This design comes from an exercise in tuning for small area and a short achievable clock period on the open sky130 flow, not from production work.
At most, simulation tests tie the RTL to the original design; equivalence was not proved.
The series may have gaps, and a smaller design here may also do less where the tests do not look.
The RTL of runs 2 and 3 was laid out without a check of its function.
Power is estimated from default activity; no workload was simulated.

### design/flow/config.mk
export PLATFORM = sky130hd
export DESIGN_NAME = mult_top
export DESIGN_NICKNAME = mult_top
export VERILOG_FILES = /design/flow/design.v
export SDC_FILE = /design/flow/constraint.sdc
export NUM_CORES = 4
export LEC_CHECK = 0
export CAP_MARGIN = 20
export CORE_MARGIN = 2
export CORE_UTILIZATION = 40
export SLEW_MARGIN = 20
### design/flow/constraint.sdc
create_clock -name core_clock -period 7.0 [get_ports {clk}]
set_input_delay 1.4000 -clock core_clock [delete_from_list [all_inputs] [get_ports {clk}]]
set_output_delay 1.4000 -clock core_clock [all_outputs]
set_load 0.01 [all_outputs]
### design/flow/design.v
module ELM_Mitchw4_v2(
    input [15:0] x,
    input [15:0] y,
    output [31:0] p
    );
    wire [1:0] sign_factor;
    wire [16:0] PP_2;
    wire [14:0] PP_1;
    wire [27:0] PP_0;
    PP_2_gen High(
        .x1(x[15:13]),
        .y(y),
        .sign_factor(sign_factor[1]),
        .PP(PP_2)
        );
    PP_1_gen Middle(
        .x(x[13:0]),
        .y1(y[15:13]),
        .sign_factor(sign_factor[0]),
        .PP(PP_1)
        );
    PP_0_gen Low(
        .x0(x[13:0]),
        .y0(y[13:0]),
        .PP(PP_0)
        );
    PP_add Final(
        .sign_factor(sign_factor),
        .PP_2(PP_2),
        .PP_1(PP_1),
        .PP_0(PP_0),
        .p(p)
        );
endmodule
module PP_2_gen(
    input [2:0] x1,
    input [15:0] y,
    output sign_factor,
    output [16:0] PP
    );
    wire one, two, sign;
    code encode_block(
        .one(one),
        .two(two),
        .sign(sign),
        .y2(x1[2]),
        .y1(x1[1]),
        .y0(x1[0])
        );
    wire [16:0] tmp1_pp; 
    assign tmp1_pp = {y[15],y};  
    wire [17:0] out1;
    assign out1[0] = sign;
    genvar i;
    generate
        for ( i = 0; i < 17; i = i+1 )
            begin : pp_rad4_first 
            product pp_pr(tmp1_pp[i],out1[i],one,two,sign,PP[i],out1[i+1]);
            end
    endgenerate
    sgn_gen sign_gen(one,two,sign,sign_factor);
endmodule
module PP_1_gen(
    input [13:0] x,
    input [2:0] y1,
    output sign_factor,
    output [14:0] PP
    );
    wire one, two, sign;
    code encode_block(
        .one(one),
        .two(two),
        .sign(sign),
        .y2(y1[2]),
        .y1(y1[1]),
        .y0(y1[0])
        );
    wire [14:0] tmp1_pp; 
    assign tmp1_pp = {x[13],x};  
    wire [15:0] out1;
    assign out1[0] = sign;
    genvar i;
    generate
        for ( i = 0; i < 15; i = i+1 )
            begin : pp_rad4_first 
            product pp_pr(tmp1_pp[i],out1[i],one,two,sign,PP[i],out1[i+1]);
            end
    endgenerate
    sgn_gen sign_gen(one,two,sign,sign_factor);
endmodule   
module code(one,two,sign,y2,y1,y0);  
	input y2,y1,y0;                     
	output one,two,sign;                
	wire [1:0]k;                        
	xor x1(one,y0,y1);                  
	xor x2(k[1],y2,y1);                 
	not n1(k[0],one);                   
	and a1(two,k[0],k[1]);              
	assign sign=y2;                     
endmodule       
module product(x1,x0,one,two,sign,p,i);
	input x1,x0,sign,one,two;
	output p,i;
	wire [1:0] k;
	xor xo1(i,x1,sign);
	and a1(k[1],i,one);
	and a0(k[0],x0,two);
	or o1(p,k[1],k[0]);
endmodule
module sgn_gen(one,two,sign,sign_factor);
    input sign,one,two;
    output sign_factor;
    wire k;
    or o1(k,one,two);
    and a1(sign_factor,sign,k);
endmodule
module PP_0_gen(
    input signed [13:0] x0,
    input signed [13:0] y0,
    output signed [27:0] PP
    );
    wire [13:0] x0_abs;
    assign x0_abs = x0 ^ {14{x0[13]}};
    wire [13:0] k_x0;
    wire zero_x0;
    wire [13:0] x0_abs2;
	assign x0_abs2 = x0_abs;
    LOD14 lod_x0(
        .data_i(x0_abs),
        .zero_o(zero_x0),
        .data_o(k_x0));
    wire [3:0] k_x0_enc;
    PriorityEncoder_14v2 PE_x0(
        .data_i(k_x0),
        .code_o(k_x0_enc));
    wire [2:0] x_shift;
    LBarrel Lshift_x0(
        .data_i(x0_abs2),
        .shift_i(k_x0),
        .data_o(x_shift));
    wire [13:0] y0_abs;
    assign y0_abs = y0 ^ {14{y0[13]}};
    wire [13:0] k_y0;
    wire zero_y0;
    LOD14 lod_y0(
        .data_i(y0_abs),
        .zero_o(zero_y0),
        .data_o(k_y0));
	wire [13:0] y0_abs2;
	assign y0_abs2 = y0_abs;  
    wire [3:0] k_y0_enc;
    PriorityEncoder_14v2 PE_y0(
        .data_i(k_y0),
        .code_o(k_y0_enc));
    wire [2:0] y_shift;
    LBarrel Lshift_y0(
        .data_i(y0_abs2),
        .shift_i(k_y0),
        .data_o(y_shift));
    wire [7:0] x_log;
    wire [7:0] y_log;
    wire [7:0] p_log;
    assign x_log = {1'b0,k_x0_enc,x_shift};
    assign y_log = {1'b0,k_y0_enc,y_shift};
    assign p_log = x_log + y_log;
    wire [19:0] p_l1b;
    wire [3:0] l1_input;
    assign l1_input = {1'b1,p_log[2:0]};
    L1Barrel L1shift_plog(
        .data_i(l1_input),
        .shift_i(p_log[6:3]),
        .data_o(p_l1b));
    wire [12:0] p_low;
    wire not_k_l5 = ~p_log[7];
    assign p_low = p_l1b[15:3] & {13{not_k_l5}};
    wire [3:0] p_med;
    assign p_med = p_log[7] ? p_l1b[3:0] : p_l1b[19:16];
    wire [10:0] p_high;
    assign p_high = p_l1b[14:4] & {11{p_log[7]}};
    wire [27:0] PP_abs;
    assign PP_abs = {p_high,p_med,p_low};
    wire p_sign;
    wire [27:0] PP_temp;
    assign p_sign = x0[13] ^ y0[13];
    assign PP_temp = PP_abs ^ {28{p_sign}};
    wire notZeroA, notZeroB, notZeroD;
    assign notZeroA = ~zero_x0 | x0[13] | x0[0];
    assign notZeroB = ~zero_y0 | y0[13] | y0[0];
    assign notZeroD = notZeroA & notZeroB;
    assign PP = notZeroD? PP_temp : 28'b0;
endmodule
module LOD14(
    input [13:0] data_i,
    output zero_o,
    output [13:0] data_o
    );
	 wire [13:0] z;
	 wire [3:0] zdet;
	 wire [3:0] select;
	 assign zdet[3] = |(data_i[13:12]);
	 assign zdet[2] = |(data_i[11:8]);
	 assign zdet[1] = |(data_i[7:4]);
	 assign zdet[0] = |(data_i[3:0]);
	 assign zero_o = ~( zdet[0]  | zdet[1] );
	 LOD4 lod4_1 (
		.data_i(data_i[3:0]), 
		.data_o(z[3:0])
	 );
	  LOD4 lod4_2 (
            .data_i(data_i[7:4]), 
            .data_o(z[7:4])
         );
      LOD4 lod4_3 (
           .data_i(data_i[11:8]), 
           .data_o(z[11:8])
        );
	 LOD2 lod2_4 (
                .data_i(data_i[13:12]), 
                .data_o(z[13:12])
             );
	 	LOD4 lod4_5 (
                .data_i(zdet), 
                .data_o(select)
             );
	Muxes2in1Array2 Inst_MUX214_3 (
         .data_i(z[13:12]), 
         .select_i(select[3]), 
         .data_o(data_o[13:12])
     );
	Muxes2in1Array4 Inst_MUX214_2 (
        .data_i(z[11:8]), 
        .select_i(select[2]), 
        .data_o(data_o[11:8])
    );
	 Muxes2in1Array4 Inst_MUX214_1 (
        .data_i(z[7:4]), 
        .select_i(select[1]), 
        .data_o(data_o[7:4])
    );
	 Muxes2in1Array4 Inst_MUX214_0 (
		.data_i(z[3:0]), 
		.select_i(select[0]), 
		.data_o(data_o[3:0])
    );
endmodule
module LOD4(
    input [3:0] data_i,
    output [3:0] data_o
    );
	 wire mux0;
	 wire mux1;
	 wire mux2;
	 assign mux2 = (data_i[3]==1) ? 1'b0 : 1'b1;
	 assign mux1 = (data_i[2]==1) ? 1'b0 : mux2;
	 assign mux0 = (data_i[1]==1) ? 1'b0 : mux1;
	 assign data_o[3] = data_i[3];
	 assign data_o[2] =(mux2 & data_i[2]);
	 assign data_o[1] =(mux1 & data_i[1]);
	 assign data_o[0] =(mux0 & data_i[0]);
endmodule
module LOD2(
    input [1:0] data_i,
    output [1:0] data_o
    );
	 assign data_o[1] = data_i[1];
	 assign data_o[0] =(~data_i[1] & data_i[0]);
endmodule
module Muxes2in1Array4(
    input [3:0] data_i,
    input select_i,
    output [3:0] data_o
    );
	assign data_o[3] = select_i ? data_i[3] : 1'b0;
	assign data_o[2] = select_i ? data_i[2] : 1'b0;
	assign data_o[1] = select_i ? data_i[1] : 1'b0;
	assign data_o[0] = select_i ? data_i[0] : 1'b0;
endmodule
module Muxes2in1Array2(
    input [1:0] data_i,
    input select_i,
    output [1:0] data_o
    );
	assign data_o[1] = select_i ? data_i[1] : 1'b0;
	assign data_o[0] = select_i ? data_i[0] : 1'b0;
endmodule
module PriorityEncoder_14(
    input [13:0] data_i,
    output reg [3:0] code_o
    );
	  always @*
		case (data_i)
	     14'b00000000000001 : code_o = 4'b0000;
         14'b00000000000010 : code_o = 4'b0001;
         14'b00000000000100 : code_o = 4'b0010;
         14'b00000000001000 : code_o = 4'b0011;
         14'b00000000010000 : code_o = 4'b0100;
         14'b00000000100000 : code_o = 4'b0101;
         14'b00000001000000 : code_o = 4'b0110;
         14'b00000010000000 : code_o = 4'b0111;
         14'b00000100000000 : code_o = 4'b1000;
         14'b00001000000000 : code_o = 4'b1001;
         14'b00010000000000 : code_o = 4'b1010;
         14'b00100000000000 : code_o = 4'b1011;
		 default  : code_o = 4'b1100;
		endcase		
endmodule
module PriorityEncoder_14v2(
    input [13:0] data_i,
    output [3:0] code_o
    );
	wire tmp10, tmp20,tmp30,tmp40;
	assign tmp10 = ~(~(data_i[1] | data_i[3]) & ~data_i[5]);
	assign tmp20 = ~(~(data_i[7] | data_i[9]) & ~data_i[11]);
	assign code_o[0] = tmp10 | tmp20;
	assign tmp30 = ~(~(data_i[2] | data_i[3]) & ~data_i[6]);
	assign tmp40 = ~(~(data_i[7] | data_i[10]) & ~data_i[11]);
	assign code_o[1] = tmp30 | tmp40;
	wire [1:0] tmp50, tmp60;
	wire tmp70, tmp80;
	assign tmp50 = ~ (data_i[5:4] | data_i[7:6]);
	assign tmp70 = ~&(tmp50);
	assign code_o[2] = tmp70 | data_i[12];
	assign tmp60 = ~ (data_i[9:8] | data_i[11:10]);
	assign tmp80 = ~&(tmp60);
	assign code_o[3] = tmp80 | data_i[12];
endmodule
module LBarrel(
    input [13:0] data_i,
    input [13:0] shift_i,
    output [2:0] data_o);
	wire [11:0] tmp1_l;  
	wire [5:0] tmp2_l;	 
	wire [2:0] tmp3_l;	 
	assign tmp1_l = ~(data_i[11:0] & shift_i[12:1]);
	assign tmp2_l = ~(tmp1_l[11:6] & tmp1_l[5:0]);	
    assign tmp3_l = ~(tmp2_l[5:3] | tmp2_l[2:0]);
	assign data_o[2] = 	~&tmp3_l;
	wire [11:0] tmp1_r;
	wire [5:0] tmp2_r;
	wire [2:0] tmp3_r;
	assign tmp1_r[11] = 1'b1;
	assign tmp1_r[10:0] = ~(data_i[10:0] & shift_i[12:2]);
	assign tmp2_r = ~(tmp1_r[11:6] & tmp1_r[5:0]);	
    assign tmp3_r = ~(tmp2_r[5:3] | tmp2_r[2:0]);
	assign data_o[1] = 	~&tmp3_r;
	wire [11:0] tmp1_u;
	wire [5:0] tmp2_u;
	wire [2:0] tmp3_u;
	assign tmp1_u[11] = 1'b1;
	assign tmp1_u[10] = 1'b1;
	assign tmp1_u[9:0] = ~(data_i[9:0] & shift_i[12:3]);
	assign tmp2_u = ~(tmp1_u[11:6] & tmp1_u[5:0]);	
    assign tmp3_u = ~(tmp2_u[5:3] | tmp2_u[2:0]);
	assign data_o[0] = 	~&tmp3_u;
endmodule
module L1Barrel(
    input [3:0] data_i,
    input [3:0] shift_i,
    output reg [19:0] data_o);
    always @*
        case (shift_i)
           4'b0000: data_o = data_i;
           4'b0001: data_o = data_i << 1;
           4'b0010: data_o = data_i << 2;
           4'b0011: data_o = data_i << 3;
           4'b0100: data_o = data_i << 4;
           4'b0101: data_o = data_i << 5;
           4'b0110: data_o = data_i << 6;
           4'b0111: data_o = data_i << 7;
           4'b1000: data_o = data_i << 8;
           4'b1001: data_o = data_i << 9;
           4'b1010: data_o = data_i << 10;
           4'b1011: data_o = data_i << 11;
           4'b1100: data_o = data_i << 12;
           4'b1101: data_o = data_i << 13;
           4'b1110: data_o = data_i << 14;
           default: data_o = data_i << 15;
        endcase
endmodule
module RBarell(
    input data_i,
    input shift_i,
    output [1:0] data_o);
    assign data_o[1] = ~shift_i;
    assign data_o[0] = shift_i | data_i;
endmodule
module PP_add(
    input [1:0] sign_factor,
    input [16:0] PP_2,
    input [14:0] PP_1,
    input [27:0] PP_0,
    output [31:0] p
    );
    wire [2:0] E_MSB;
    assign E_MSB[0] = ~ PP_0[27];
    assign E_MSB[1] = ~ PP_1[14];
    assign E_MSB[2] = ~ PP_2[16];
    wire [15:0] sum00_FA;
    wire [15:0] carry00_FA;
    wire [15:0] tmp001_FA;
    wire [15:0] tmp002_FA;
    wire [15:0] tmp003_FA;
    assign tmp001_FA = {E_MSB[0],PP_0[27],PP_0[27:14]};
    assign tmp002_FA = {E_MSB[1],PP_1};
    assign tmp003_FA = {PP_2[15:0]};
    genvar i001;
    generate
        for (i001 = 0; i001 < 16; i001 = i001 + 1)
            begin : pp_fad00
            FAd pp_fad(tmp001_FA[i001],tmp002_FA[i001], tmp003_FA[i001], carry00_FA[i001],sum00_FA[i001]);
            end
    endgenerate
    wire sum00_HA, carry00_HA;
    assign carry00_HA = PP_2[16];  
    assign sum00_HA = E_MSB[2];  
    wire [31:0] tmp1_add;
    wire [31:0] tmp2_add;
    assign tmp1_add = {E_MSB[2],sum00_HA,sum00_FA,PP_0[13:0]};
    assign tmp2_add = {carry00_HA,carry00_FA,sign_factor[1],{14{sign_factor[0]}}};
    assign p = tmp1_add + tmp2_add;
endmodule
module FAd(a,b,c,cy,sm);
	input a,b,c;
	output cy,sm;
	wire x,y,z;
	xor x1(x,a,b);
	xor x2(sm,x,c);
	and a1(y,a,b);
	and a2(z,x,c);
	or o1(cy,y,z);
endmodule 
module mult_top(
    input clk,
    input  [15:0] x,
    input  [15:0] y,
    output reg [31:0] p_out
    );
    wire [31:0] P_vec;
    reg [15:0] X_vec;
    reg [15:0] Y_vec;
    ELM_Mitchw4_v2 mult(X_vec,Y_vec,P_vec); 
    always @(posedge clk) 
    begin
        p_out = P_vec;
        X_vec = x;
        Y_vec = y;
    end
endmodule 
### design/flow/run.sh
#!/bin/bash
# synth_recipe.tcl (not shown) runs the flow's synth.tcl, then flattens the netlist and writes it again
# the make line also repeats each setting of config.mk as NAME=value (left out here)
make -C /OpenROAD-flow-scripts/flow DESIGN_CONFIG=/design/flow/config.mk WORK_HOME=/design/flow/orfs CLKGATE_MAP_FILE= SYNTH_SCRIPT=/design/flow/synth_recipe.tcl finish
==> impl_summary.log, run 1 <==
INFO  metric post_synth_xor_area_fraction = 10.81%
INFO  metric pg_comb = 1.72 mW
INFO  metric timing.reg2reg.setup_slack = 0.38 ns
INFO  metric clk_share = 3.488%
INFO  metric multiInputCombCellCount = 731
INFO  metric wl = 19.83 mm
INFO  metric worst_setup_path_start_kind = flip-flop
INFO  metric post-dp-hpwl = 15.55 mm
INFO  metric timing.max_slew.rel_slack = 26.67%
INFO  metric groute.layer.met3.usage = 2.759%
INFO  metric p_per_area = 311.3 nW/um2
INFO  metric detailedRoute.firstPassIterationCount = 7
INFO  metric hold-path-endpoint = p_out[31]
INFO  metric initial_utilization = 40.89%
INFO  metric num_antenna_cells = 0
INFO  metric final_antenna_net_count = 0
INFO  metric final.period_utilization = 94.52%
INFO  metric synthAdderAreaFrac = 12.32%
INFO  metric route.top_layer_used = met4
INFO  metric core_area = 16,580 um2
INFO  metric layout.nonclk_buf_share = 15.88%
INFO  metric hold_path_depth = 5
INFO  metric clock_sinks = 64
INFO  metric yosys-top-cells-count = nor2_1 (80), nand2_1 (70), a21oi_1 (65), dfxtp_1 (64), o21ai_0 (60)
INFO  metric largest_reg_flops = 32
INFO  metric ff2ff_path_depth = 30
INFO  metric layout.cells.most_common = buf_4
INFO  metric p_leak = 3.655 nW
INFO  metric cts_tree = built
INFO  metric stdcell_area = 8645 um2
INFO  metric route.met2.wl = 9.231 mm
INFO  metric layout.area.seq = 1285 um2
INFO  metric layout.cells.non_filler = 1,252
INFO  metric n_sequential_cell = 64
INFO  metric critical_path_endpoint_category = flip-flop
INFO  metric worstSetupPathDepth = 30
INFO  metric cp.required = 7.23 ns
INFO  metric outcome = complete, no violations
INFO  metric crit_family = compound AO/OA/AOI/OAI gates
INFO  metric final_net_count = 1,116
INFO  metric hold-worst-slack = 0.9191 ns
INFO  metric combinational_family_with_the_most_area_after_synthesis = compound AO/OA/AOI/OAI gates
INFO  metric port_buffers = 64
INFO  metric gp_routability_congestion = 0.9419
INFO  metric yosys.area.top_type = dfxtp_1
INFO  metric synth-seq-area-share = 18.89%
INFO  metric timing.final.setup_violations = 0
INFO  metric timing_hold_violations_final = 0
INFO  metric worstHoldStart = X_vec[14]
INFO  metric met3_length = 757 um
INFO  metric worst-setup-path-type = flip-flop to flip-flop
INFO  metric dp_cells = 1,234
INFO  metric buffers_from_clock_root_to_sink_at_most = 2
INFO  metric cp.buffers_inverters = 2
INFO  metric edff_count_synth = 0
INFO  metric clk_transition_reported_paths = 0.06 ns
INFO  metric post-synth-top-area-fraction = 18.89%
INFO  metric final_core_util = 52.13%
INFO  metric tap_cell_count = 220
INFO  metric clock_power_share = 17.3%
INFO  metric track_usage = 22.21%
INFO  metric setup_total_negative_slack = 0 ns
INFO  metric synthesis.nets = 1,009
INFO  metric fin_ws = 0.3833 ns
INFO  metric floorplan.die.width = 134.2 um
INFO  metric netSwitchingFraction = 40.00%
INFO  metric first_global_vias = 6,349
INFO  metric die_y = 134.2 um
INFO  metric drt-vias-per-instance = 5.538
INFO  metric synth_compound_area_share = 29.45%
INFO  metric startpoint = Y_vec[11]
Run 1, power grid:
Bar = 50 um. Pins as bars on the die edge.
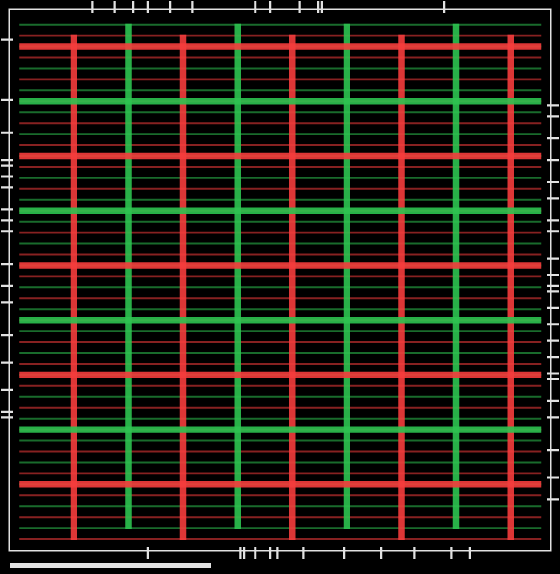
| net | color |
|---|---|
| VSS | red |
| VDD | green |
met1 rails: 48
met4 straps: 9
rows: 47
signal pins: 65

Run 1, cell classes on the final placement:
Bar = 50 um.
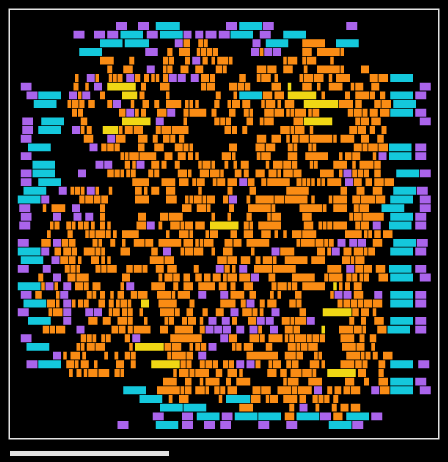
| class | color | cells | share of their area |
|---|---|---|---|
| clock drivers and dummy loads | yellow | 16 | 3.6% |
| flops | cyan | 64 | 15% |
| all other logic | orange | 791 | 65% |
| other buffers and delay cells | purple | 161 | 16% |

Run 1, routed clock nets over the placement:
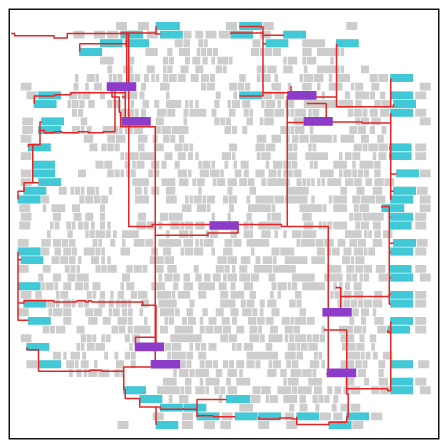
[flip-flops] cyan | count: 64
[clock wires] red | length: 1,140 um
[cells driving clock nets] purple | count: 9
routed clock nets: 10

==> inputs of run 2 (changes only) <==
==> design/flow/design.v (replaced) <==
module elm_log13(
    input  [12:0] a,
    output [3:0]  n,
    output [2:0]  f
    );
    wire [12:0] oh;
    genvar i;
    generate
        for (i = 0; i < 13; i = i + 1) begin : g_oh
            if (i == 12) begin : g_top
                assign oh[i] = a[i];
            end else begin : g_rest
                assign oh[i] = a[i] & ~|a[12:i+1];
            end
        end
    endgenerate
    assign n[0] = oh[1] | oh[3] | oh[5] | oh[7] | oh[9] | oh[11];
    assign n[1] = oh[2] | oh[3] | oh[6] | oh[7] | oh[10] | oh[11];
    assign n[2] = oh[4] | oh[5] | oh[6] | oh[7] | oh[12];
    assign n[3] = oh[8] | oh[9] | oh[10] | oh[11] | oh[12];
    assign f[2] = |(oh[12:1] & a[11:0]);
    assign f[1] = |(oh[12:2] & a[10:0]);
    assign f[0] = |(oh[12:3] & a[9:0]);
endmodule
module elm_stage1(
    input  [15:0] x,
    input  [15:0] y,
    output [17:0] e,
    output        sf0,
    output [7:0]  l,
    output        ps,
    output        nz
    );
    wire x_one = x[13] ^ x[14];
    wire x_two = ~x_one & (x[15] ^ x[14]);
    wire x_neg = x[15] & (x_one | x_two);
    wire y_one = y[13] ^ y[14];
    wire y_two = ~y_one & (y[15] ^ y[14]);
    wire y_neg = y[15] & (y_one | y_two);
    wire [17:0] ys = {{2{y[15]}}, y};
    wire [17:0] xs = {{4{x[13]}}, x[13:0]};
    wire [17:0] pa = (x_one ? ys : x_two ? {ys[16:0], 1'b0} : 18'd0) ^ {18{x_neg}};
    wire [17:0] pb = (y_one ? xs : y_two ? {xs[16:0], 1'b0} : 18'd0) ^ {18{y_neg}};
    assign e = pa + pb + {17'd0, x_neg} + {17'd0, y_neg};
    assign sf0 = y_neg;
    wire [3:0] nx, ny;
    wire [2:0] fx, fy;
    elm_log13 lx(.a(x[12:0] ^ {13{x[13]}}), .n(nx), .f(fx));
    elm_log13 ly(.a(y[12:0] ^ {13{y[13]}}), .n(ny), .f(fy));
    assign l = {1'b0, nx, fx} + {1'b0, ny, fy};
    assign ps = x[13] ^ y[13];
    assign nz = (x[13] | (|x[7:0])) & (y[13] | (|y[7:0]));
endmodule
module elm_stage2(
    input  [17:0] e,
    input         sf0,
    input  [7:0]  l,
    input         ps,
    input         nz,
    output [31:0] p
    );
    wire [28:0] sh = {25'd0, 1'b1, l[2:0]} << l[7:3];
    wire [25:0] a  = sh[28:3];
    wire [27:0] m  = nz ? ({2'b00, a} ^ {28{ps}}) : 28'd0;
    assign p = {e, 14'd0} + {{4{m[27]}}, m} - {31'd0, sf0};
endmodule
module mult_top(
    input clk,
    input  [15:0] x,
    input  [15:0] y,
    output reg [31:0] p_out
    );
    wire [17:0] e;
    wire        sf0;
    wire [7:0]  l;
    wire        ps, nz;
    elm_stage1 s1(.x(x), .y(y), .e(e), .sf0(sf0), .l(l), .ps(ps), .nz(nz));
    reg [17:0] e_r;
    reg        sf0_r;
    reg [7:0]  l_r;
    reg        ps_r, nz_r;
    always @(posedge clk) begin
        e_r   <= e;
        sf0_r <= sf0;
        l_r   <= l;
        ps_r  <= ps;
        nz_r  <= nz;
    end
    wire [31:0] p;
    elm_stage2 s2(.e(e_r), .sf0(sf0_r), .l(l_r), .ps(ps_r), .nz(nz_r), .p(p));
    always @(posedge clk)
        p_out <= p;
endmodule
--- a/design/flow/config.mk
+++ b/design/flow/config.mk
@@ -5,6 +5,7 @@
 export SDC_FILE = /design/flow/constraint.sdc
 export NUM_CORES = 4
 export LEC_CHECK = 0
+export ABC_AREA = 1
 export CAP_MARGIN = 20
 export CORE_MARGIN = 2
 export CORE_UTILIZATION = 40
Run 2, signal wires by layer:
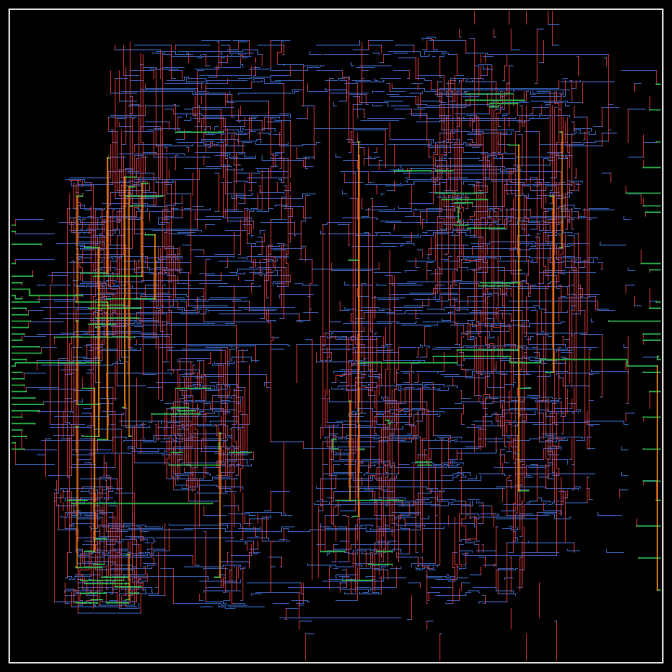
| layer | color | wire length |
|---|---|---|
| met3 | green | 721 um |
| met1 | blue | 8,410 um |
| met2 | red | 8,410 um |
| met4 | orange | 658 um |
wire length per cell after detailed routing: 12.71 um
Total Routing Usage GR: 19.01%

Run 2, track usage over the die:
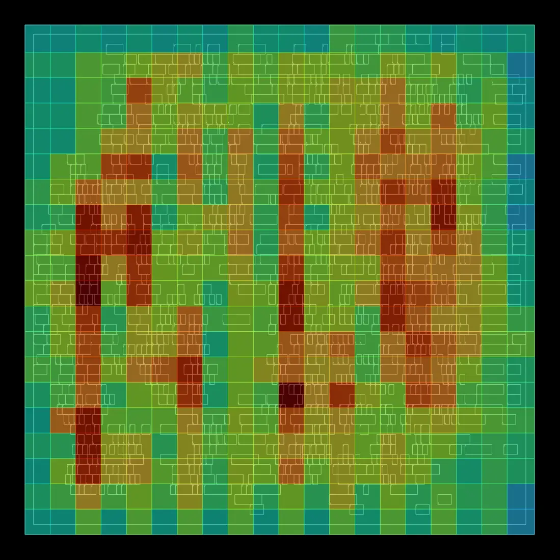
fraction of met1 tracks used by global routing: 24.58%
met2 Use GR: 32.15%

==> run 2 against run 1 <==
Combinational power grew 54%. Die area grew 6.5%. Core utilization shrank 5.0 points. Sequential share of layout area shrank 0.33 points. Wire length shrank 8.2%. Cell count grew 14%.
==> impl_summary.log, run 2 <==
INFO  metric outcome = complete, no violations
INFO  metric clk_share = 3.574%
INFO  metric buffers_from_clock_root_to_sink_at_most = 2
INFO  metric ff2ff_path_depth = 14
INFO  metric p_per_area = 440.1 nW/um2
INFO  metric hold-worst-slack = 0.5368 ns
INFO  metric worstHoldStart = sf0_r
INFO  metric die_y = 138.5 um
INFO  metric multi_input_combinational_cell_area = 5121 um2
INFO  metric largest_reg_flops = 32
INFO  metric clk_transition_reported_paths = 0.05 ns
INFO  metric areaGrowthSynthToFinish = 16.09%
INFO  metric rsz_0062_raised_after_global_routing = false
INFO  metric seq_power_share = 16.4%
INFO  metric num-clock-buffers = 11
INFO  metric yosys-top-cells-count = nand2_1 (214), inv_1 (207), nor2_1 (111), ha_1 (86), xor2_1 (77)
INFO  metric clock_power_share = 11.9%
INFO  metric final_period_minus_worst_setup_slack = 5.371 ns
INFO  metric edff_count_synth = 0
INFO  metric timing.max_slew.rel_slack = 45.17%
INFO  metric worstSetupEndpoint = e_r[17]
INFO  metric synth-seq-area-share = 16.87%
INFO  metric clock-skew-final = 0.006148 ns
INFO  metric netSwitchingFraction = 49.73%
INFO  metric final.signal_inverter_count = 214
INFO  metric first_global_vias = 6,662
INFO  metric clock_sinks = 61
INFO  metric hold_path_depth = 2
INFO  metric crit_family = simple AND/OR/NAND/NOR gates
INFO  metric drt-vias-per-instance = 4.991
INFO  metric n_sequential_cell = 61
INFO  metric yosys.area.top_type = dfxtp_1
INFO  metric gp_routability_congestion = 0.9590
INFO  metric floorplan.die.width = 138.5 um
INFO  metric fp.dieArea = 19,190 um2
INFO  metric multiInputCombCellCount = 845
INFO  metric core_area = 17,840 um2
INFO  metric startpoint = x[13]
INFO  metric wl = 18.20 mm
INFO  metric synthAdderAreaFrac = 15.70%
INFO  metric timing_hold_violations_final = 0
INFO  metric peakVddDrop = 0.0002340 V
INFO  metric pg_comb = 2.65 mW
INFO  metric route.top_layer_used = met4
INFO  metric synth.most_common_cell = nand2_1
INFO  metric antenna_found_initial = 0
INFO  metric cell_type_taking_the_most_area = multi-input combinational cells
INFO  metric cp.required = 7.22 ns
INFO  metric final_antenna_net_count = 0
INFO  metric post_synth_xor_area_fraction = 11.48%
INFO  metric post_route_cells_drive_above_1_share = 4.156%
INFO  metric worst-setup-path-type = input port to flip-flop
INFO  metric synthesis.nets = 1,261
INFO  metric synth_compound_area_share = 16.51%
INFO  metric fmaxAchievable = 186.2 MHz
INFO  metric worst_r2r_endpoint = p_out[27]
INFO  metric grt_start_max_net_pins = 36
INFO  metric tap_cell_count = 229
INFO  metric dp_cells = 1,417
INFO  metric groute.layer.met3.usage = 1.628%
INFO  metric layout.cells.most_common = nand2_1
INFO  metric met3_length = 720 um
INFO  metric met1Wirelength = 8.409 mm
INFO  metric fin_ws = 1.629 ns
INFO  metric cp.buffers_inverters = 3
INFO  metric synthMuxAreaShare = 0%
INFO  metric route.met2.wl = 8.411 mm
INFO  metric post-synth-top-area-fraction = 16.87%
INFO  metric num_antenna_cells = 0
INFO  metric yosys-top-cells-area = dfxtp_1 (17%), ha_1 (15%), nand2_1 (11%)
INFO  metric cts_tree = built
INFO  metric worst-slew-pin-transition = 0.8174 ns
INFO  metric p_leak = 4.310 nW
INFO  metric initial_utilization = 40.57%
INFO  metric pg_clk = 0.440 mW
INFO  metric setup_total_negative_slack = 0 ns
INFO  metric hold-path-endpoint = p_out[0]
INFO  metric worst_setup_path_start_kind = input port
INFO  metric p_sw = 1.839 mW
INFO  metric worstSetupPathDepth = 20
INFO  metric layout.area.seq = 1221 um2
INFO  metric post_cts_buffers = 0
INFO  metric pin_count = 65
INFO  metric combinational_family_with_the_most_area_after_synthesis = simple AND/OR/NAND/NOR gates
INFO  metric port_buffers = 64
INFO  metric timing.reg2reg.setup_slack = 2.91 ns
INFO  metric layout.cells.non_filler = 1,432
INFO  metric detailedRoute.firstPassIterationCount = 8
INFO  metric final_net_count = 1,321
INFO  metric p_int = 1.859 mW
INFO  metric sh_seq_area = 14.53%
INFO  metric power = 3.698 mW
INFO  metric critical_path_endpoint_category = flip-flop
INFO  metric post-dp-hpwl = 15.47 mm
INFO  metric final.period_utilization = 76.73%
INFO  metric timing.final.setup_violations = 0
INFO  metric layout.nonclk_buf_share = 7.981%
INFO  metric synth-simple-area-share = 27.07%
Run 2, cell classes on the final placement:
Bar = 50 um.
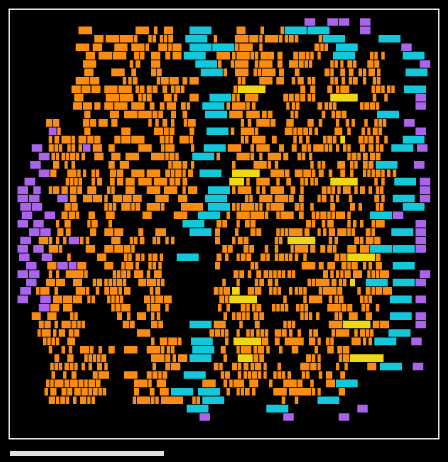
| class | color | cells | share of their area |
|---|---|---|---|
| clock drivers and dummy loads | yellow | 15 | 3.7% |
| flops | cyan | 61 | 15% |
| other buffers and delay cells | purple | 68 | 8.3% |
| all other logic | orange | 1,059 | 73% |
final cell utilization of the core: 47.10%
number of placement rows: 49
final design area excluding fillers: 8403 um2

==> inputs of run 3 (changes only) <==
--- a/design/flow/config.mk
+++ b/design/flow/config.mk
@@ -5,7 +5,6 @@
 export SDC_FILE = /design/flow/constraint.sdc
 export NUM_CORES = 4
 export LEC_CHECK = 0
-export ABC_AREA = 1
 export CAP_MARGIN = 20
 export CORE_MARGIN = 2
 export CORE_UTILIZATION = 40
Run 3, power grid:
Bar = 50 um. Pins as bars on the die edge.
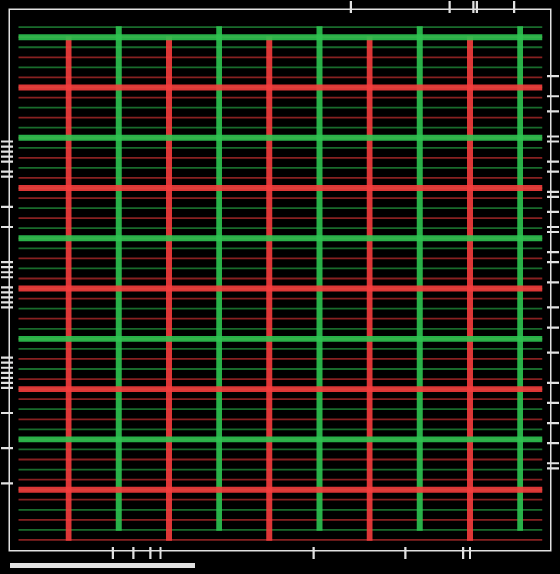
| net | color |
|---|---|
| VSS | red |
| VDD | green |
rows: 51
met4 straps: 10
signal pins: 65

Run 3, cell classes on the final placement:
Bar = 50 um.
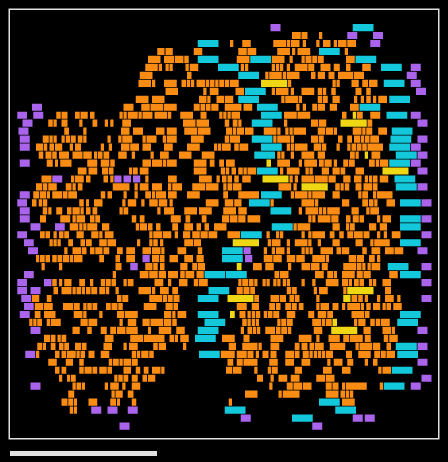
| class | color | cells | share of their area |
|---|---|---|---|
| clock drivers and dummy loads | yellow | 16 | 3.0% |
| flops | cyan | 61 | 14% |
| other buffers and delay cells | purple | 72 | 8.0% |
| all other logic | orange | 988 | 75% |
number of placement rows: 51
sequential share of cell area: 13.45%
placeable core region: 19,650 um2

==> run 3 against run 2 <==
Die area is 11% higher. Highest routed layer unchanged. Sequential power barely moved. Count of clock-buffer cells in the layout unchanged. First-iteration DRC count is 38% higher. Combinational power fell by 3%. Worst setup slack worse by 0.35 ns. Flip-flop and latch count is the same. Non-clock buffer count is 4 higher. Critical path type unchanged. Core utilization fell by 0.90 points. Cell area up 8.1%. Sequential share of layout area shrank 1.1 points.
==> impl_summary.log, run 3 <==
INFO  metric post_cts_buffers = 0
INFO  metric clock-skew-final = 0.006413 ns
INFO  metric synth_compound_area_share = 28.85%
INFO  metric clock_power_share = 10.8%
INFO  metric layout.area.seq = 1221 um2
INFO  metric yosys-top-cells-count = nand2_1 (106), inv_1 (102), ha_1 (86), nor2_1 (78), o21ai_0 (78)
INFO  metric groute.layer.met3.usage = 1.719%
INFO  metric route.top_layer_used = met4
INFO  metric detailedRoute.firstPassIterationCount = 6
INFO  metric die_y = 146.1 um
INFO  metric final_antenna_net_count = 0
INFO  metric worst_setup_path_start_kind = input port
INFO  metric tap_cell_count = 265
INFO  metric clk_transition_reported_paths = 0.05 ns
INFO  metric p_leak = 3.979 nW
INFO  metric cts_tree = built
INFO  metric netSwitchingFraction = 46.07%
INFO  metric dp_cells = 1,386
INFO  metric p_per_area = 393.5 nW/um2
INFO  metric crit_family = compound AO/OA/AOI/OAI gates
INFO  metric largest_reg_flops = 32
INFO  metric port_buffers = 64
INFO  metric route.met2.wl = 9.300 mm
INFO  metric wl = 20.26 mm
INFO  metric synth-seq-area-share = 15.12%
INFO  metric pg_clk = 0.385 mW
INFO  metric multiInputCombCellCount = 884
INFO  metric num_antenna_cells = 0
INFO  metric stdcell_area = 9080 um2
INFO  metric rsz_0062_raised_after_global_routing = false
INFO  metric worstSetupEndpoint = e_r[17]
INFO  metric power = 3.573 mW
INFO  metric post_route_cells_drive_above_1_share = 4.837%
INFO  metric n_sequential_cell = 61
INFO  metric multi_input_combinational_cell_area = 6176 um2
INFO  metric cell_type_taking_the_most_area = multi-input combinational cells
INFO  metric layout.cells.non_filler = 1,402
INFO  metric post-synth-top-area-fraction = 15.12%
INFO  metric post-dp-hpwl = 16.10 mm
INFO  metric fp.dieArea = 21,340 um2
INFO  metric hold_path_depth = 2
INFO  metric areaGrowthSynthToFinish = 12.46%
INFO  metric cp.buffers_inverters = 2
INFO  metric hold-worst-slack = 0.5386 ns
INFO  metric grt_start_max_net_pins = 36
INFO  metric synth.most_common_cell = nand2_1
INFO  metric drt-vias-per-instance = 5.502
INFO  metric avgRoutedWirePerCell = 14.45 um
INFO  metric yosys-top-cells-area = dfxtp_1 (15%), ha_1 (13%), xnor2_1 (6.7%)
INFO  metric hold-path-endpoint = p_out[0]
INFO  metric outcome = complete, no violations
INFO  metric p_sw = 1.646 mW
Run 3, track usage over the die:
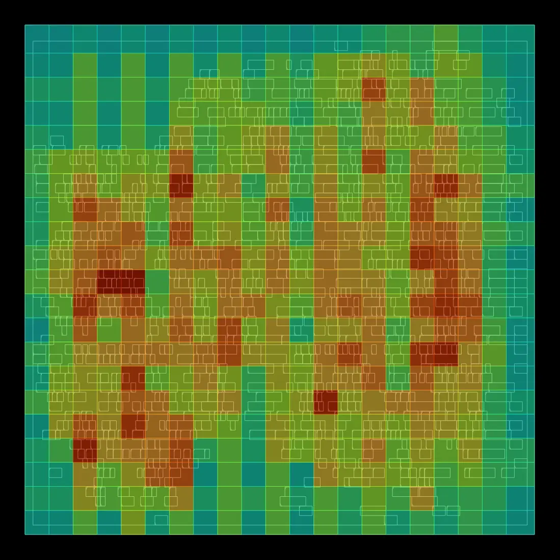
met2 Use GR: 30.45%
fraction of met1 tracks used by global routing: 25.90%

==> inputs of run 4 (changes only) <==
==> design/flow/design.v (replaced) <==
module elm_log13(
    input  [12:0] a,
    output [3:0]  n,
    output [2:0]  f
    );
    wire        z3 = ~|a[12:5];
    wire [12:0] a1 = z3 ? {a[4:0], 8'd0} : a;
    wire        z2 = ~|a1[12:9];
    wire [12:0] a2 = z2 ? {a1[8:0], 4'd0} : a1;
    wire        z1 = ~|a2[12:11];
    wire [12:0] a3 = z1 ? {a2[10:0], 2'd0} : a2;
    wire        z0 = ~a3[12];
    wire [11:0] a4 = z0 ? {a3[10:0], 1'b0} : a3[11:0];
    wire        az = ~a3[12] & ~a3[11];
    assign n = az ? 4'd0 : 4'd12 - {z3, z2, z1, z0};
    assign f = a4[11:9];
endmodule
module elm_stage1(
    input  [15:0] x,
    input  [15:0] y,
    output [17:0] e,
    output        sf0,
    output [3:0]  nx,
    output [2:0]  fx,
    output [3:0]  ny,
    output [2:0]  fy,
    output        s
    );
    wire x_one = x[13] ^ x[14];
    wire x_two = ~x_one & (x[15] ^ x[14]);
    wire x_neg = x[15] & ~(x[14] & x[13]);
    wire y_one = y[13] ^ y[14];
    wire y_two = ~y_one & (y[15] ^ y[14]);
    wire y_neg = y[15] & ~(y[14] & y[13]);
    wire [17:0] ys = {{2{y[15]}}, y};
    wire [17:0] xs = {{4{x[13]}}, x[13:0]};
    wire [17:0] pa = (({18{x_one}} & ys) | ({18{x_two}} & {ys[16:0], 1'b0})) ^ {18{x_neg}};
    wire [17:0] pb = (({18{y_one}} & xs) | ({18{y_two}} & {xs[16:0], 1'b0})) ^ {18{y_neg}};
    assign e = pa + pb + {17'd0, x_neg};
    assign sf0 = y_neg;
    elm_log13 lx(.a(x[12:0] ^ {13{x[13]}}), .n(nx), .f(fx));
    elm_log13 ly(.a(y[12:0] ^ {13{y[13]}}), .n(ny), .f(fy));
    wire nz = (x[13] | (|x[7:0])) & (y[13] | (|y[7:0]));
    assign s = nz & (x[13] ^ y[13]);
endmodule
module elm_stage2(
    input  [17:0] e,
    input         sf0,
    input  [7:0]  l,
    input         s,
    input         z,
    output [31:0] p
    );
    wire [4:0] k = l[7:3];
    wire [2:0] f = l[2:0];
    wire [28:0] d = {28'd0, ~z} << k;
    wire [25:0] a = d[25:0] | ({26{f[2]}} & d[26:1])
                            | ({26{f[1]}} & d[27:2])
                            | ({26{f[0]}} & d[28:3]);
    wire [27:0] m = {s, s, a ^ {26{s}}};
    wire        c14 = sf0 & (|m[13:0]);
    assign p[13:0]  = m[13:0] - {13'd0, sf0};
    assign p[31:14] = e + {{4{m[27]}}, m[27:14]} + {17'd0, c14};
endmodule
module mult_top(
    input clk,
    input  [15:0] x,
    input  [15:0] y,
    output reg [31:0] p_out
    );
    wire [17:0] e;
    wire        sf0, s;
    wire [3:0]  nx, ny;
    wire [2:0]  fx, fy;
    elm_stage1 s1(.x(x), .y(y), .e(e), .sf0(sf0),
                  .nx(nx), .fx(fx), .ny(ny), .fy(fy), .s(s));
    reg [17:0] e_r;
    reg        sf0_r, s_r, z_r;
    reg [6:0]  lx_r, ly_r;
    always @(posedge clk) begin
        e_r   <= e;
        sf0_r <= sf0;
        s_r   <= s;
        z_r   <= ~((x[13] | (|x[7:0])) & (y[13] | (|y[7:0])));
        lx_r  <= {nx, fx};
        ly_r  <= {ny, fy};
    end
    wire [7:0]  l = {1'b0, lx_r} + {1'b0, ly_r};
    wire [31:0] p;
    elm_stage2 s2(.e(e_r), .sf0(sf0_r), .l(l), .s(s_r), .z(z_r), .p(p));
    always @(posedge clk)
        p_out <= p;
endmodule
Run 4, signal wires by layer:
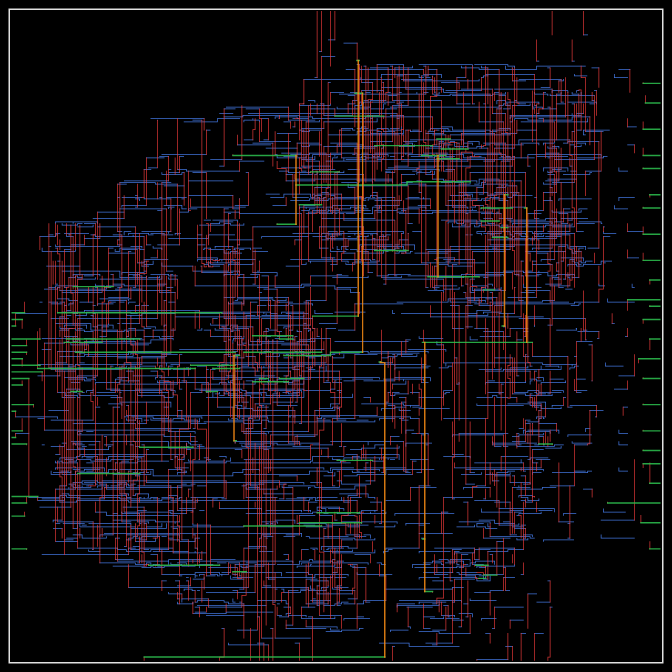
| layer | color | wire length |
|---|---|---|
| met3 | green | 679 um |
| met4 | orange | 333 um |
| met1 | blue | 8,380 um |
| met2 | red | 7,660 um |
total wirelength of the detailed-routed design: 17.06 mm
via count: 6,308
Total Routing Usage GR: 18.54%

Run 4, power grid:
Bar = 50 um. Pins as bars on the die edge.
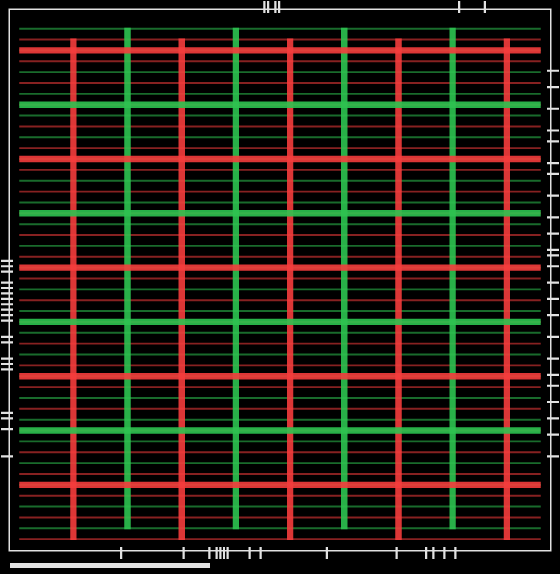
| net | color |
|---|---|
| VSS | red |
| VDD | green |
met1 rails: 48
signal pins: 65
overall die height: 135.2 um
placeable core region: 16,700 um2
largest vdd supply drop: 0.0002015 V
x dimension of the die: 135.2 um

==> run 4 against run 3 <==
Still clean. Via count is 18% lower. Core utilization grew 1.4 points. Count of clock-buffer cells in the layout is the same. Cell area shrank 13%. Cell count down 19%. Synthesized area fell by 15%. Wire length shrank 16%. Flip-flop and latch count grew 6. Power shrank 25%. Worst setup slack worse by 0.27 ns. Synthesized cell count decreased by 22%. Largest power group unchanged. Highest routed layer unchanged.
==> impl_summary.log, run 4 <==
INFO  metric final_antenna_net_count = 0
INFO  metric synthesis.nets = 955
INFO  metric worstSetupEndpoint = p_out[31]
INFO  metric clk_share = 3.717%
INFO  metric clock_power_share = 16.4%
INFO  metric yosys.area.top_type = dfxtp_1
INFO  metric timing.max_slew.rel_slack = 59.01%
INFO  metric dp_cells = 1,116
INFO  metric avgRoutedWirePerCell = 15.07 um
INFO  metric worst-setup-path-type = flip-flop to flip-flop
INFO  metric synthMuxAreaShare = 1.162%
INFO  metric hold-path-endpoint = p_out[31]
INFO  metric timing.final.setup_violations = 0
INFO  metric synth_cells = 875
INFO  metric worstSetupPathDepth = 21
INFO  metric detailedRoute.firstPassIterationCount = 5
INFO  metric fp-row-count = 47
INFO  metric final.period_utilization = 85.51%
INFO  metric yosys-top-cells-area = dfxtp_1 (19%), xnor2_1 (9.0%), ha_1 (7.8%)
INFO  metric num_antenna_cells = 0
INFO  metric post_synth_xor_area_fraction = 13.68%
INFO  metric hold-worst-slack = 0.5492 ns
INFO  metric postCtsHoldBufs = 0
INFO  metric route.met2.wl = 7.664 mm
INFO  metric groute.layer.met3.usage = 2.432%
INFO  metric timing_hold_violations_final = 0
INFO  metric rsz_0062_raised_after_global_routing = false
INFO  metric clk_transition_reported_paths = 0.05 ns
INFO  metric power = 2.680 mW
INFO  metric synthAdderAreaFrac = 8.972%
INFO  metric antenna_found_initial = 0
INFO  metric multi_input_combinational_cell_area = 5200 um2
INFO  metric crit_family = compound AO/OA/AOI/OAI gates
INFO  metric ff2ff_path_depth = 21
INFO  metric grt_start_max_net_pins = 35
INFO  metric final_core_util = 47.57%
INFO  metric final_period_minus_worst_setup_slack = 5.986 ns
INFO  metric htreeDepth = 3
INFO  metric fmaxAchievable = 167.1 MHz
INFO  metric yosys-top-cells-count = nand2_1 (76), xnor2_1 (71), dfxtp_1 (67), nor2_1 (62), a21oi_1 (52)
INFO  metric gp_routability_congestion = 0.8787
INFO  metric largest_reg_flops = 32
INFO  metric post-dp-hpwl = 13.22 mm
INFO  metric drt-vias-per-instance = 5.572
INFO  metric startpoint = lx_r[0]
INFO  metric cp.required = 7.22 ns
INFO  metric post-synth-top-area-fraction = 19.47%
INFO  metric n_sequential_cell = 67
INFO  metric critical_path_endpoint_category = flip-flop
INFO  metric worst-slew-pin-transition = 0.6068 ns
INFO  metric outcome = complete, no violations
INFO  metric port_buffers = 64
INFO  metric initial_utilization = 41.25%
INFO  metric layout.nonclk_buf_share = 9.198%
INFO  metric synth-simple-area-share = 20.65%
INFO  metric p_sw = 1.113 mW
INFO  metric cp.buffers_inverters = 0
INFO  metric cts_repair_resize_count = 0
INFO  metric buffers_from_clock_root_to_sink_at_most = 2
INFO  metric hold_path_depth = 2
INFO  metric edff_count_synth = 0
INFO  metric pg_clk = 0.440 mW
INFO  metric p_per_area = 337.3 nW/um2
INFO  metric multiInputCombCellCount = 726
INFO  metric fp.dieArea = 18,290 um2
INFO  metric layout.area.seq = 1341 um2
INFO  metric route.top_layer_used = met4
INFO  metric netSwitchingFraction = 41.53%
INFO  metric fin_ws = 1.014 ns
INFO  metric pin_count = 65
INFO  metric tap_cell_count = 220
INFO  metric p_leak = 2.995 nW
INFO  metric layout.cells.non_filler = 1,132
INFO  metric final.signal_inverter_count = 27
INFO  metric post_cts_buffers = 0
INFO  metric pg_comb = 1.67 mW
INFO  metric layout.cells.most_common = nand2_1
INFO  metric cell_type_taking_the_most_area = multi-input combinational cells
INFO  metric synth.most_common_cell = nand2_1
INFO  metric first_global_vias = 5,632
INFO  metric stdcell_area = 7944 um2
INFO  metric synth_compound_area_share = 31.02%
INFO  metric final_net_count = 987
INFO  metric synth-seq-area-share = 19.47%
Run 4, track usage over the die:
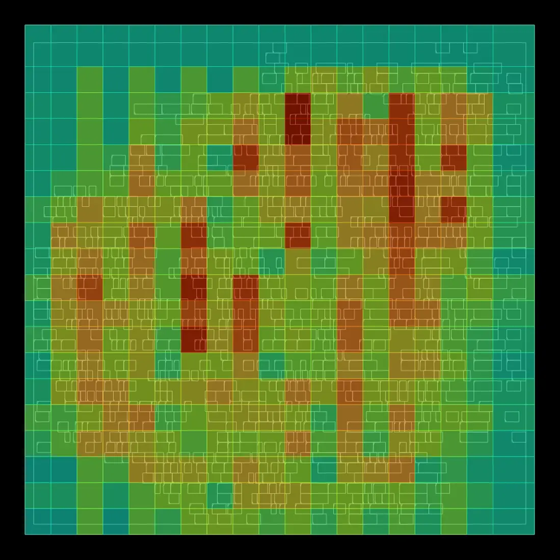
grt peak-use layer: met2
fraction of met1 tracks used by global routing: 25.75%

==> inputs of run 5 (changes only) <==
--- a/design/flow/config.mk
+++ b/design/flow/config.mk
@@ -5,6 +5,7 @@
 export SDC_FILE = /design/flow/constraint.sdc
 export NUM_CORES = 4
 export LEC_CHECK = 0
+export ABC_AREA = 1
 export CAP_MARGIN = 20
 export CORE_MARGIN = 2
 export CORE_UTILIZATION = 40
Run 5, power grid:
Bar = 50 um. Pins as bars on the die edge.
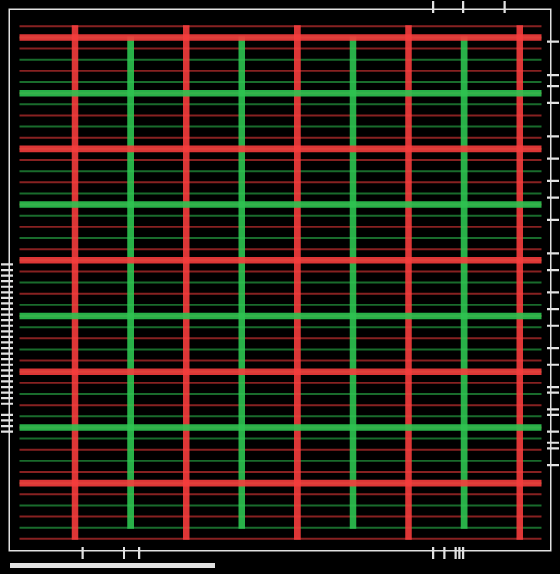
| net | color |
|---|---|
| VDD | green |
| VSS | red |
met1 rails: 47
met5 straps: 9
rows: 46

Run 5, track usage over the die:
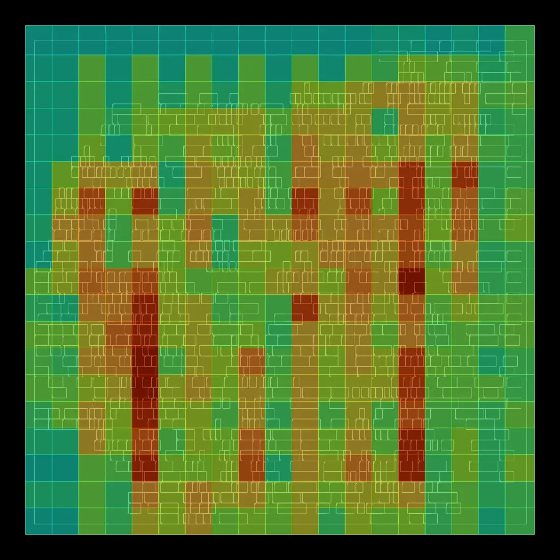
final cell utilization of the core: 47.90%
met2 Use GR: 27.81%

==> run 5 against run 4 <==
Critical path type is now input port to flip-flop. Synthesized area fell by 5.1%. Clock power rose by 5.0%. Still clean. Critical endpoint is now e_r[14]. Highest routed layer unchanged. Critical path depth fell by 5. Clock skew fell by 0.0043 ns. Power rose by 4.2%. Cell area fell by 3.9%.
==> impl_summary.log, run 5 <==
INFO  metric outcome = complete, no violations
INFO  metric synthesis.nets = 1,055
INFO  metric first_global_vias = 5,582
INFO  metric multiInputCombCellCount = 752
INFO  metric route.met2.wl = 6.772 mm
INFO  metric gr-usage-met1 = 25.39%
INFO  metric stdcell_area = 7637 um2
INFO  metric num_antenna_cells = 0
INFO  metric synth_compound_area_share = 16.12%
INFO  metric detailedRoute.firstPassIterationCount = 5
INFO  metric multi_input_combinational_cell_area = 4553 um2
INFO  metric layout.nonclk_buf_share = 8.978%
INFO  metric power = 2.791 mW
INFO  metric fin_ws = 1.443 ns
INFO  metric dp_cells = 1,230
INFO  metric cell_type_taking_the_most_area = multi-input combinational cells
INFO  metric n_sequential_cell = 67
INFO  metric postCtsHoldBufs = 0
INFO  metric yosys.area.top_type = dfxtp_1
INFO  metric sh_seq_area = 17.56%
INFO  metric synthAdderAreaFrac = 9.458%
INFO  metric worstSetupEndpoint = e_r[14]
INFO  metric edff_count_synth = 0
INFO  metric final_net_count = 1,105
INFO  metric hold_path_depth = 2
INFO  metric cts_tree = built
INFO  metric port_buffers = 64
INFO  metric tap_cell_count = 216
INFO  metric worstSetupPathDepth = 16
INFO  metric synthMuxAreaShare = 0%
INFO  metric timing.final.setup_violations = 0
INFO  metric final_antenna_net_count = 0
INFO  metric p_leak = 3.621 nW
INFO  metric timing.max_slew.rel_slack = 38.34%
INFO  metric netSwitchingFraction = 45.37%
INFO  metric combinational_family_with_the_most_area_after_synthesis = simple AND/OR/NAND/NOR gates
INFO  metric top_usage_layer = met2
INFO  metric grt_start_max_net_pins = 38
INFO  metric fmaxAchievable = 179.9 MHz
INFO  metric setup_total_negative_slack = 0 ns
INFO  metric num_vias = 6,257
INFO  metric rsz_0062_raised_after_global_routing = false
INFO  metric groute.layer.met3.usage = 2.653%
INFO  metric post_cts_buffers = 0
INFO  metric fp.dieArea = 17,380 um2
INFO  metric hold-path-endpoint = p_out[0]
INFO  metric post-synth-top-area-fraction = 20.52%
INFO  metric pin_count = 65
INFO  metric worst_setup_path_start_kind = input port
INFO  metric yosys-top-cells-area = dfxtp_1 (21%), nand2_1 (11%), xor2_1 (11%)
INFO  metric pg_clk = 0.462 mW
INFO  metric areaGrowthSynthToFinish = 16.87%
INFO  metric worst-slew-pin-transition = 0.9227 ns
INFO  metric largest_reg_flops = 32
INFO  metric timing.reg2reg.setup_slack = 1.56 ns
INFO  metric p_per_area = 365.4 nW/um2
INFO  metric antenna_found_initial = 0
INFO  metric wl = 15.53 mm
INFO  metric critical_path_endpoint_category = flip-flop
INFO  metric pg_comb = 1.74 mW
INFO  metric p_sw = 1.266 mW
INFO  metric yosys-top-cells-count = nand2_1 (200), inv_1 (116), xor2_1 (82), dfxtp_1 (67), nand3_1 (66)
INFO  metric floorplan.die.width = 131.8 um
INFO  metric final.signal_inverter_count = 125
INFO  metric met1Wirelength = 7.697 mm
INFO  metric p_int = 1.525 mW
INFO  metric initial_utilization = 40.99%
INFO  metric timing_hold_violations_final = 0
INFO  metric core_area = 15,940 um2
INFO  metric clock_power_share = 16.5%
INFO  metric clock-skew-final = 0.004344 ns
INFO  metric layout.area.seq = 1341 um2
INFO  metric ff2ff_path_depth = 25
INFO  metric layout.cells.non_filler = 1,246
INFO  metric fp-row-count = 46
INFO  metric buffers_from_clock_root_to_sink_at_most = 2
INFO  metric synth_cells = 975
INFO  metric hold-worst-slack = 0.5950 ns
INFO  metric avgRoutedWirePerCell = 12.47 um
INFO  metric post-dp-hpwl = 12.58 mm
INFO  metric final.period_utilization = 79.39%
INFO  metric worst-setup-path-type = input port to flip-flop
INFO  metric seq_power_share = 21.0%
INFO  metric worst_r2r_endpoint = p_out[28]
INFO  metric post_synth_xor_area_fraction = 14.21%
INFO  metric peakVddDrop = 0.0001518 V
INFO  metric final_period_minus_worst_setup_slack = 5.557 ns
INFO  metric die_y = 131.8 um
INFO  metric clock_sinks = 67
INFO  metric gp_routability_congestion = 0.9291
Run 5, routed clock nets over the placement:
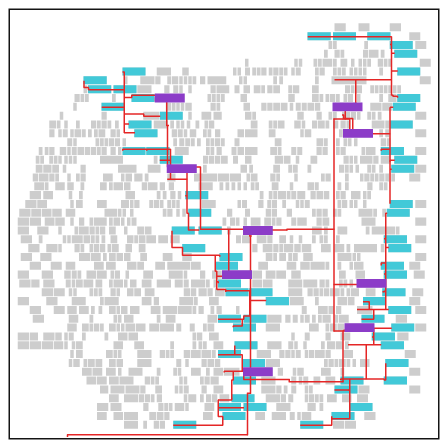
[clock wires] red | length: 935 um
[flip-flops] cyan | count: 67
[cells driving clock nets] purple | count: 9
routed clock nets: 10

==> inputs of run 6 (changes only) <==
--- a/design/flow/config.mk
+++ b/design/flow/config.mk
@@ -9,4 +9,5 @@
 export CAP_MARGIN = 20
 export CORE_MARGIN = 2
 export CORE_UTILIZATION = 40
+export SETUP_SLACK_MARGIN = 3.5
 export SLEW_MARGIN = 20
Run 6, power grid:
Bar = 50 um. Pins as bars on the die edge.
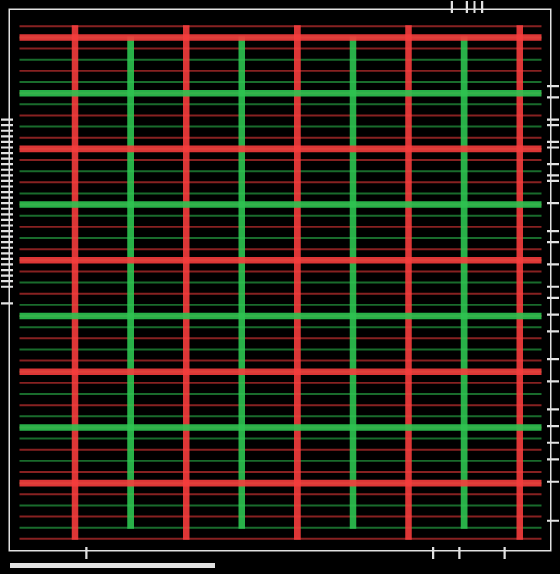
| net | color |
|---|---|
| VDD | green |
| VSS | red |
met4 straps: 9
signal pins: 65
placeable core region: 15,940 um2
x dimension of the die: 131.8 um

Run 6, signal wires by layer:
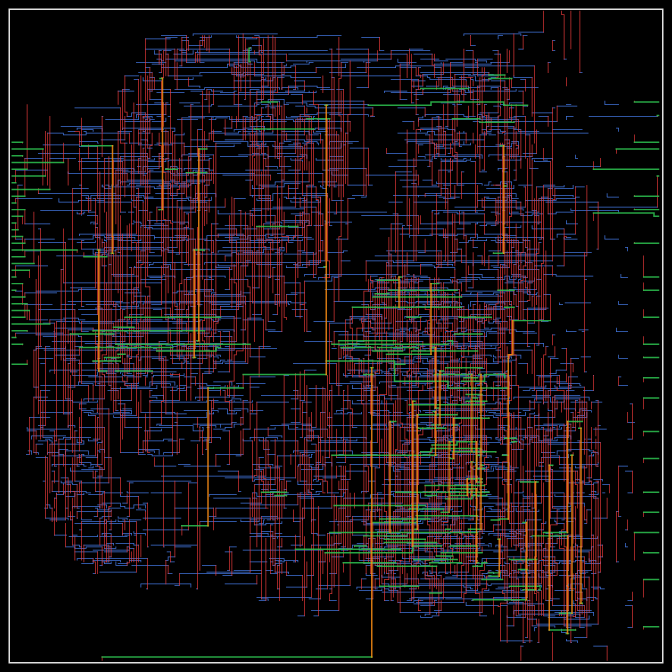
| layer | color | wire length |
|---|---|---|
| met1 | blue | 8,870 um |
| met4 | orange | 754 um |
| met3 | green | 1,280 um |
| met2 | red | 10,900 um |
wire length per cell after detailed routing: 15.47 um
total wirelength of the detailed-routed design: 21.75 mm

==> run 6 against run 5 <==
Count of clock-buffer cells in the layout fell by 3. Highest routed layer unchanged. Combinational power rose by 66%. Clock power fell by 2%. Critical path depth rose by 15. Cell area rose by 35%. Synthesized cell count did not move. Core utilization rose by 17 points.
==> impl_summary.log, run 6 <==
INFO  metric grt_start_max_net_pins = 26
INFO  metric final.period_utilization = 63.80%
INFO  metric synth_cells = 975
INFO  metric post_synth_xor_area_fraction = 14.21%
INFO  metric setup_total_negative_slack = 0 ns
INFO  metric fmaxAchievable = 223.9 MHz
INFO  metric fin_ws = 2.534 ns
INFO  metric num-clock-buffers = 10
INFO  metric clock_sinks = 67
INFO  metric combinational_family_with_the_most_area_after_synthesis = simple AND/OR/NAND/NOR gates
INFO  metric rsz_0062_raised_after_global_routing = true
INFO  metric seq_power_share = 15.2%
INFO  metric fp-row-count = 46
INFO  metric htreeDepth = 3
INFO  metric worst_r2r_endpoint = p_out[8]
INFO  metric stdcell_area = 10,280 um2
INFO  metric timing.final.setup_violations = 0
INFO  metric layout.area.seq = 1343 um2
INFO  metric clock_power_share = 11.5%
INFO  metric dp_cells = 1,226
INFO  metric postCtsHoldBufs = 0
INFO  metric critical_path_endpoint_category = flip-flop
INFO  metric buffers_from_clock_root_to_sink_at_most = 2
INFO  metric first_global_vias = 7,038
INFO  metric num_vias = 7,564
INFO  metric final_net_count = 1,265
INFO  metric largest_reg_flops = 32
INFO  metric p_leak = 4.719 nW
INFO  metric gp_routability_congestion = 0.9108
INFO  metric drt-vias-per-instance = 5.380
INFO  metric layout.cells.non_filler = 1,406
INFO  metric post_route_cells_drive_above_1_share = 36.30%
INFO  metric outcome = complete, no violations
INFO  metric p_sw = 1.804 mW
INFO  metric synth-seq-area-share = 20.52%
INFO  metric met3_length = 1.277 mm
INFO  metric track_usage = 22.47%
INFO  metric worstSetupEndpoint = p_out[8]
INFO  metric ff2ff_path_depth = 31
INFO  metric pin_count = 65
INFO  metric port_buffers = 64
INFO  metric hold_path_depth = 2
INFO  metric sh_seq_area = 13.06%
INFO  metric met1Wirelength = 8.869 mm
INFO  metric worstSetupPathDepth = 31
INFO  metric worst_setup_path_start_kind = flip-flop
INFO  metric hold-path-endpoint = p_out[0]
INFO  metric p_per_area = 383.6 nW/um2
INFO  metric startpoint = lx_r[0]
INFO  metric final_period_minus_worst_setup_slack = 4.466 ns
INFO  metric pg_comb = 2.89 mW
INFO  metric top_usage_layer = met2
INFO  metric clk_share = 2.945%
INFO  metric worstHoldStart = sf0_r
INFO  metric multiInputCombCellCount = 759
INFO  metric post-dp-hpwl = 13.12 mm
INFO  metric cp.buffers_inverters = 15
INFO  metric yosys-top-cells-area = dfxtp_1 (21%), nand2_1 (11%), xor2_1 (11%)
INFO  metric power = 3.944 mW
INFO  metric peakVddDrop = 0.0002063 V
INFO  metric tap_cell_count = 216
INFO  metric hold-worst-slack = 0.6538 ns
INFO  metric timing_hold_violations_final = 0
INFO  metric post_cts_buffers = 117
INFO  metric n_sequential_cell = 67
INFO  metric layout.nonclk_buf_share = 19.78%
INFO  metric clock-skew-final = 0.004895 ns
INFO  metric layout.cells.most_common = nand2_1
INFO  metric synthAdderAreaFrac = 9.458%
INFO  metric synthMuxAreaShare = 0%
INFO  metric edff_count_synth = 0
INFO  metric final_antenna_net_count = 0
INFO  metric yosys.area.top_type = dfxtp_1
INFO  metric route.met2.wl = 10.85 mm
INFO  metric synthesis.nets = 1,055
INFO  metric timing.max_slew.rel_slack = 35.30%
INFO  metric worst-slew-pin-transition = 0.9692 ns
INFO  metric pg_clk = 0.452 mW
Run 6, track usage over the die:
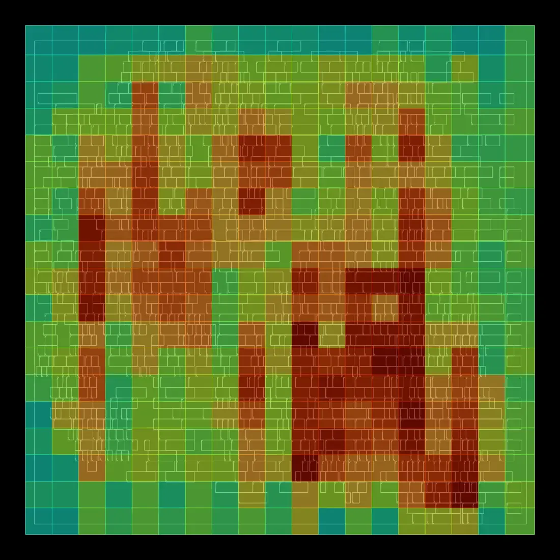
GRT met3 Usage: 3.998%
met2 Use GR: 38.77%
fraction of met1 tracks used by global routing: 27.37%
final cell utilization of the core: 64.49%

==> inputs of run 7 (changes only) <==
--- a/design/flow/config.mk
+++ b/design/flow/config.mk
@@ -5,7 +5,7 @@
 export SDC_FILE = /design/flow/constraint.sdc
 export NUM_CORES = 4
 export LEC_CHECK = 0
-export ABC_AREA = 1
+export ABC_AREA = 0
 export CAP_MARGIN = 20
 export CORE_MARGIN = 2
 export CORE_UTILIZATION = 40
Run 7, routed clock nets over the placement:
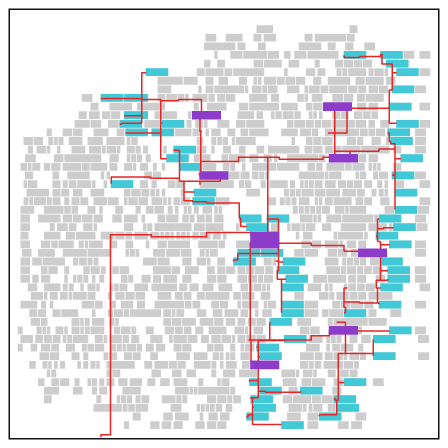
[clock wires] red | length: 917 um
[cells driving clock nets] purple | count: 9
[flip-flops] cyan | count: 67
routed clock nets: 10

Run 7, signal wires by layer:
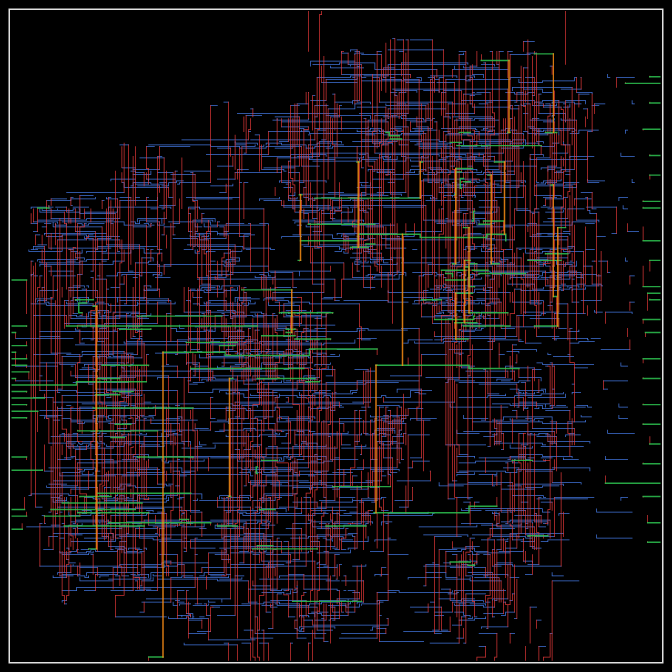
| layer | color | wire length |
|---|---|---|
| met2 | red | 9,870 um |
| met1 | blue | 9,340 um |
| met3 | green | 974 um |
| met4 | orange | 411 um |
Total Routing Usage GR: 22.24%
via count: 7,079
wire length per cell after detailed routing: 16.47 um

==> run 7 against run 6 <==
Still clean. Hold slack worse by 0.085 ns. Clock skew up 0.0020 ns. Cell area down 3.0%. Count of clock-buffer cells in the layout up 2. Sequential power down 3.8%. Die area up 5.2%. Worst setup slack worse by 0.64 ns. Largest power group unchanged. Register-to-register slack worse by 0.64 ns.
==> impl_summary.log, run 7 <==
INFO  metric combinational_family_with_the_most_area_after_synthesis = compound AO/OA/AOI/OAI gates
INFO  metric final.period_utilization = 72.96%
INFO  metric layout.nonclk_buf_share = 17.40%
INFO  metric worstSetupPathDepth = 22
INFO  metric pg_comb = 2.38 mW
INFO  metric synthMuxAreaShare = 1.162%
INFO  metric final_core_util = 59.71%
INFO  metric hold-path-endpoint = p_out[31]
INFO  metric htreeDepth = 3
INFO  metric worst_setup_path_start_kind = flip-flop
INFO  metric cts_repair_resize_count = 157
INFO  metric cp.buffers_inverters = 2
INFO  metric multi_input_combinational_cell_area = 6170 um2
INFO  metric tap_cell_count = 220
INFO  metric layout.area.seq = 1344 um2
INFO  metric worstHoldStart = e_r[17]
INFO  metric final_period_minus_worst_setup_slack = 5.107 ns
INFO  metric first_global_vias = 6,592
INFO  metric worst_r2r_endpoint = p_out[29]
INFO  metric timing_hold_violations_final = 0
INFO  metric fin_ws = 1.893 ns
INFO  metric clk_transition_reported_paths = 0.06 ns
INFO  metric rsz_0062_raised_after_global_routing = true
INFO  metric clk_share = 3.450%
INFO  metric final_antenna_net_count = 0
INFO  metric power = 3.478 mW
INFO  metric fmaxAchievable = 195.8 MHz
INFO  metric multiInputCombCellCount = 726
INFO  metric gp_routability_congestion = 0.8786
INFO  metric clock_sinks = 67
INFO  metric clock_power_share = 14.9%
INFO  metric cell_type_taking_the_most_area = multi-input combinational cells
INFO  metric worst-slew-pin-transition = 0.6140 ns
INFO  metric edff_count_synth = 0
INFO  metric port_buffers = 64
INFO  metric pin_count = 65
INFO  metric synth-simple-area-share = 20.65%
INFO  metric stdcell_area = 9972 um2
INFO  metric setup_total_negative_slack = 0 ns
INFO  metric yosys.area.top_type = dfxtp_1
INFO  metric cts_tree = built
INFO  metric fp.dieArea = 18,290 um2
INFO  metric grt_start_max_net_pins = 34
INFO  metric outcome = complete, no violations
INFO  metric met1Wirelength = 9.343 mm
INFO  metric dp_cells = 1,109
INFO  metric top_usage_layer = met2
INFO  metric route.met2.wl = 9.869 mm
INFO  metric synthAdderAreaFrac = 8.972%
INFO  metric clock-skew-final = 0.006895 ns
INFO  metric seq_power_share = 16.6%
INFO  metric hold-worst-slack = 0.5692 ns
INFO  metric buffers_from_clock_root_to_sink_at_most = 2
INFO  metric p_leak = 3.918 nW
INFO  metric synth-seq-area-share = 19.47%
INFO  metric post_route_cells_drive_above_1_share = 33.30%
INFO  metric yosys-top-cells-area = dfxtp_1 (19%), xnor2_1 (9.0%), ha_1 (7.8%)
INFO  metric synthesis.nets = 955
INFO  metric timing.final.setup_violations = 0
INFO  metric p_per_area = 348.7 nW/um2
INFO  metric ff2ff_path_depth = 22
INFO  metric areaGrowthSynthToFinish = 44.75%
INFO  metric met3_length = 973 um
INFO  metric postCtsHoldBufs = 0
INFO  metric gr-usage-met1 = 29.68%
INFO  metric layout.cells.non_filler = 1,251
INFO  metric route.top_layer_used = met4
INFO  metric groute.layer.met3.usage = 3.068%
INFO  metric post_cts_buffers = 96
INFO  metric num_antenna_cells = 1
INFO  metric cp.required = 7.22 ns
Run 7, power grid:
Bar = 50 um. Pins as bars on the die edge.
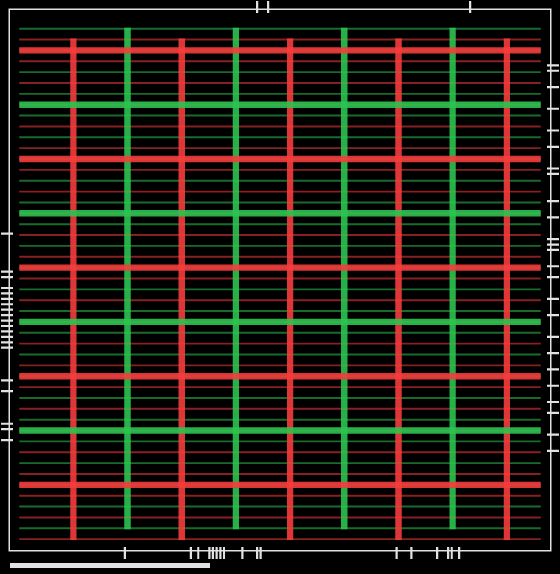
| net | color |
|---|---|
| VDD | green |
| VSS | red |
met1 rails: 48
rows: 47
met4 straps: 9
met5 straps: 9
signal pins: 65
largest vdd supply drop: 0.0002310 V
placeable core region: 16,700 um2
x dimension of the die: 135.2 um

==> inputs of run 8 (changes only) <==
==> design/flow/flow/run.sh (new file) <==
#!/bin/bash
# Layout flow: the standard ORFS flow (standard.sh) with Yosys's full/half
# adder extraction turned off (ADDER_MAP_FILE empty), so that ABC maps the
# adders itself. Everything else, including the synthesis script, is standard.
set -euo pipefail
cd "$(dirname "$0")/.."
bash standard.sh ADDER_MAP_FILE= finish > flow_make.log 2>&1
==> design/flow/standard.sh (new file) <==
#!/bin/bash
# synth_recipe.tcl (not shown) runs the flow's synth.tcl, then flattens the netlist and writes it again
# the make line also repeats each setting of config.mk as NAME=value (left out here)
make -C /OpenROAD-flow-scripts/flow DESIGN_CONFIG=/design/flow/config.mk WORK_HOME=/design/flow/orfs CLKGATE_MAP_FILE= SYNTH_SCRIPT=/design/flow/synth_recipe.tcl "${@:-finish}"
--- a/design/flow/config.mk
+++ b/design/flow/config.mk
@@ -5,9 +5,8 @@
 export SDC_FILE = /design/flow/constraint.sdc
 export NUM_CORES = 4
 export LEC_CHECK = 0
-export ABC_AREA = 0
+export ABC_AREA = 1
 export CAP_MARGIN = 20
 export CORE_MARGIN = 2
 export CORE_UTILIZATION = 40
-export SETUP_SLACK_MARGIN = 3.5
 export SLEW_MARGIN = 20
removed: design/flow/run.sh
Run 8, routed clock nets over the placement:
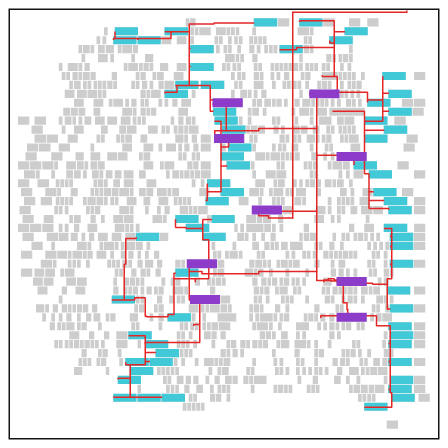
[cells driving clock nets] purple | count: 9
[flip-flops] cyan | count: 67
[clock wires] red | length: 926 um
routed clock nets: 10

Run 8, track usage over the die:
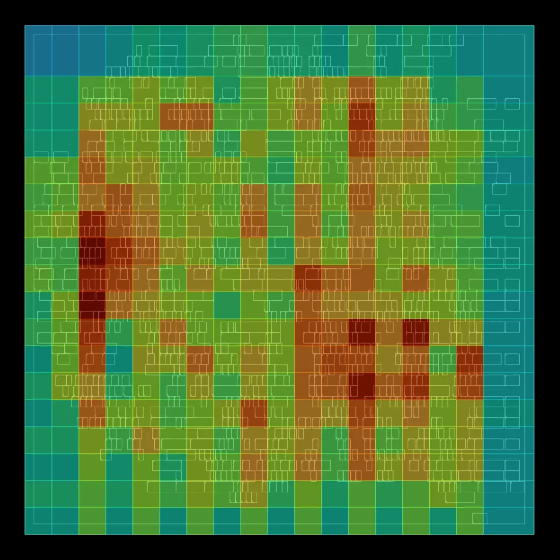
GRT met3 Usage: 2.583%
wire length per cell after detailed routing: 11.15 um
Total Routing Usage GR: 18.52%
met2 Use GR: 29.20%

==> run 8 against run 7 <==
Die area down 7.3%. Sequential share of layout area rose by 4.5 points. First-iteration DRC count fell by 27%. Clock power shrank 15%. Global-route usage is 3.7 points lower. Cell count increased by 9.3%. Sequential power about the same. Flip-flop and latch count did not move. Fmax grew 1.2%. Clock skew increased by 0.0015 ns. Critical path type is now input port to flip-flop. Critical endpoint is now e_r[14].
==> impl_summary.log, run 8 <==
INFO  metric crit_family = compound AO/OA/AOI/OAI gates
INFO  metric die_y = 130.2 um
INFO  metric pin_count = 65
INFO  metric post-synth-top-area-fraction = 21.04%
INFO  metric initial_utilization = 40.57%
INFO  metric post-dp-hpwl = 12.53 mm
INFO  metric combinational_family_with_the_most_area_after_synthesis = simple AND/OR/NAND/NOR gates
INFO  metric timing.max_slew.rel_slack = 45.12%
INFO  metric dp_cells = 1,351
INFO  metric cp.required = 7.22 ns
INFO  metric rsz_0062_raised_after_global_routing = false
INFO  metric met3_length = 745 um
INFO  metric hold-path-endpoint = p_out[31]
INFO  metric yosys-top-cells-count = nand2_1 (307), inv_1 (162), nor2_1 (133), xor2_1 (73), dfxtp_1 (67)
INFO  metric pg_comb = 1.67 mW
INFO  metric synth_compound_area_share = 13.13%
INFO  metric gp_routability_congestion = 0.9081
INFO  metric layout.cells.non_filler = 1,367
INFO  metric postCtsHoldBufs = 0
INFO  metric yosys.area.top_type = dfxtp_1
INFO  metric worstHoldStart = e_r[17]
INFO  metric route.top_layer_used = met4
INFO  metric n_sequential_cell = 67
INFO  metric first_global_vias = 5,595
INFO  metric layout.cells.most_common_list = nand2_1 (307), inv_1 (162), nor2_1 (133)
INFO  metric post_synth_xor_area_fraction = 14.43%
INFO  metric gr-usage-met1 = 25.02%
INFO  metric layout.area.seq = 1341 um2
INFO  metric worst_setup_path_start_kind = input port
INFO  metric power = 2.685 mW
INFO  metric synth-seq-area-share = 21.04%
INFO  metric clock_power_share = 16.4%
INFO  metric drt-vias-per-instance = 4.656
INFO  metric hold_path_depth = 3
INFO  metric final.signal_inverter_count = 169
INFO  metric timing.reg2reg.setup_slack = 3.50 ns
INFO  metric met1Wirelength = 7.567 mm
INFO  metric cts_tree = built
INFO  metric p_int = 1.425 mW
INFO  metric cts_repair_resize_count = 0
INFO  metric p_per_area = 359.2 nW/um2
INFO  metric worstSetupEndpoint = e_r[14]
INFO  metric synth-simple-area-share = 38.96%
INFO  metric startpoint = y[13]
INFO  metric seq_power_share = 21.3%
INFO  metric pg_clk = 0.442 mW
INFO  metric worstSetupPathDepth = 15
INFO  metric synthAdderAreaFrac = 0%
INFO  metric final_period_minus_worst_setup_slack = 5.049 ns
INFO  metric crit_path_max_fanout = 17
INFO  metric final.period_utilization = 72.12%
INFO  metric peakVddDrop = 0.0001663 V
INFO  metric ff2ff_path_depth = 27
INFO  metric floorplan.die.width = 130.2 um
INFO  metric worst_r2r_endpoint = p_out[31]
INFO  metric clock-skew-final = 0.008405 ns
INFO  metric multiInputCombCellCount = 833
INFO  metric synthesis.nets = 1,123
INFO  metric final_core_util = 47.57%
INFO  metric worst-setup-path-type = input port to flip-flop
INFO  metric timing_hold_violations_final = 0
INFO  metric num_vias = 6,365
INFO  metric tap_cell_count = 216
INFO  metric antenna_found_initial = 0
INFO  metric final_antenna_net_count = 0
INFO  metric worst-slew-pin-transition = 0.8206 ns
INFO  metric yosys-top-cells-area = dfxtp_1 (21%), nand2_1 (18%), xor2_1 (10%)
INFO  metric core_area = 15,710 um2
INFO  metric layout.nonclk_buf_share = 8.771%
INFO  metric outcome = complete, no violations
INFO  metric sh_seq_area = 17.94%
INFO  metric fin_ws = 1.951 ns
INFO  metric areaGrowthSynthToFinish = 17.25%
INFO  metric htreeDepth = 3
INFO  metric post_cts_buffers = 0
INFO  metric netSwitchingFraction = 46.95%
INFO  metric fp-row-count = 46
INFO  metric synth_cells = 1,090
INFO  metric hold-worst-slack = 0.5724 ns
INFO  metric largest_reg_flops = 32
INFO  metric setup_total_negative_slack = 0 ns
INFO  metric critical_path_endpoint_category = flip-flop
INFO  metric num-clock-buffers = 11
INFO  metric clk_transition_reported_paths = 0.06 ns
INFO  metric layout.cells.most_common = nand2_1
INFO  metric stdcell_area = 7475 um2
INFO  metric p_sw = 1.261 mW
INFO  metric cp.buffers_inverters = 1
INFO  metric fp.dieArea = 16,960 um2
INFO  metric port_buffers = 64
INFO  metric synthMuxAreaShare = 0.4711%
INFO  metric multi_input_combinational_cell_area = 4278 um2
INFO  metric timing.final.setup_violations = 0
INFO  metric grt_start_max_net_pins = 36
INFO  metric num_antenna_cells = 0
INFO  metric fmaxAchievable = 198.1 MHz
INFO  metric edff_count_synth = 0
INFO  metric top_usage_layer = met2
Run 8, power grid:
Bar = 50 um. Pins as bars on the die edge.
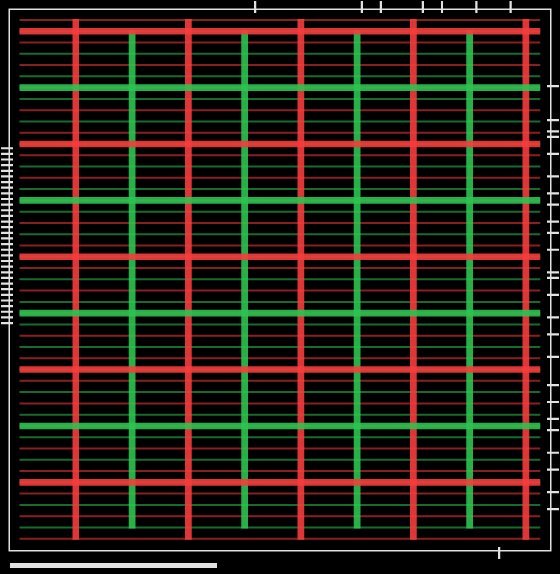
| net | color |
|---|---|
| VDD | green |
| VSS | red |
met1 rails: 47
met5 straps: 9
signal pins: 65
met4 straps: 9
rows: 46

==> inputs of run 9 (changes only) <==
--- a/design/flow/config.mk
+++ b/design/flow/config.mk
@@ -9,4 +9,5 @@
 export CAP_MARGIN = 20
 export CORE_MARGIN = 2
 export CORE_UTILIZATION = 40
+export SETUP_SLACK_MARGIN = 4.0
 export SLEW_MARGIN = 20
Run 9, track usage over the die:
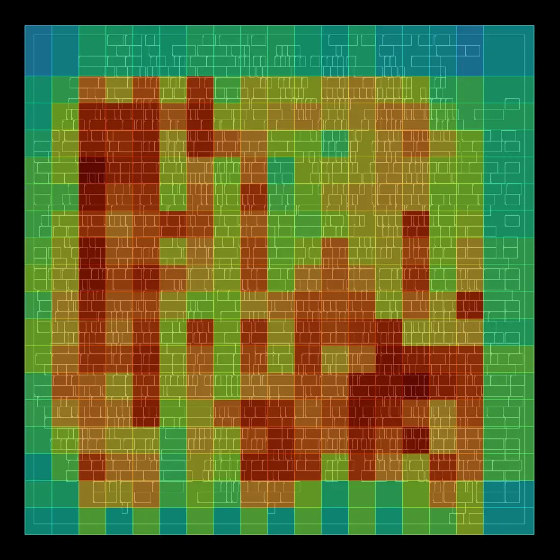
Total Routing Usage GR: 23.33%
final cell utilization of the core: 70.47%
fraction of met1 tracks used by global routing: 29.06%

Run 9, cell classes on the final placement:
Bar = 50 um.
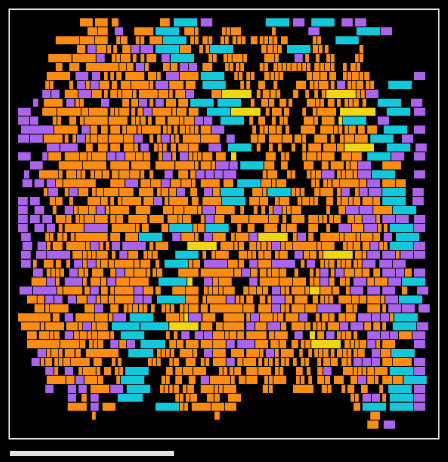
| class | color | cells | share of their area |
|---|---|---|---|
| flops | cyan | 67 | 13% |
| other buffers and delay cells | purple | 255 | 22% |
| all other logic | orange | 1,006 | 63% |
| clock drivers and dummy loads | yellow | 16 | 2.7% |
sequential share of cell area: 12.28%
placeable core region: 15,710 um2
number of placement rows: 46
final design area excluding fillers: 11,070 um2

==> run 9 against run 8 <==
Still clean. Fmax up 44%. Hold slack worse by 0.028 ns. Count of clock-buffer cells in the layout unchanged. First-iteration DRC count up 36%. Wire length up 50%. Register-to-register slack better by 0.20 ns. Sequential share of layout area down 5.7 points. Clock skew down 0.0020 ns. Die area unchanged. Clock power down 0.9%. Synthesized cell count unchanged. Critical endpoint is now lx_r[0].
==> impl_summary.log, run 9 <==
INFO  metric synth_compound_area_share = 13.13%
INFO  metric fin_ws = 3.505 ns
INFO  metric seq_power_share = 15.7%
INFO  metric detailedRoute.firstPassIterationCount = 5
INFO  metric top_usage_layer = met2
INFO  metric die_y = 130.2 um
INFO  metric synthAdderAreaFrac = 0%
INFO  metric cp.buffers_inverters = 7
INFO  metric wl = 22.84 mm
INFO  metric num_antenna_cells = 0
INFO  metric synth.most_common_cell = nand2_1
INFO  metric yosys-top-cells-area = dfxtp_1 (21%), nand2_1 (18%), xor2_1 (10%)
INFO  metric post-synth-top-area-fraction = 21.04%
INFO  metric htreeDepth = 3
INFO  metric final_period_minus_worst_setup_slack = 3.495 ns
INFO  metric cell_type_taking_the_most_area = multi-input combinational cells
INFO  metric synth_cell_type_count = 47
INFO  metric layout.area.seq = 1360 um2
INFO  metric ff2ff_path_depth = 30
INFO  metric cts_tree = built
INFO  metric rsz_0062_raised_after_global_routing = true
INFO  metric final_antenna_net_count = 0
INFO  metric postCtsHoldBufs = 0
INFO  metric crit_family = simple AND/OR/NAND/NOR gates
INFO  metric edff_count_synth = 0
INFO  metric grt_start_max_net_pins = 36
INFO  metric yosys-top-cells-count = nand2_1 (307), inv_1 (162), nor2_1 (133), xor2_1 (73), dfxtp_1 (67)
INFO  metric synth-simple-area-share = 38.96%
INFO  metric multi_input_area_share = 55.34%
INFO  metric clk_transition_reported_paths = 0.06 ns
INFO  metric pg_clk = 0.438 mW
INFO  metric gp_routability_congestion = 0.9465
INFO  metric setup_total_negative_slack = 0 ns
INFO  metric hold_path_depth = 3
INFO  metric synth-seq-area-share = 21.04%
INFO  metric cts_repair_resize_count = 327
INFO  metric port_buffers = 64
INFO  metric hold-path-endpoint = p_out[31]
INFO  metric p_per_area = 336.0 nW/um2
INFO  metric cp.required = 7.27 ns
INFO  metric largest_reg_flops = 32
INFO  metric startpoint = x[13]
INFO  metric initial_utilization = 40.57%
INFO  metric timing.final.setup_violations = 0
INFO  metric clock_sinks = 67
INFO  metric areaGrowthSynthToFinish = 73.70%
INFO  metric netSwitchingFraction = 47.61%
INFO  metric crit_path_max_fanout = 6
INFO  metric layout.nonclk_buf_share = 21.23%
INFO  metric antenna_found_initial = 0
INFO  metric layout.cells.most_common_list = nand2_1 (210), buf_4 (134), inv_1 (126)
INFO  metric clock-skew-final = 0.006393 ns
INFO  metric combinational_family_with_the_most_area_after_synthesis = simple AND/OR/NAND/NOR gates
INFO  metric final.signal_inverter_count = 171
INFO  metric post-dp-hpwl = 12.98 mm
INFO  metric groute.layer.met3.usage = 3.116%
INFO  metric met3_length = 1.020 mm
INFO  metric critical_path_endpoint_category = flip-flop
INFO  metric clock_power_share = 11.8%
INFO  metric multiInputCombCellCount = 835
INFO  metric worst_setup_path_start_kind = input port
INFO  metric fmaxAchievable = 286.1 MHz
INFO  metric buffers_from_clock_root_to_sink_at_most = 2
INFO  metric outcome = complete, no violations
INFO  metric p_int = 1.949 mW
INFO  metric layout.cells.non_filler = 1,560
INFO  metric p_leak = 5.270 nW
INFO  metric worst-setup-path-type = input port to flip-flop
INFO  metric pin_count = 65
INFO  metric worstSetupEndpoint = lx_r[0]
INFO  metric avgRoutedWirePerCell = 14.64 um
INFO  metric worst_r2r_endpoint = p_out[31]
INFO  metric layout.cells.most_common = nand2_1
INFO  metric timing_hold_violations_final = 0
INFO  metric n_sequential_cell = 67
INFO  metric peakVddDrop = 0.0001878 V
INFO  metric post_synth_xor_area_fraction = 14.43%
INFO  metric route.met2.wl = 12.03 mm
INFO  metric worst-slew-pin-transition = 0.6644 ns
INFO  metric final.period_utilization = 49.93%
INFO  metric worstHoldStart = e_r[17]
INFO  metric num_vias = 7,881
INFO  metric tap_cell_count = 216
INFO  metric p_sw = 1.771 mW
INFO  metric dp_worst_setup_slack = 1.977 ns
INFO  metric worstSetupPathDepth = 20
INFO  metric first_global_vias = 6,968
INFO  metric met1Wirelength = 9.010 mm
INFO  metric synth_cells = 1,090
INFO  metric grt_use_met2 = 40.25%
INFO  metric multi_input_combinational_cell_area = 6128 um2
INFO  metric drt-vias-per-instance = 5.052
INFO  metric floorplan.die.width = 130.2 um
INFO  metric synthesis.nets = 1,123
INFO  metric synthMuxAreaShare = 0.4711%
INFO  metric synth_area_per_cell = 5.848 um2
INFO  metric hold-worst-slack = 0.5444 ns
INFO  metric power = 3.721 mW
INFO  metric timing.max_slew.rel_slack = 55.66%
INFO  metric post_cts_buffers = 138
INFO  metric route.top_layer_used = met4
INFO  metric pg_comb = 2.70 mW
INFO  metric dp_cells = 1,351
INFO  metric clk_share = 2.588%
INFO  metric yosys.area.top_type = dfxtp_1
INFO  metric num-clock-buffers = 11
INFO  metric post_route_cells_drive_above_1_share = 44.42%
INFO  metric timing.reg2reg.setup_slack = 3.70 ns
INFO  metric fp.dieArea = 16,960 um2
Run 9, routed clock nets over the placement:
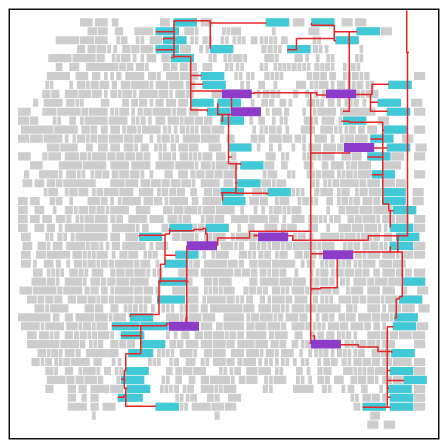
[cells driving clock nets] purple | count: 9
[flip-flops] cyan | count: 67
[clock wires] red | length: 946 um
routed clock nets: 10
flops lie: all over the die

==> inputs of run 10 (changes only) <==
--- a/design/flow/config.mk
+++ b/design/flow/config.mk
@@ -9,5 +9,5 @@
 export CAP_MARGIN = 20
 export CORE_MARGIN = 2
 export CORE_UTILIZATION = 40
-export SETUP_SLACK_MARGIN = 4.0
+export SETUP_SLACK_MARGIN = 3.0
 export SLEW_MARGIN = 20
Run 10, cell classes on the final placement:
Bar = 50 um.
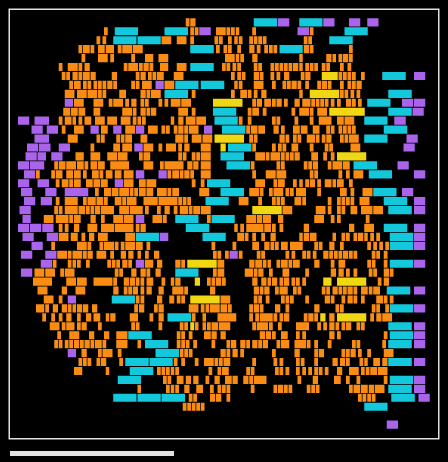
| class | color | cells | share of their area |
|---|---|---|---|
| flops | cyan | 67 | 18% |
| clock drivers and dummy loads | yellow | 16 | 3.9% |
| all other logic | orange | 1,002 | 68% |
| other buffers and delay cells | purple | 81 | 10% |
sequential share of cell area: 17.26%
final cell utilization of the core: 49.45%
final design area excluding fillers: 7770 um2

Run 10, signal wires by layer:
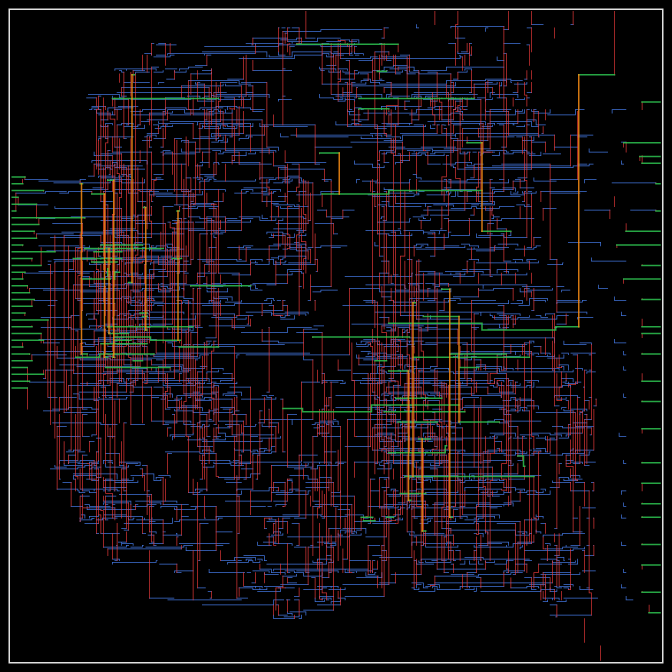
| layer | color | wire length |
|---|---|---|
| met3 | green | 770 um |
| met1 | blue | 7,670 um |
| met4 | orange | 433 um |
| met2 | red | 6,820 um |
via count: 6,463
total wirelength of the detailed-routed design: 15.69 mm
wire length per cell after detailed routing: 11.35 um
Total Routing Usage GR: 18.68%

==> run 10 against run 9 <==
Sequential power is 2% lower. Clock skew is 0.0019 ns higher. Power is 27% lower. Cell area is 30% lower. Hold slack better by 0.028 ns. Synthesized area stayed put. Core utilization is 21 points lower. Non-clock buffer count is 174 lower. Die area stayed put. Via count is 18% lower. Worst setup slack worse by 0.38 ns. Global-route usage is 4.7 points lower. Critical endpoint is now e_r[14].
==> impl_summary.log, run 10 <==
INFO  metric outcome = complete, no violations
INFO  metric synth_cell_type_count = 47
INFO  metric synth-seq-area-share = 21.04%
INFO  metric groute.layer.met3.usage = 2.665%
INFO  metric startpoint = x[14]
INFO  metric fp-row-count = 46
INFO  metric floorplan.die.width = 130.2 um
INFO  metric worst_setup_path_start_kind = input port
INFO  metric num_antenna_cells = 0
INFO  metric power = 2.728 mW
INFO  metric rsz_0062_raised_after_global_routing = true
INFO  metric fmaxAchievable = 257.9 MHz
INFO  metric multiInputCombCellCount = 833
INFO  metric crit_family = compound AO/OA/AOI/OAI gates
INFO  metric final.signal_inverter_count = 169
INFO  metric grt_use_met2 = 29.69%
INFO  metric timing.max_slew.rel_slack = 53.23%
INFO  metric final_period_minus_worst_setup_slack = 3.878 ns
INFO  metric core_area = 15,710 um2
INFO  metric synth_compound_area_share = 13.13%
INFO  metric final.period_utilization = 55.40%
INFO  metric p_leak = 3.945 nW
INFO  metric clk_share = 3.800%
INFO  metric antenna_found_initial = 0
INFO  metric worst-slew-pin-transition = 0.7010 ns
INFO  metric final_antenna_net_count = 0
INFO  metric cell_type_taking_the_most_area = multi-input combinational cells
INFO  metric ff2ff_path_depth = 27
INFO  metric pin_count = 65
INFO  metric synthAdderAreaFrac = 0%
INFO  metric synth_area_per_cell = 5.848 um2
INFO  metric dp_cells = 1,351
INFO  metric yosys-top-cells-area = dfxtp_1 (21%), nand2_1 (18%), xor2_1 (10%)
INFO  metric timing.final.setup_violations = 0
INFO  metric post_synth_xor_area_fraction = 14.43%
INFO  metric largest_reg_flops = 32
INFO  metric layout.cells.non_filler = 1,382
INFO  metric dp_worst_setup_slack = 1.667 ns
INFO  metric p_sw = 1.281 mW
INFO  metric hold-path-endpoint = p_out[31]
INFO  metric tap_cell_count = 216
INFO  metric worstSetupEndpoint = e_r[14]
INFO  metric gp_routability_congestion = 0.9081
INFO  metric cts_tree = built
INFO  metric netSwitchingFraction = 46.96%
INFO  metric synth-simple-area-share = 38.96%
INFO  metric met3_length = 770 um
INFO  metric worst-setup-path-type = input port to flip-flop
INFO  metric hold_path_depth = 3
INFO  metric fp.dieArea = 16,960 um2
INFO  metric layout.area.seq = 1341 um2
INFO  metric postCtsHoldBufs = 0
INFO  metric cts_repair_resize_count = 28
INFO  metric gr-usage-met1 = 24.98%
INFO  metric post-synth-top-area-fraction = 21.04%
INFO  metric peakVddDrop = 0.0001665 V
INFO  metric post_cts_buffers = 1
INFO  metric p_per_area = 351.0 nW/um2
INFO  metric num-clock-buffers = 11
INFO  metric synthesis.nets = 1,123
INFO  metric timing.reg2reg.setup_slack = 3.58 ns
INFO  metric p_int = 1.447 mW
INFO  metric edff_count_synth = 0
INFO  metric synth.most_common_cell = nand2_1
INFO  metric areaGrowthSynthToFinish = 21.88%
INFO  metric first_global_vias = 5,654
INFO  metric cp.buffers_inverters = 2
INFO  metric combinational_family_with_the_most_area_after_synthesis = simple AND/OR/NAND/NOR gates
INFO  metric synth_cells = 1,090
INFO  metric crit_path_max_fanout = 11
INFO  metric layout.nonclk_buf_share = 10.08%
INFO  metric detailedRoute.firstPassIterationCount = 5
INFO  metric die_y = 130.2 um
INFO  metric cp.required = 7.22 ns
INFO  metric clk_transition_reported_paths = 0.06 ns
INFO  metric synthMuxAreaShare = 0.4711%
INFO  metric drt-vias-per-instance = 4.677
INFO  metric met1Wirelength = 7.665 mm
INFO  metric multi_input_combinational_cell_area = 4436 um2
Run 10, routed clock nets over the placement:
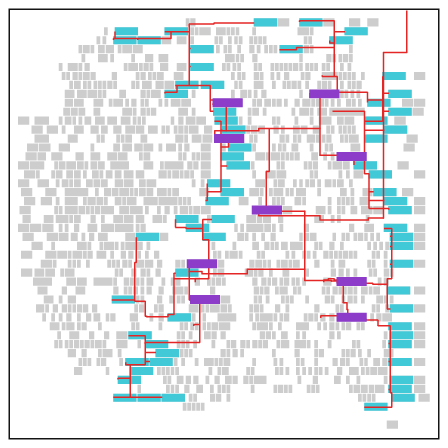
[clock wires] red | length: 927 um
[flip-flops] cyan | count: 67
[cells driving clock nets] purple | count: 9
flops lie: all over the die
routed clock nets: 10
Max Clock Skew: 0.008324 ns
clock insertion delay at the later pin of the skew report: 0.33 ns
share of power burned in the clock network: 16.2%
clock distribution power: 0.441 mW

==> inputs of run 11 (changes only) <==
==> design/flow/flow/run.sh (replaced) <==
#!/bin/bash
# Layout flow: the standard ORFS flow (standard.sh) with two changes:
#  - Yosys's full/half adder extraction is off (ADDER_MAP_FILE empty), so ABC
#    maps the adders itself;
#  - the port buffers are sky130_fd_sc_hd__buf_2 instead of the delay buffer
#    buffer_ports picks by default.
# make's full output goes to flow_make.log; each tool's log is under orfs/logs/.
set -euo pipefail
cd "$(dirname "$0")/.."
bash standard.sh ADDER_MAP_FILE= "BUFFER_PORTS_ARGS=-buffer_cell sky130_fd_sc_hd__buf_2"  finish > flow_make.log 2>&1
--- a/design/flow/config.mk
+++ b/design/flow/config.mk
@@ -9,5 +9,5 @@
 export CAP_MARGIN = 20
 export CORE_MARGIN = 2
 export CORE_UTILIZATION = 40
-export SETUP_SLACK_MARGIN = 3.0
+export SETUP_SLACK_MARGIN = 2.5
 export SLEW_MARGIN = 20
Run 11, signal wires by layer:
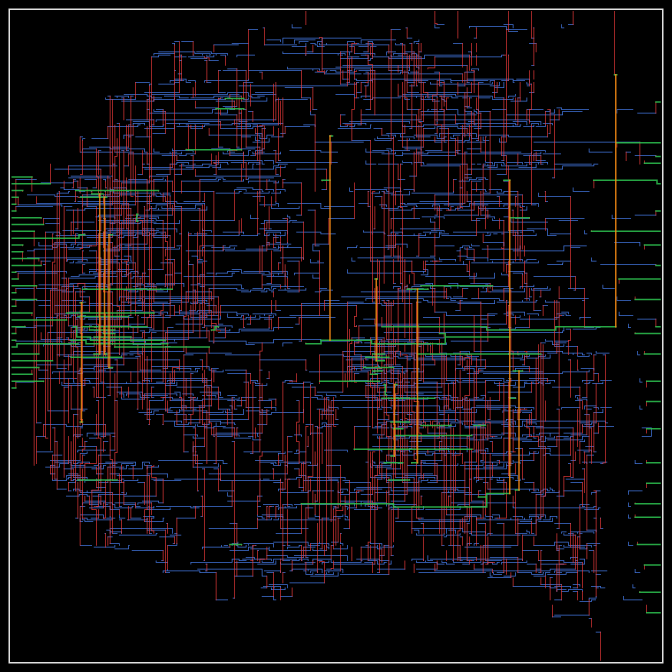
| layer | color | wire length |
|---|---|---|
| met1 | blue | 7,690 um |
| met2 | red | 6,530 um |
| met4 | orange | 356 um |
| met3 | green | 746 um |

Run 11, track usage over the die:
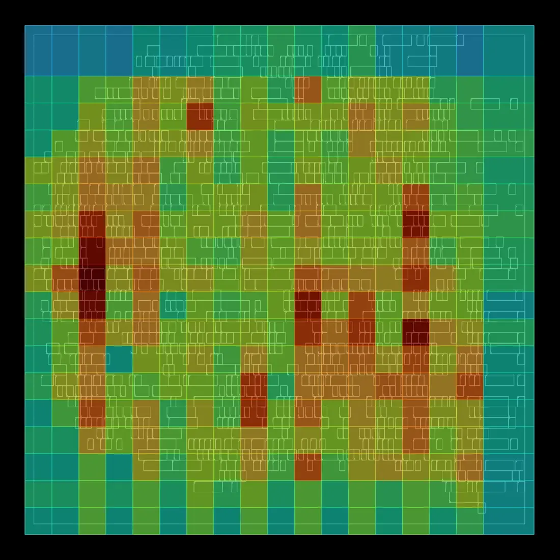
final cell utilization of the core: 45.87%
GRT met3 Usage: 3.116%

==> run 11 against run 10 <==
Core utilization shrank 3.6 points. Clock skew fell by 0.0018 ns. Global-route usage is 0.24 points lower. Synthesized area is the same. Sequential power fell by 0.7%. Wire length is 2.4% lower. Hold slack got worse by 0.029 ns. Critical endpoint unchanged. Largest power group unchanged.
==> impl_summary.log, run 11 <==
INFO  metric outcome = complete, no violations
INFO  metric avgRoutedWirePerCell = 11.20 um
INFO  metric yosys-top-cells-area = dfxtp_1 (21%), nand2_1 (18%), xor2_1 (10%)
INFO  metric post-dp-hpwl = 12.54 mm
INFO  metric synth_compound_area_share = 13.13%
INFO  metric timing.max_slew.rel_slack = 62.46%
INFO  metric stdcell_area = 7207 um2
INFO  metric post_cts_buffers = 0
INFO  metric route.met2.wl = 6.531 mm
INFO  metric ff2ff_path_depth = 23
INFO  metric peakVddDrop = 0.0001522 V
INFO  metric initial_utilization = 40.57%
INFO  metric final_period_minus_worst_setup_slack = 4.115 ns
INFO  metric num_vias = 6,348
INFO  metric post_synth_xor_area_fraction = 14.43%
INFO  metric met1Wirelength = 7.687 mm
INFO  metric hold_path_depth = 3
INFO  metric areaGrowthSynthToFinish = 13.05%
INFO  metric p_int = 1.421 mW
INFO  metric grt_start_max_net_pins = 36
INFO  metric synth-simple-area-share = 38.96%
INFO  metric wl = 15.32 mm
INFO  metric worstSetupEndpoint = e_r[14]
INFO  metric synth-seq-area-share = 21.04%
INFO  metric timing.final.setup_violations = 0
INFO  metric pg_comb = 1.60 mW
INFO  metric hold-worst-slack = 0.5433 ns
INFO  metric clk_latency = 0.34 ns
INFO  metric critical_path_endpoint_category = flip-flop
INFO  metric p_sw = 1.265 mW
INFO  metric clock-skew-final = 0.006479 ns
INFO  metric pin_count = 65
INFO  metric gr-usage-met1 = 25.35%
INFO  metric cp.buffers_inverters = 2
INFO  metric fmaxAchievable = 243.0 MHz
INFO  metric timing_hold_violations_final = 0
INFO  metric met3_length = 746 um
INFO  metric clock_sinks = 67
INFO  metric clock_power_share = 19.1%
INFO  metric clk_transition_reported_paths = 0.06 ns
INFO  metric synthMuxAreaShare = 0.4711%
INFO  metric layout.cells.most_common = nand2_1
INFO  metric track_usage = 18.44%
INFO  metric timing.reg2reg.setup_slack = 3.57 ns
INFO  metric worst-slew-pin-transition = 0.5558 ns
INFO  metric core_area = 15,710 um2
INFO  metric cp.required = 7.22 ns
INFO  metric drt-vias-per-instance = 4.640
INFO  metric gp_routability_congestion = 0.9507
INFO  metric port_buffers = 64
INFO  metric final.period_utilization = 58.78%
INFO  metric clk_share = 4.740%
INFO  metric startpoint = x[13]
INFO  metric post-synth-top-area-fraction = 21.04%
INFO  metric yosys.area.top_type = dfxtp_1
INFO  metric dp_worst_setup_slack = 2.388 ns
INFO  metric floorplan.die.width = 130.2 um
INFO  metric layout.cells.most_common_list = nand2_1 (307), inv_1 (162), nor2_1 (133)
INFO  metric multiInputCombCellCount = 833
INFO  metric worstSetupPathDepth = 17
INFO  metric worst_setup_path_start_kind = input port
INFO  metric crit_path_max_fanout = 19
INFO  metric fin_ws = 2.885 ns
INFO  metric final.signal_inverter_count = 169
INFO  metric first_global_vias = 5,582
INFO  metric post_route_cells_drive_above_1_share = 11.98%
INFO  metric multi_input_combinational_cell_area = 4274 um2
INFO  metric hold-path-endpoint = p_out[31]
INFO  metric crit_family = compound AO/OA/AOI/OAI gates
INFO  metric synth_cells = 1,090
INFO  metric cts_repair_resize_count = 0
INFO  metric htreeDepth = 3
INFO  metric final_antenna_net_count = 0
INFO  metric layout.cells.non_filler = 1,368
INFO  metric buffers_from_clock_root_to_sink_at_most = 2
INFO  metric netSwitchingFraction = 47.09%
INFO  metric yosys-top-cells-count = nand2_1 (307), inv_1 (162), nor2_1 (133), xor2_1 (73), dfxtp_1 (67)
INFO  metric grt_use_met2 = 29.04%
INFO  metric die_y = 130.2 um
INFO  metric synthAdderAreaFrac = 0%
INFO  metric sh_seq_area = 18.61%
INFO  metric worstHoldStart = e_r[17]
INFO  metric p_leak = 3.838 nW
INFO  metric dp_cells = 1,351
INFO  metric tap_cell_count = 216
INFO  metric num_antenna_cells = 0
INFO  metric synth_area_per_cell = 5.848 um2
INFO  metric antenna_found_initial = 0
INFO  metric worst-setup-path-type = input port to flip-flop
INFO  metric edff_count_synth = 0
INFO  metric synthesis.nets = 1,123
INFO  metric p_per_area = 372.7 nW/um2
INFO  metric layout.nonclk_buf_share = 4.792%
INFO  metric pg_clk = 0.513 mW
INFO  metric top_usage_layer = met2
INFO  metric combinational_family_with_the_most_area_after_synthesis = simple AND/OR/NAND/NOR gates
INFO  metric largest_reg_flops = 32
INFO  metric synth.most_common_cell = nand2_1
INFO  metric layout.area.seq = 1341 um2
Run 11, routed clock nets over the placement:
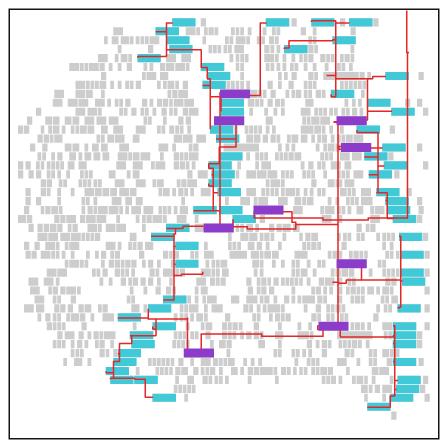
[clock wires] red | length: 923 um
[cells driving clock nets] purple | count: 9
[flip-flops] cyan | count: 67
routed clock nets: 10

==> inputs of run 12 (changes only) <==
--- a/design/flow/config.mk
+++ b/design/flow/config.mk
@@ -9,5 +9,5 @@
 export CAP_MARGIN = 20
 export CORE_MARGIN = 2
 export CORE_UTILIZATION = 40
-export SETUP_SLACK_MARGIN = 2.5
+export SETUP_SLACK_MARGIN = 3.5
 export SLEW_MARGIN = 20
Run 12, track usage over the die:
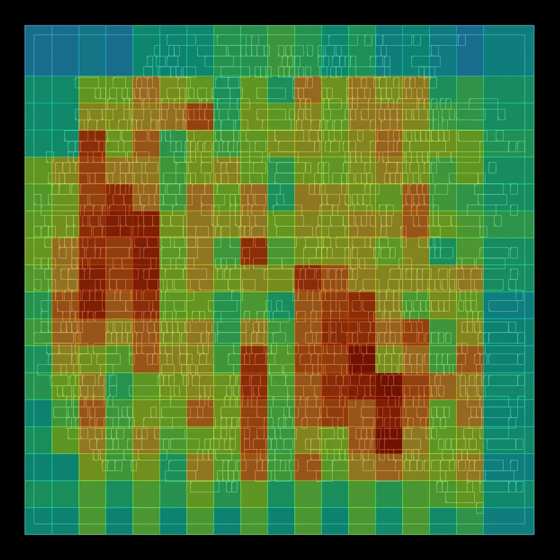
final cell utilization of the core: 53.28%
fraction of met1 tracks used by global routing: 26.35%
wire length per cell after detailed routing: 12.15 um
Total Routing Usage GR: 19.16%
met2 Use GR: 30.00%

Run 12, routed clock nets over the placement:
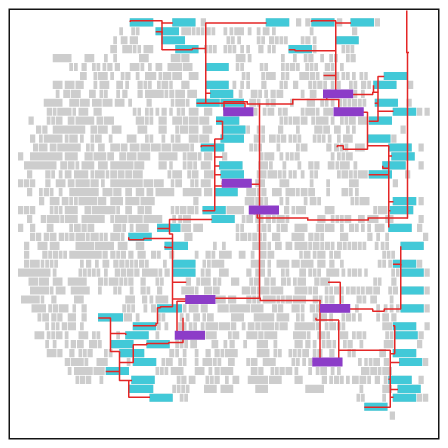
[flip-flops] cyan | count: 67
[cells driving clock nets] purple | count: 9
[clock wires] red | length: 949 um
flops lie: all over the die

==> run 12 against run 11 <==
Count of clock-buffer cells in the layout grew 1. Critical path depth down 1. Synthesized area unchanged. Largest power group unchanged. Cell count grew 3.3%. Clock skew shrank 0.0011 ns. Synthesized cell count unchanged. Still clean on timing, DRC and antenna. Combinational power rose by 17%. Highest routed layer unchanged. Register-to-register slack better by 0.21 ns. Sequential power up 1%. Largest cell class unchanged.
==> impl_summary.log, run 12 <==
INFO  metric hold_path_depth = 3
INFO  metric p_per_area = 341.8 nW/um2
INFO  metric cell_type_taking_the_most_area = multi-input combinational cells
INFO  metric sh_seq_area = 16.08%
INFO  metric multi_input_combinational_cell_area = 5091 um2
INFO  metric post-synth-top-area-fraction = 21.04%
INFO  metric ff2ff_path_depth = 17
INFO  metric core_area = 15,710 um2
INFO  metric final.period_utilization = 48.42%
INFO  metric synth-seq-area-share = 21.04%
INFO  metric final_net_count = 1,225
INFO  metric p_leak = 4.255 nW
INFO  metric worstSetupEndpoint = e_r[12]
INFO  metric synth-seq-cells = 67
INFO  metric synth_compound_area_share = 13.13%
INFO  metric fp.dieArea = 16,960 um2
INFO  metric initial_utilization = 40.57%
INFO  metric synthAdderAreaFrac = 0%
INFO  metric seq_power_share = 20.1%
INFO  metric cp.required = 7.27 ns
INFO  metric met3_length = 951 um
INFO  metric p_int = 1.452 mW
INFO  metric cts_repair_resize_count = 12
INFO  metric timing.reg2reg.setup_slack = 3.78 ns
INFO  metric setup_total_negative_slack = 0 ns
INFO  metric num_antenna_cells = 0
INFO  metric synth_cell_type_count = 47
INFO  metric clk_share = 3.243%
INFO  metric multi_input_area_share = 60.81%
INFO  metric met1Wirelength = 8.086 mm
INFO  metric dp_worst_setup_slack = 2.799 ns
INFO  metric n_sequential_cell = 67
INFO  metric timing.critical_path.slowest_stage_cell = or2_1
INFO  metric floorplan.die.width = 130.2 um
INFO  metric detailedRoute.firstPassIterationCount = 5
INFO  metric stdcell_area = 8372 um2
INFO  metric combinational_family_with_the_most_area_after_synthesis = simple AND/OR/NAND/NOR gates
INFO  metric route.met2.wl = 7.761 mm
INFO  metric hold-worst-slack = 0.5380 ns
INFO  metric post_cts_buffers = 2
INFO  metric layout.cells.non_filler = 1,413
INFO  metric layout.area.seq = 1346 um2
INFO  metric startpoint = y[14]
INFO  metric wl = 17.17 mm
INFO  metric grt_start_max_net_pins = 36
INFO  metric synth.most_common_cell = nand2_1
INFO  metric post_synth_xor_area_fraction = 14.43%
INFO  metric post-dp-hpwl = 12.77 mm
INFO  metric layout.cells.most_common_list = nand2_1 (271), inv_1 (151), nor2_1 (103)
INFO  metric final_period_minus_worst_setup_slack = 3.389 ns
INFO  metric yosys-top-cells-area = dfxtp_1 (21%), nand2_1 (18%), xor2_1 (10%)
INFO  metric clock_sinks = 67
INFO  metric groute.layer.met3.usage = 3.075%
INFO  metric rsz_0062_raised_after_global_routing = true
INFO  metric drv_slew = 0
INFO  metric final.signal_inverter_count = 169
INFO  metric yosys.area.top_type = dfxtp_1
INFO  metric postCtsHoldBufs = 0
INFO  metric layout.cells.most_common = nand2_1
INFO  metric tap_cell_count = 216
INFO  metric synthesis.nets = 1,123
INFO  metric cts_tree = built
INFO  metric pg_comb = 1.88 mW
INFO  metric post_route_cells_drive_above_1_share = 26.65%
INFO  metric gp_routability_congestion = 0.9707
INFO  metric timing.max_slew.rel_slack = 59.04%
INFO  metric worst-slew-pin-transition = 0.6065 ns
INFO  metric buffers_from_clock_root_to_sink_at_most = 2
INFO  metric multiInputCombCellCount = 836
INFO  metric first_global_vias = 5,814
INFO  metric num-clock-buffers = 11
INFO  metric seq-power = 0.575 mW
INFO  metric layout.nonclk_buf_share = 8.728%
INFO  metric crit_family = compound AO/OA/AOI/OAI gates
INFO  metric fin_ws = 3.611 ns
INFO  metric peakVddDrop = 0.0001839 V
INFO  metric fmaxAchievable = 295.0 MHz
INFO  metric top_usage_layer = met2
INFO  metric port_buffers = 64
INFO  metric die_y = 130.2 um
INFO  metric cp.buffers_inverters = 3
INFO  metric worst_r2r_endpoint = p_out[30]
INFO  metric worstHoldStart = e_r[17]
INFO  metric route.top_layer_used = met4
INFO  metric drt-vias-per-instance = 4.798
INFO  metric power = 2.862 mW
INFO  metric areaGrowthSynthToFinish = 31.32%
INFO  metric yosys-top-cells-count = nand2_1 (307), inv_1 (162), nor2_1 (133), xor2_1 (73), dfxtp_1 (67)
INFO  metric hold-path-endpoint = p_out[31]
INFO  metric critical_path_endpoint_category = flip-flop
INFO  metric edff_count_synth = 0
INFO  metric timing.final.setup_violations = 0
INFO  metric synthMuxAreaShare = 0.4711%
INFO  metric pg_clk = 0.407 mW
INFO  metric outcome = complete, no violations
INFO  metric dp_cells = 1,352
INFO  metric htreeDepth = 3
INFO  metric worst-setup-path-type = input port to flip-flop
INFO  metric worstSetupPathDepth = 16
INFO  metric largest_reg_flops = 32
INFO  metric clock_power_share = 14.2%
INFO  metric clock-skew-final = 0.005368 ns
INFO  metric synth_cells = 1,090
INFO  metric worst_setup_path_start_kind = input port
INFO  metric antenna_found_initial = 0
INFO  metric pin_count = 65
INFO  metric post_synthesis_async_set_or_reset_flop_share = 0%
INFO  metric netSwitchingFraction = 49.27%
INFO  metric num_vias = 6,779
INFO  metric clk_latency = 0.34 ns
Run 12, cell classes on the final placement:
Bar = 50 um.
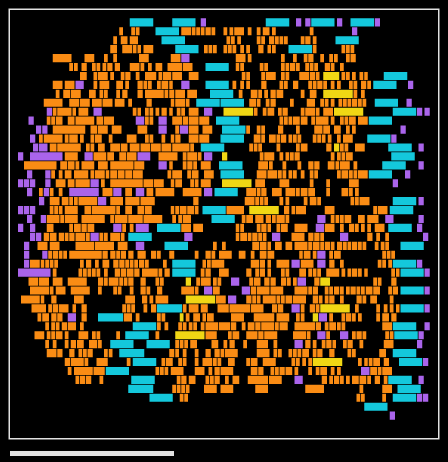
| class | color | cells | share of their area |
|---|---|---|---|
| all other logic | orange | 1,005 | 71% |
| other buffers and delay cells | purple | 109 | 9.0% |
| flops | cyan | 67 | 17% |
| clock drivers and dummy loads | yellow | 16 | 3.4% |

==> inputs of run 13 (changes only) <==
--- a/design/flow/config.mk
+++ b/design/flow/config.mk
@@ -9,5 +9,6 @@
 export CAP_MARGIN = 20
 export CORE_MARGIN = 2
 export CORE_UTILIZATION = 40
-export SETUP_SLACK_MARGIN = 3.5
+export CTS_BUF_LIST = sky130_fd_sc_hd__clkbuf_4
+export SETUP_SLACK_MARGIN = 3.0
 export SLEW_MARGIN = 20
Run 13, cell classes on the final placement:
Bar = 50 um.
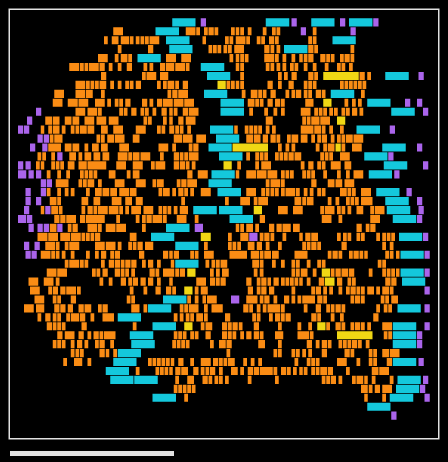
| class | color | cells | share of their area |
|---|---|---|---|
| all other logic | orange | 1,002 | 73% |
| other buffers and delay cells | purple | 67 | 5.1% |
| flops | cyan | 67 | 20% |
| clock drivers and dummy loads | yellow | 16 | 2.7% |
sequential share of cell area: 18.88%
final design area excluding fillers: 7106 um2
final cell utilization of the core: 45.22%

Run 13, track usage over the die:
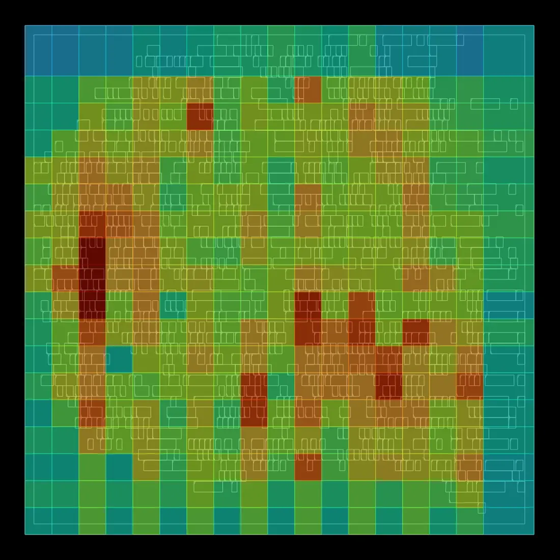
GRT met3 Usage: 2.870%
Total Routing Usage GR: 18.32%
fraction of met1 tracks used by global routing: 25.39%

==> run 13 against run 12 <==
Worst setup slack lost 0.39 ns. Largest power group unchanged. Critical endpoint is now e_r[14]. Synthesized cell count unchanged. Via count fell by 6.2%. Still clean. Non-clock buffer count shrank 42.
==> impl_summary.log, run 13 <==
INFO  metric num_vias = 6,361
INFO  metric timing_hold_violations_final = 0
INFO  metric startpoint = y[13]
INFO  metric power = 2.500 mW
INFO  metric die_y = 130.2 um
INFO  metric worstHoldStart = e_r[17]
INFO  metric num_antenna_cells = 1
INFO  metric worst_r2r_endpoint = p_out[31]
INFO  metric buffers_from_clock_root_to_sink_at_most = 2
INFO  metric initial_utilization = 40.57%
INFO  metric worst_setup_path_start_kind = input port
INFO  metric ff2ff_path_depth = 23
INFO  metric detailedRoute.firstPassIterationCount = 5
INFO  metric tap_cell_count = 216
INFO  metric port_buffers = 64
INFO  metric outcome = complete, no violations
INFO  metric met1Wirelength = 7.729 mm
INFO  metric seq-power = 0.567 mW
INFO  metric fin_ws = 3.217 ns
INFO  metric post_route_cells_drive_above_1_share = 12.76%
INFO  metric multi_input_combinational_cell_area = 4319 um2
INFO  metric crit_path_max_fanout = 17
INFO  metric worst-slew-pin-transition = 0.5579 ns
INFO  metric cell_type_taking_the_most_area = multi-input combinational cells
INFO  metric multi_input_area_share = 60.79%
INFO  metric timing.final.setup_violations = 0
INFO  metric worst-setup-path-type = input port to flip-flop
INFO  metric first_global_vias = 5,580
INFO  metric hold-path-endpoint = p_out[31]
INFO  metric multiInputCombCellCount = 833
INFO  metric p_sw = 1.240 mW
INFO  metric cp.required = 7.33 ns
INFO  metric clock-skew-final = 0.01363 ns
INFO  metric pin_count = 65
INFO  metric clk_transition_reported_paths = 0.12 ns
INFO  metric post-synth-top-area-fraction = 21.04%
INFO  metric synth_cells = 1,090
INFO  metric synth-simple-area-share = 38.96%
INFO  metric fp-row-count = 46
INFO  metric route.met2.wl = 6.528 mm
INFO  metric core_area = 15,710 um2
INFO  metric dp_cells = 1,351
INFO  metric clock_sinks = 67
INFO  metric n_sequential_cell = 67
Run 13, signal wires by layer:
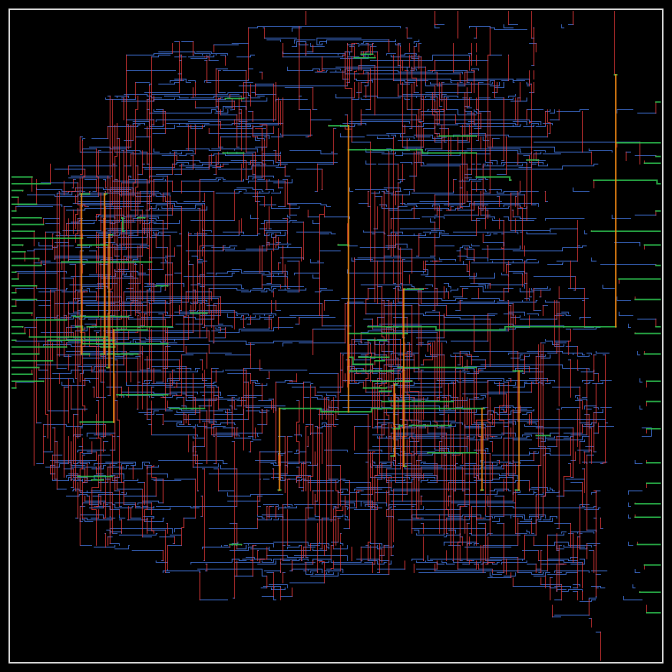
| layer | color | wire length |
|---|---|---|
| met4 | orange | 322 um |
| met1 | blue | 7,730 um |
| met3 | green | 681 um |
| met2 | red | 6,530 um |

==> inputs of run 14 (changes only) <==
--- a/design/flow/config.mk
+++ b/design/flow/config.mk
@@ -8,7 +8,7 @@
 export ABC_AREA = 1
 export CAP_MARGIN = 20
 export CORE_MARGIN = 2
-export CORE_UTILIZATION = 40
-export CTS_BUF_LIST = sky130_fd_sc_hd__clkbuf_4
+export CORE_UTILIZATION = 65
+export PLACE_DENSITY = 0.75
 export SETUP_SLACK_MARGIN = 3.0
 export SLEW_MARGIN = 20
Run 14, track usage over the die:
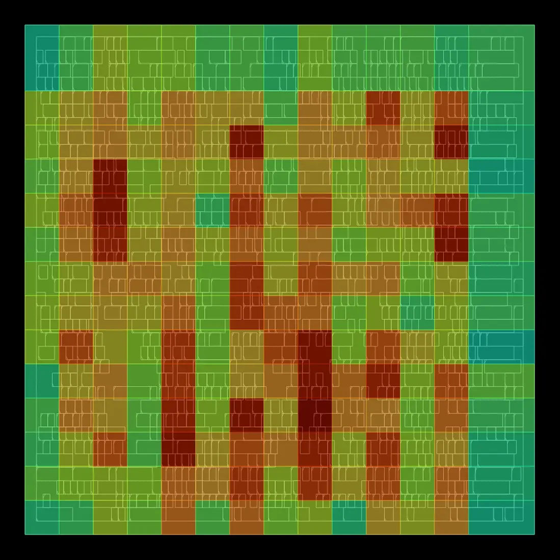
Total Routing Usage GR: 29.22%
GRT met3 Usage: 5.356%
met2 Use GR: 49.35%
final cell utilization of the core: 72.83%
wire length per cell after detailed routing: 11.90 um

Run 14, cell classes on the final placement:
Bar = 20 um.
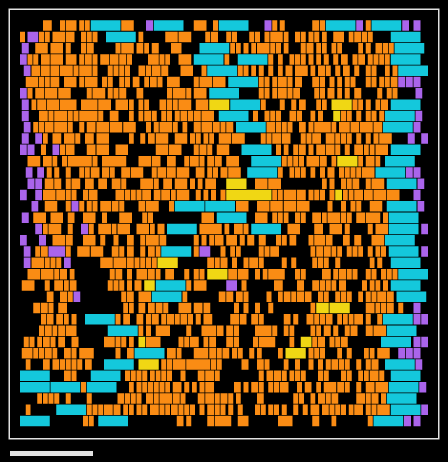
| class | color | cells | share of their area |
|---|---|---|---|
| flops | cyan | 67 | 20% |
| all other logic | orange | 1,002 | 73% |
| other buffers and delay cells | purple | 66 | 5.0% |
| clock drivers and dummy loads | yellow | 16 | 2.8% |

==> run 14 against run 13 <==
Still clean on timing, DRC and antenna. Sequential power increased by 1%. Flip-flop and latch count stayed put. Non-clock buffer count is 1 lower. Global-route usage rose by 11 points. Count of clock-buffer cells in the layout shrank 1. Critical path depth rose by 1. Largest cell class unchanged. Largest power group unchanged. Highest routed layer unchanged.
==> impl_summary.log, run 14 <==
INFO  metric largest_reg_flops = 32
INFO  metric yosys-top-cells-area = dfxtp_1 (21%), nand2_1 (18%), xor2_1 (10%)
INFO  metric synth-simple-area-share = 38.96%
INFO  metric grt_start_max_net_pins = 36
INFO  metric wl = 15.28 mm
INFO  metric sh_seq_area = 19.11%
INFO  metric timing_hold_violations_final = 0
INFO  metric crit_path_max_fanout = 19
INFO  metric worstHoldStart = sf0_r
INFO  metric clock_sinks = 67
INFO  metric cell_type_taking_the_most_area = multi-input combinational cells
INFO  metric gr-usage-met1 = 37.26%
INFO  metric drt-vias-per-instance = 5.105
INFO  metric post-synth-top-area-fraction = 21.04%
INFO  metric first_global_vias = 5,663
INFO  metric n_sequential_cell = 67
INFO  metric clk_share = 2.745%
INFO  metric core_area = 9639 um2
INFO  metric outcome = complete, no violations
INFO  metric num_vias = 6,555
INFO  metric worst-slew-pin-transition = 0.7132 ns
INFO  metric post-dp-hpwl = 12.29 mm
INFO  metric crit_family = compound AO/OA/AOI/OAI gates
INFO  metric layout.cells.most_common_list = nand2_1 (304), inv_1 (162), nor2_1 (130)
INFO  metric route.met2.wl = 7.147 mm
INFO  metric floorplan.die.width = 103.0 um
INFO  metric stdcell_area = 7020 um2
INFO  metric post_route_cells_drive_above_1_share = 13.03%
INFO  metric fp-row-count = 36
INFO  metric cts_tree = built
INFO  metric num_antenna_cells = 0
INFO  metric route.top_layer_used = met4
INFO  metric multi_input_area_share = 61.81%
INFO  metric cp.buffers_inverters = 2
INFO  metric final_net_count = 1,179
INFO  metric synth_compound_area_share = 13.13%
INFO  metric timing.critical_path.slowest_stage_cell = or2_2
INFO  metric critical_path_endpoint_category = flip-flop
INFO  metric final.signal_inverter_count = 169
INFO  metric multiInputCombCellCount = 833
INFO  metric buffers_from_clock_root_to_sink_at_most = 2
INFO  metric areaGrowthSynthToFinish = 10.13%
INFO  metric post_synth_xor_area_fraction = 14.43%
INFO  metric met1Wirelength = 7.102 mm
INFO  metric setup_total_negative_slack = 0 ns
INFO  metric p_int = 1.234 mW
INFO  metric worst_r2r_endpoint = p_out[31]
INFO  metric ff2ff_path_depth = 27
INFO  metric gp_routability_congestion = 0.9562
INFO  metric worstSetupPathDepth = 17
INFO  metric final.period_utilization = 53.85%
INFO  metric p_leak = 3.777 nW
INFO  metric tap_cell_count = 133
INFO  metric netSwitchingFraction = 50.69%
INFO  metric worstSetupEndpoint = e_r[14]
INFO  metric hold-worst-slack = 0.5654 ns
INFO  metric synthMuxAreaShare = 0.4711%
INFO  metric synth_area_per_cell = 5.848 um2
INFO  metric seq_power_share = 22.9%
INFO  metric met3_length = 726 um
INFO  metric clk_transition_reported_paths = 0.08 ns
INFO  metric antenna_found_initial = 0
INFO  metric hold_path_depth = 2
INFO  metric postCtsHoldBufs = 0
INFO  metric final_period_minus_worst_setup_slack = 3.769 ns
INFO  metric die_y = 103.0 um
INFO  metric synth-seq-cells = 67
INFO  metric synthAdderAreaFrac = 0%
INFO  metric startpoint = x[13]
INFO  metric drv_slew = 0
INFO  metric synth-seq-area-share = 21.04%
INFO  metric worst_setup_path_start_kind = input port
INFO  metric rsz_0062_raised_after_global_routing = false
INFO  metric edff_count_synth = 0
INFO  metric cp.required = 7.25 ns
INFO  metric p_per_area = 356.6 nW/um2
INFO  metric pin_count = 65
INFO  metric layout.nonclk_buf_share = 4.901%
INFO  metric detailedRoute.firstPassIterationCount = 5
INFO  metric final_antenna_net_count = 0
Run 14, routed clock nets over the placement:
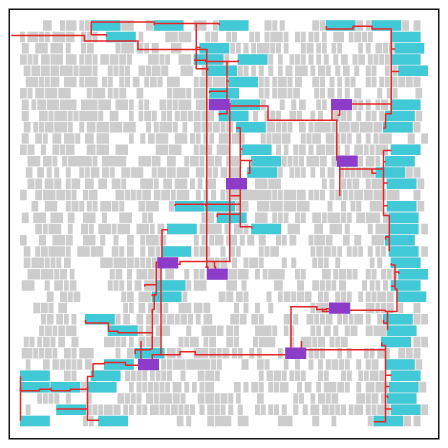
[cells driving clock nets] purple | count: 9
[flip-flops] cyan | count: 67
[clock wires] red | length: 790 um
flops lie: all over the die
share of power burned in the clock network: 12.4%
Max Clock Skew: 0.006837 ns
clock insertion delay at the later pin of the skew report: 0.35 ns
clock distribution power: 0.310 mW

[re-timing with driven ports]
No port has a modelled driver above. Below, the same layouts with a new extraction and two added sets of constraints. Step 1 sets driving cells, clkbuf_16 on the clock port and buf_2 on the other inputs (assumed; they add their load-dependent delay and slew). Step 2 adds t to the input delays and takes it off the output delays; t is the mean of the earliest and latest rising clock arrival at the registers after step 1. Input paths then give back, and output paths get back, about the clock's delay inside the block. Slacks: no drivers / after step 1 / after step 2; pairs: no drivers / after step 1.
run	t, ns	setup WS [ns]	hold WS [ns]	worst data-port slew with drivers (ns)	cell pins on the clock port's net
run 1	0.389	0.383 / 0.383 / 0.383	0.919 / 0.919 / 0.919	0.04	1
run 2	0.369	1.629 / 1.645 / 1.276	0.537 / 0.537 / 0.537	0.04	1
run 3	0.364	1.282 / 1.290 / 0.926	0.539 / 0.539 / 0.539	0.03	1
run 4	0.368	1.014 / 1.014 / 1.014	0.549 / 0.549 / 0.549	0.05	1
run 5	0.374	1.443 / 1.459 / 1.085	0.595 / 0.595 / 0.595	0.03	1
run 6	0.383	2.534 / 2.534 / 2.534	0.654 / 0.654 / 0.654	0.09	1
run 7	0.378	1.893 / 1.893 / 1.893	0.569 / 0.569 / 0.569	0.06	1
run 8	0.367	1.951 / 1.964 / 1.597	0.572 / 0.572 / 0.572	0.04	1
run 9	0.376	3.505 / 3.513 / 3.137	0.544 / 0.544 / 0.544	0.08	1
run 10	0.369	3.122 / 3.139 / 2.770	0.572 / 0.572 / 0.572	0.04	1
run 11	0.373	2.885 / 2.902 / 2.528	0.543 / 0.543 / 0.543	0.03	1
run 12	0.373	3.611 / 3.536 / 3.162	0.538 / 0.538 / 0.538	0.13	1
run 13	0.456	3.217 / 3.232 / 2.776	0.557 / 0.557 / 0.557	0.03	1
run 14	0.388	3.231 / 3.224 / 2.837	0.565 / 0.565 / 0.565	0.04	1
After both steps setup and hold are still met in every run listed. For run 12, which loses most, drivers alone change the setup slack by -0.075 ns; drivers and shift together by -0.449 ns.
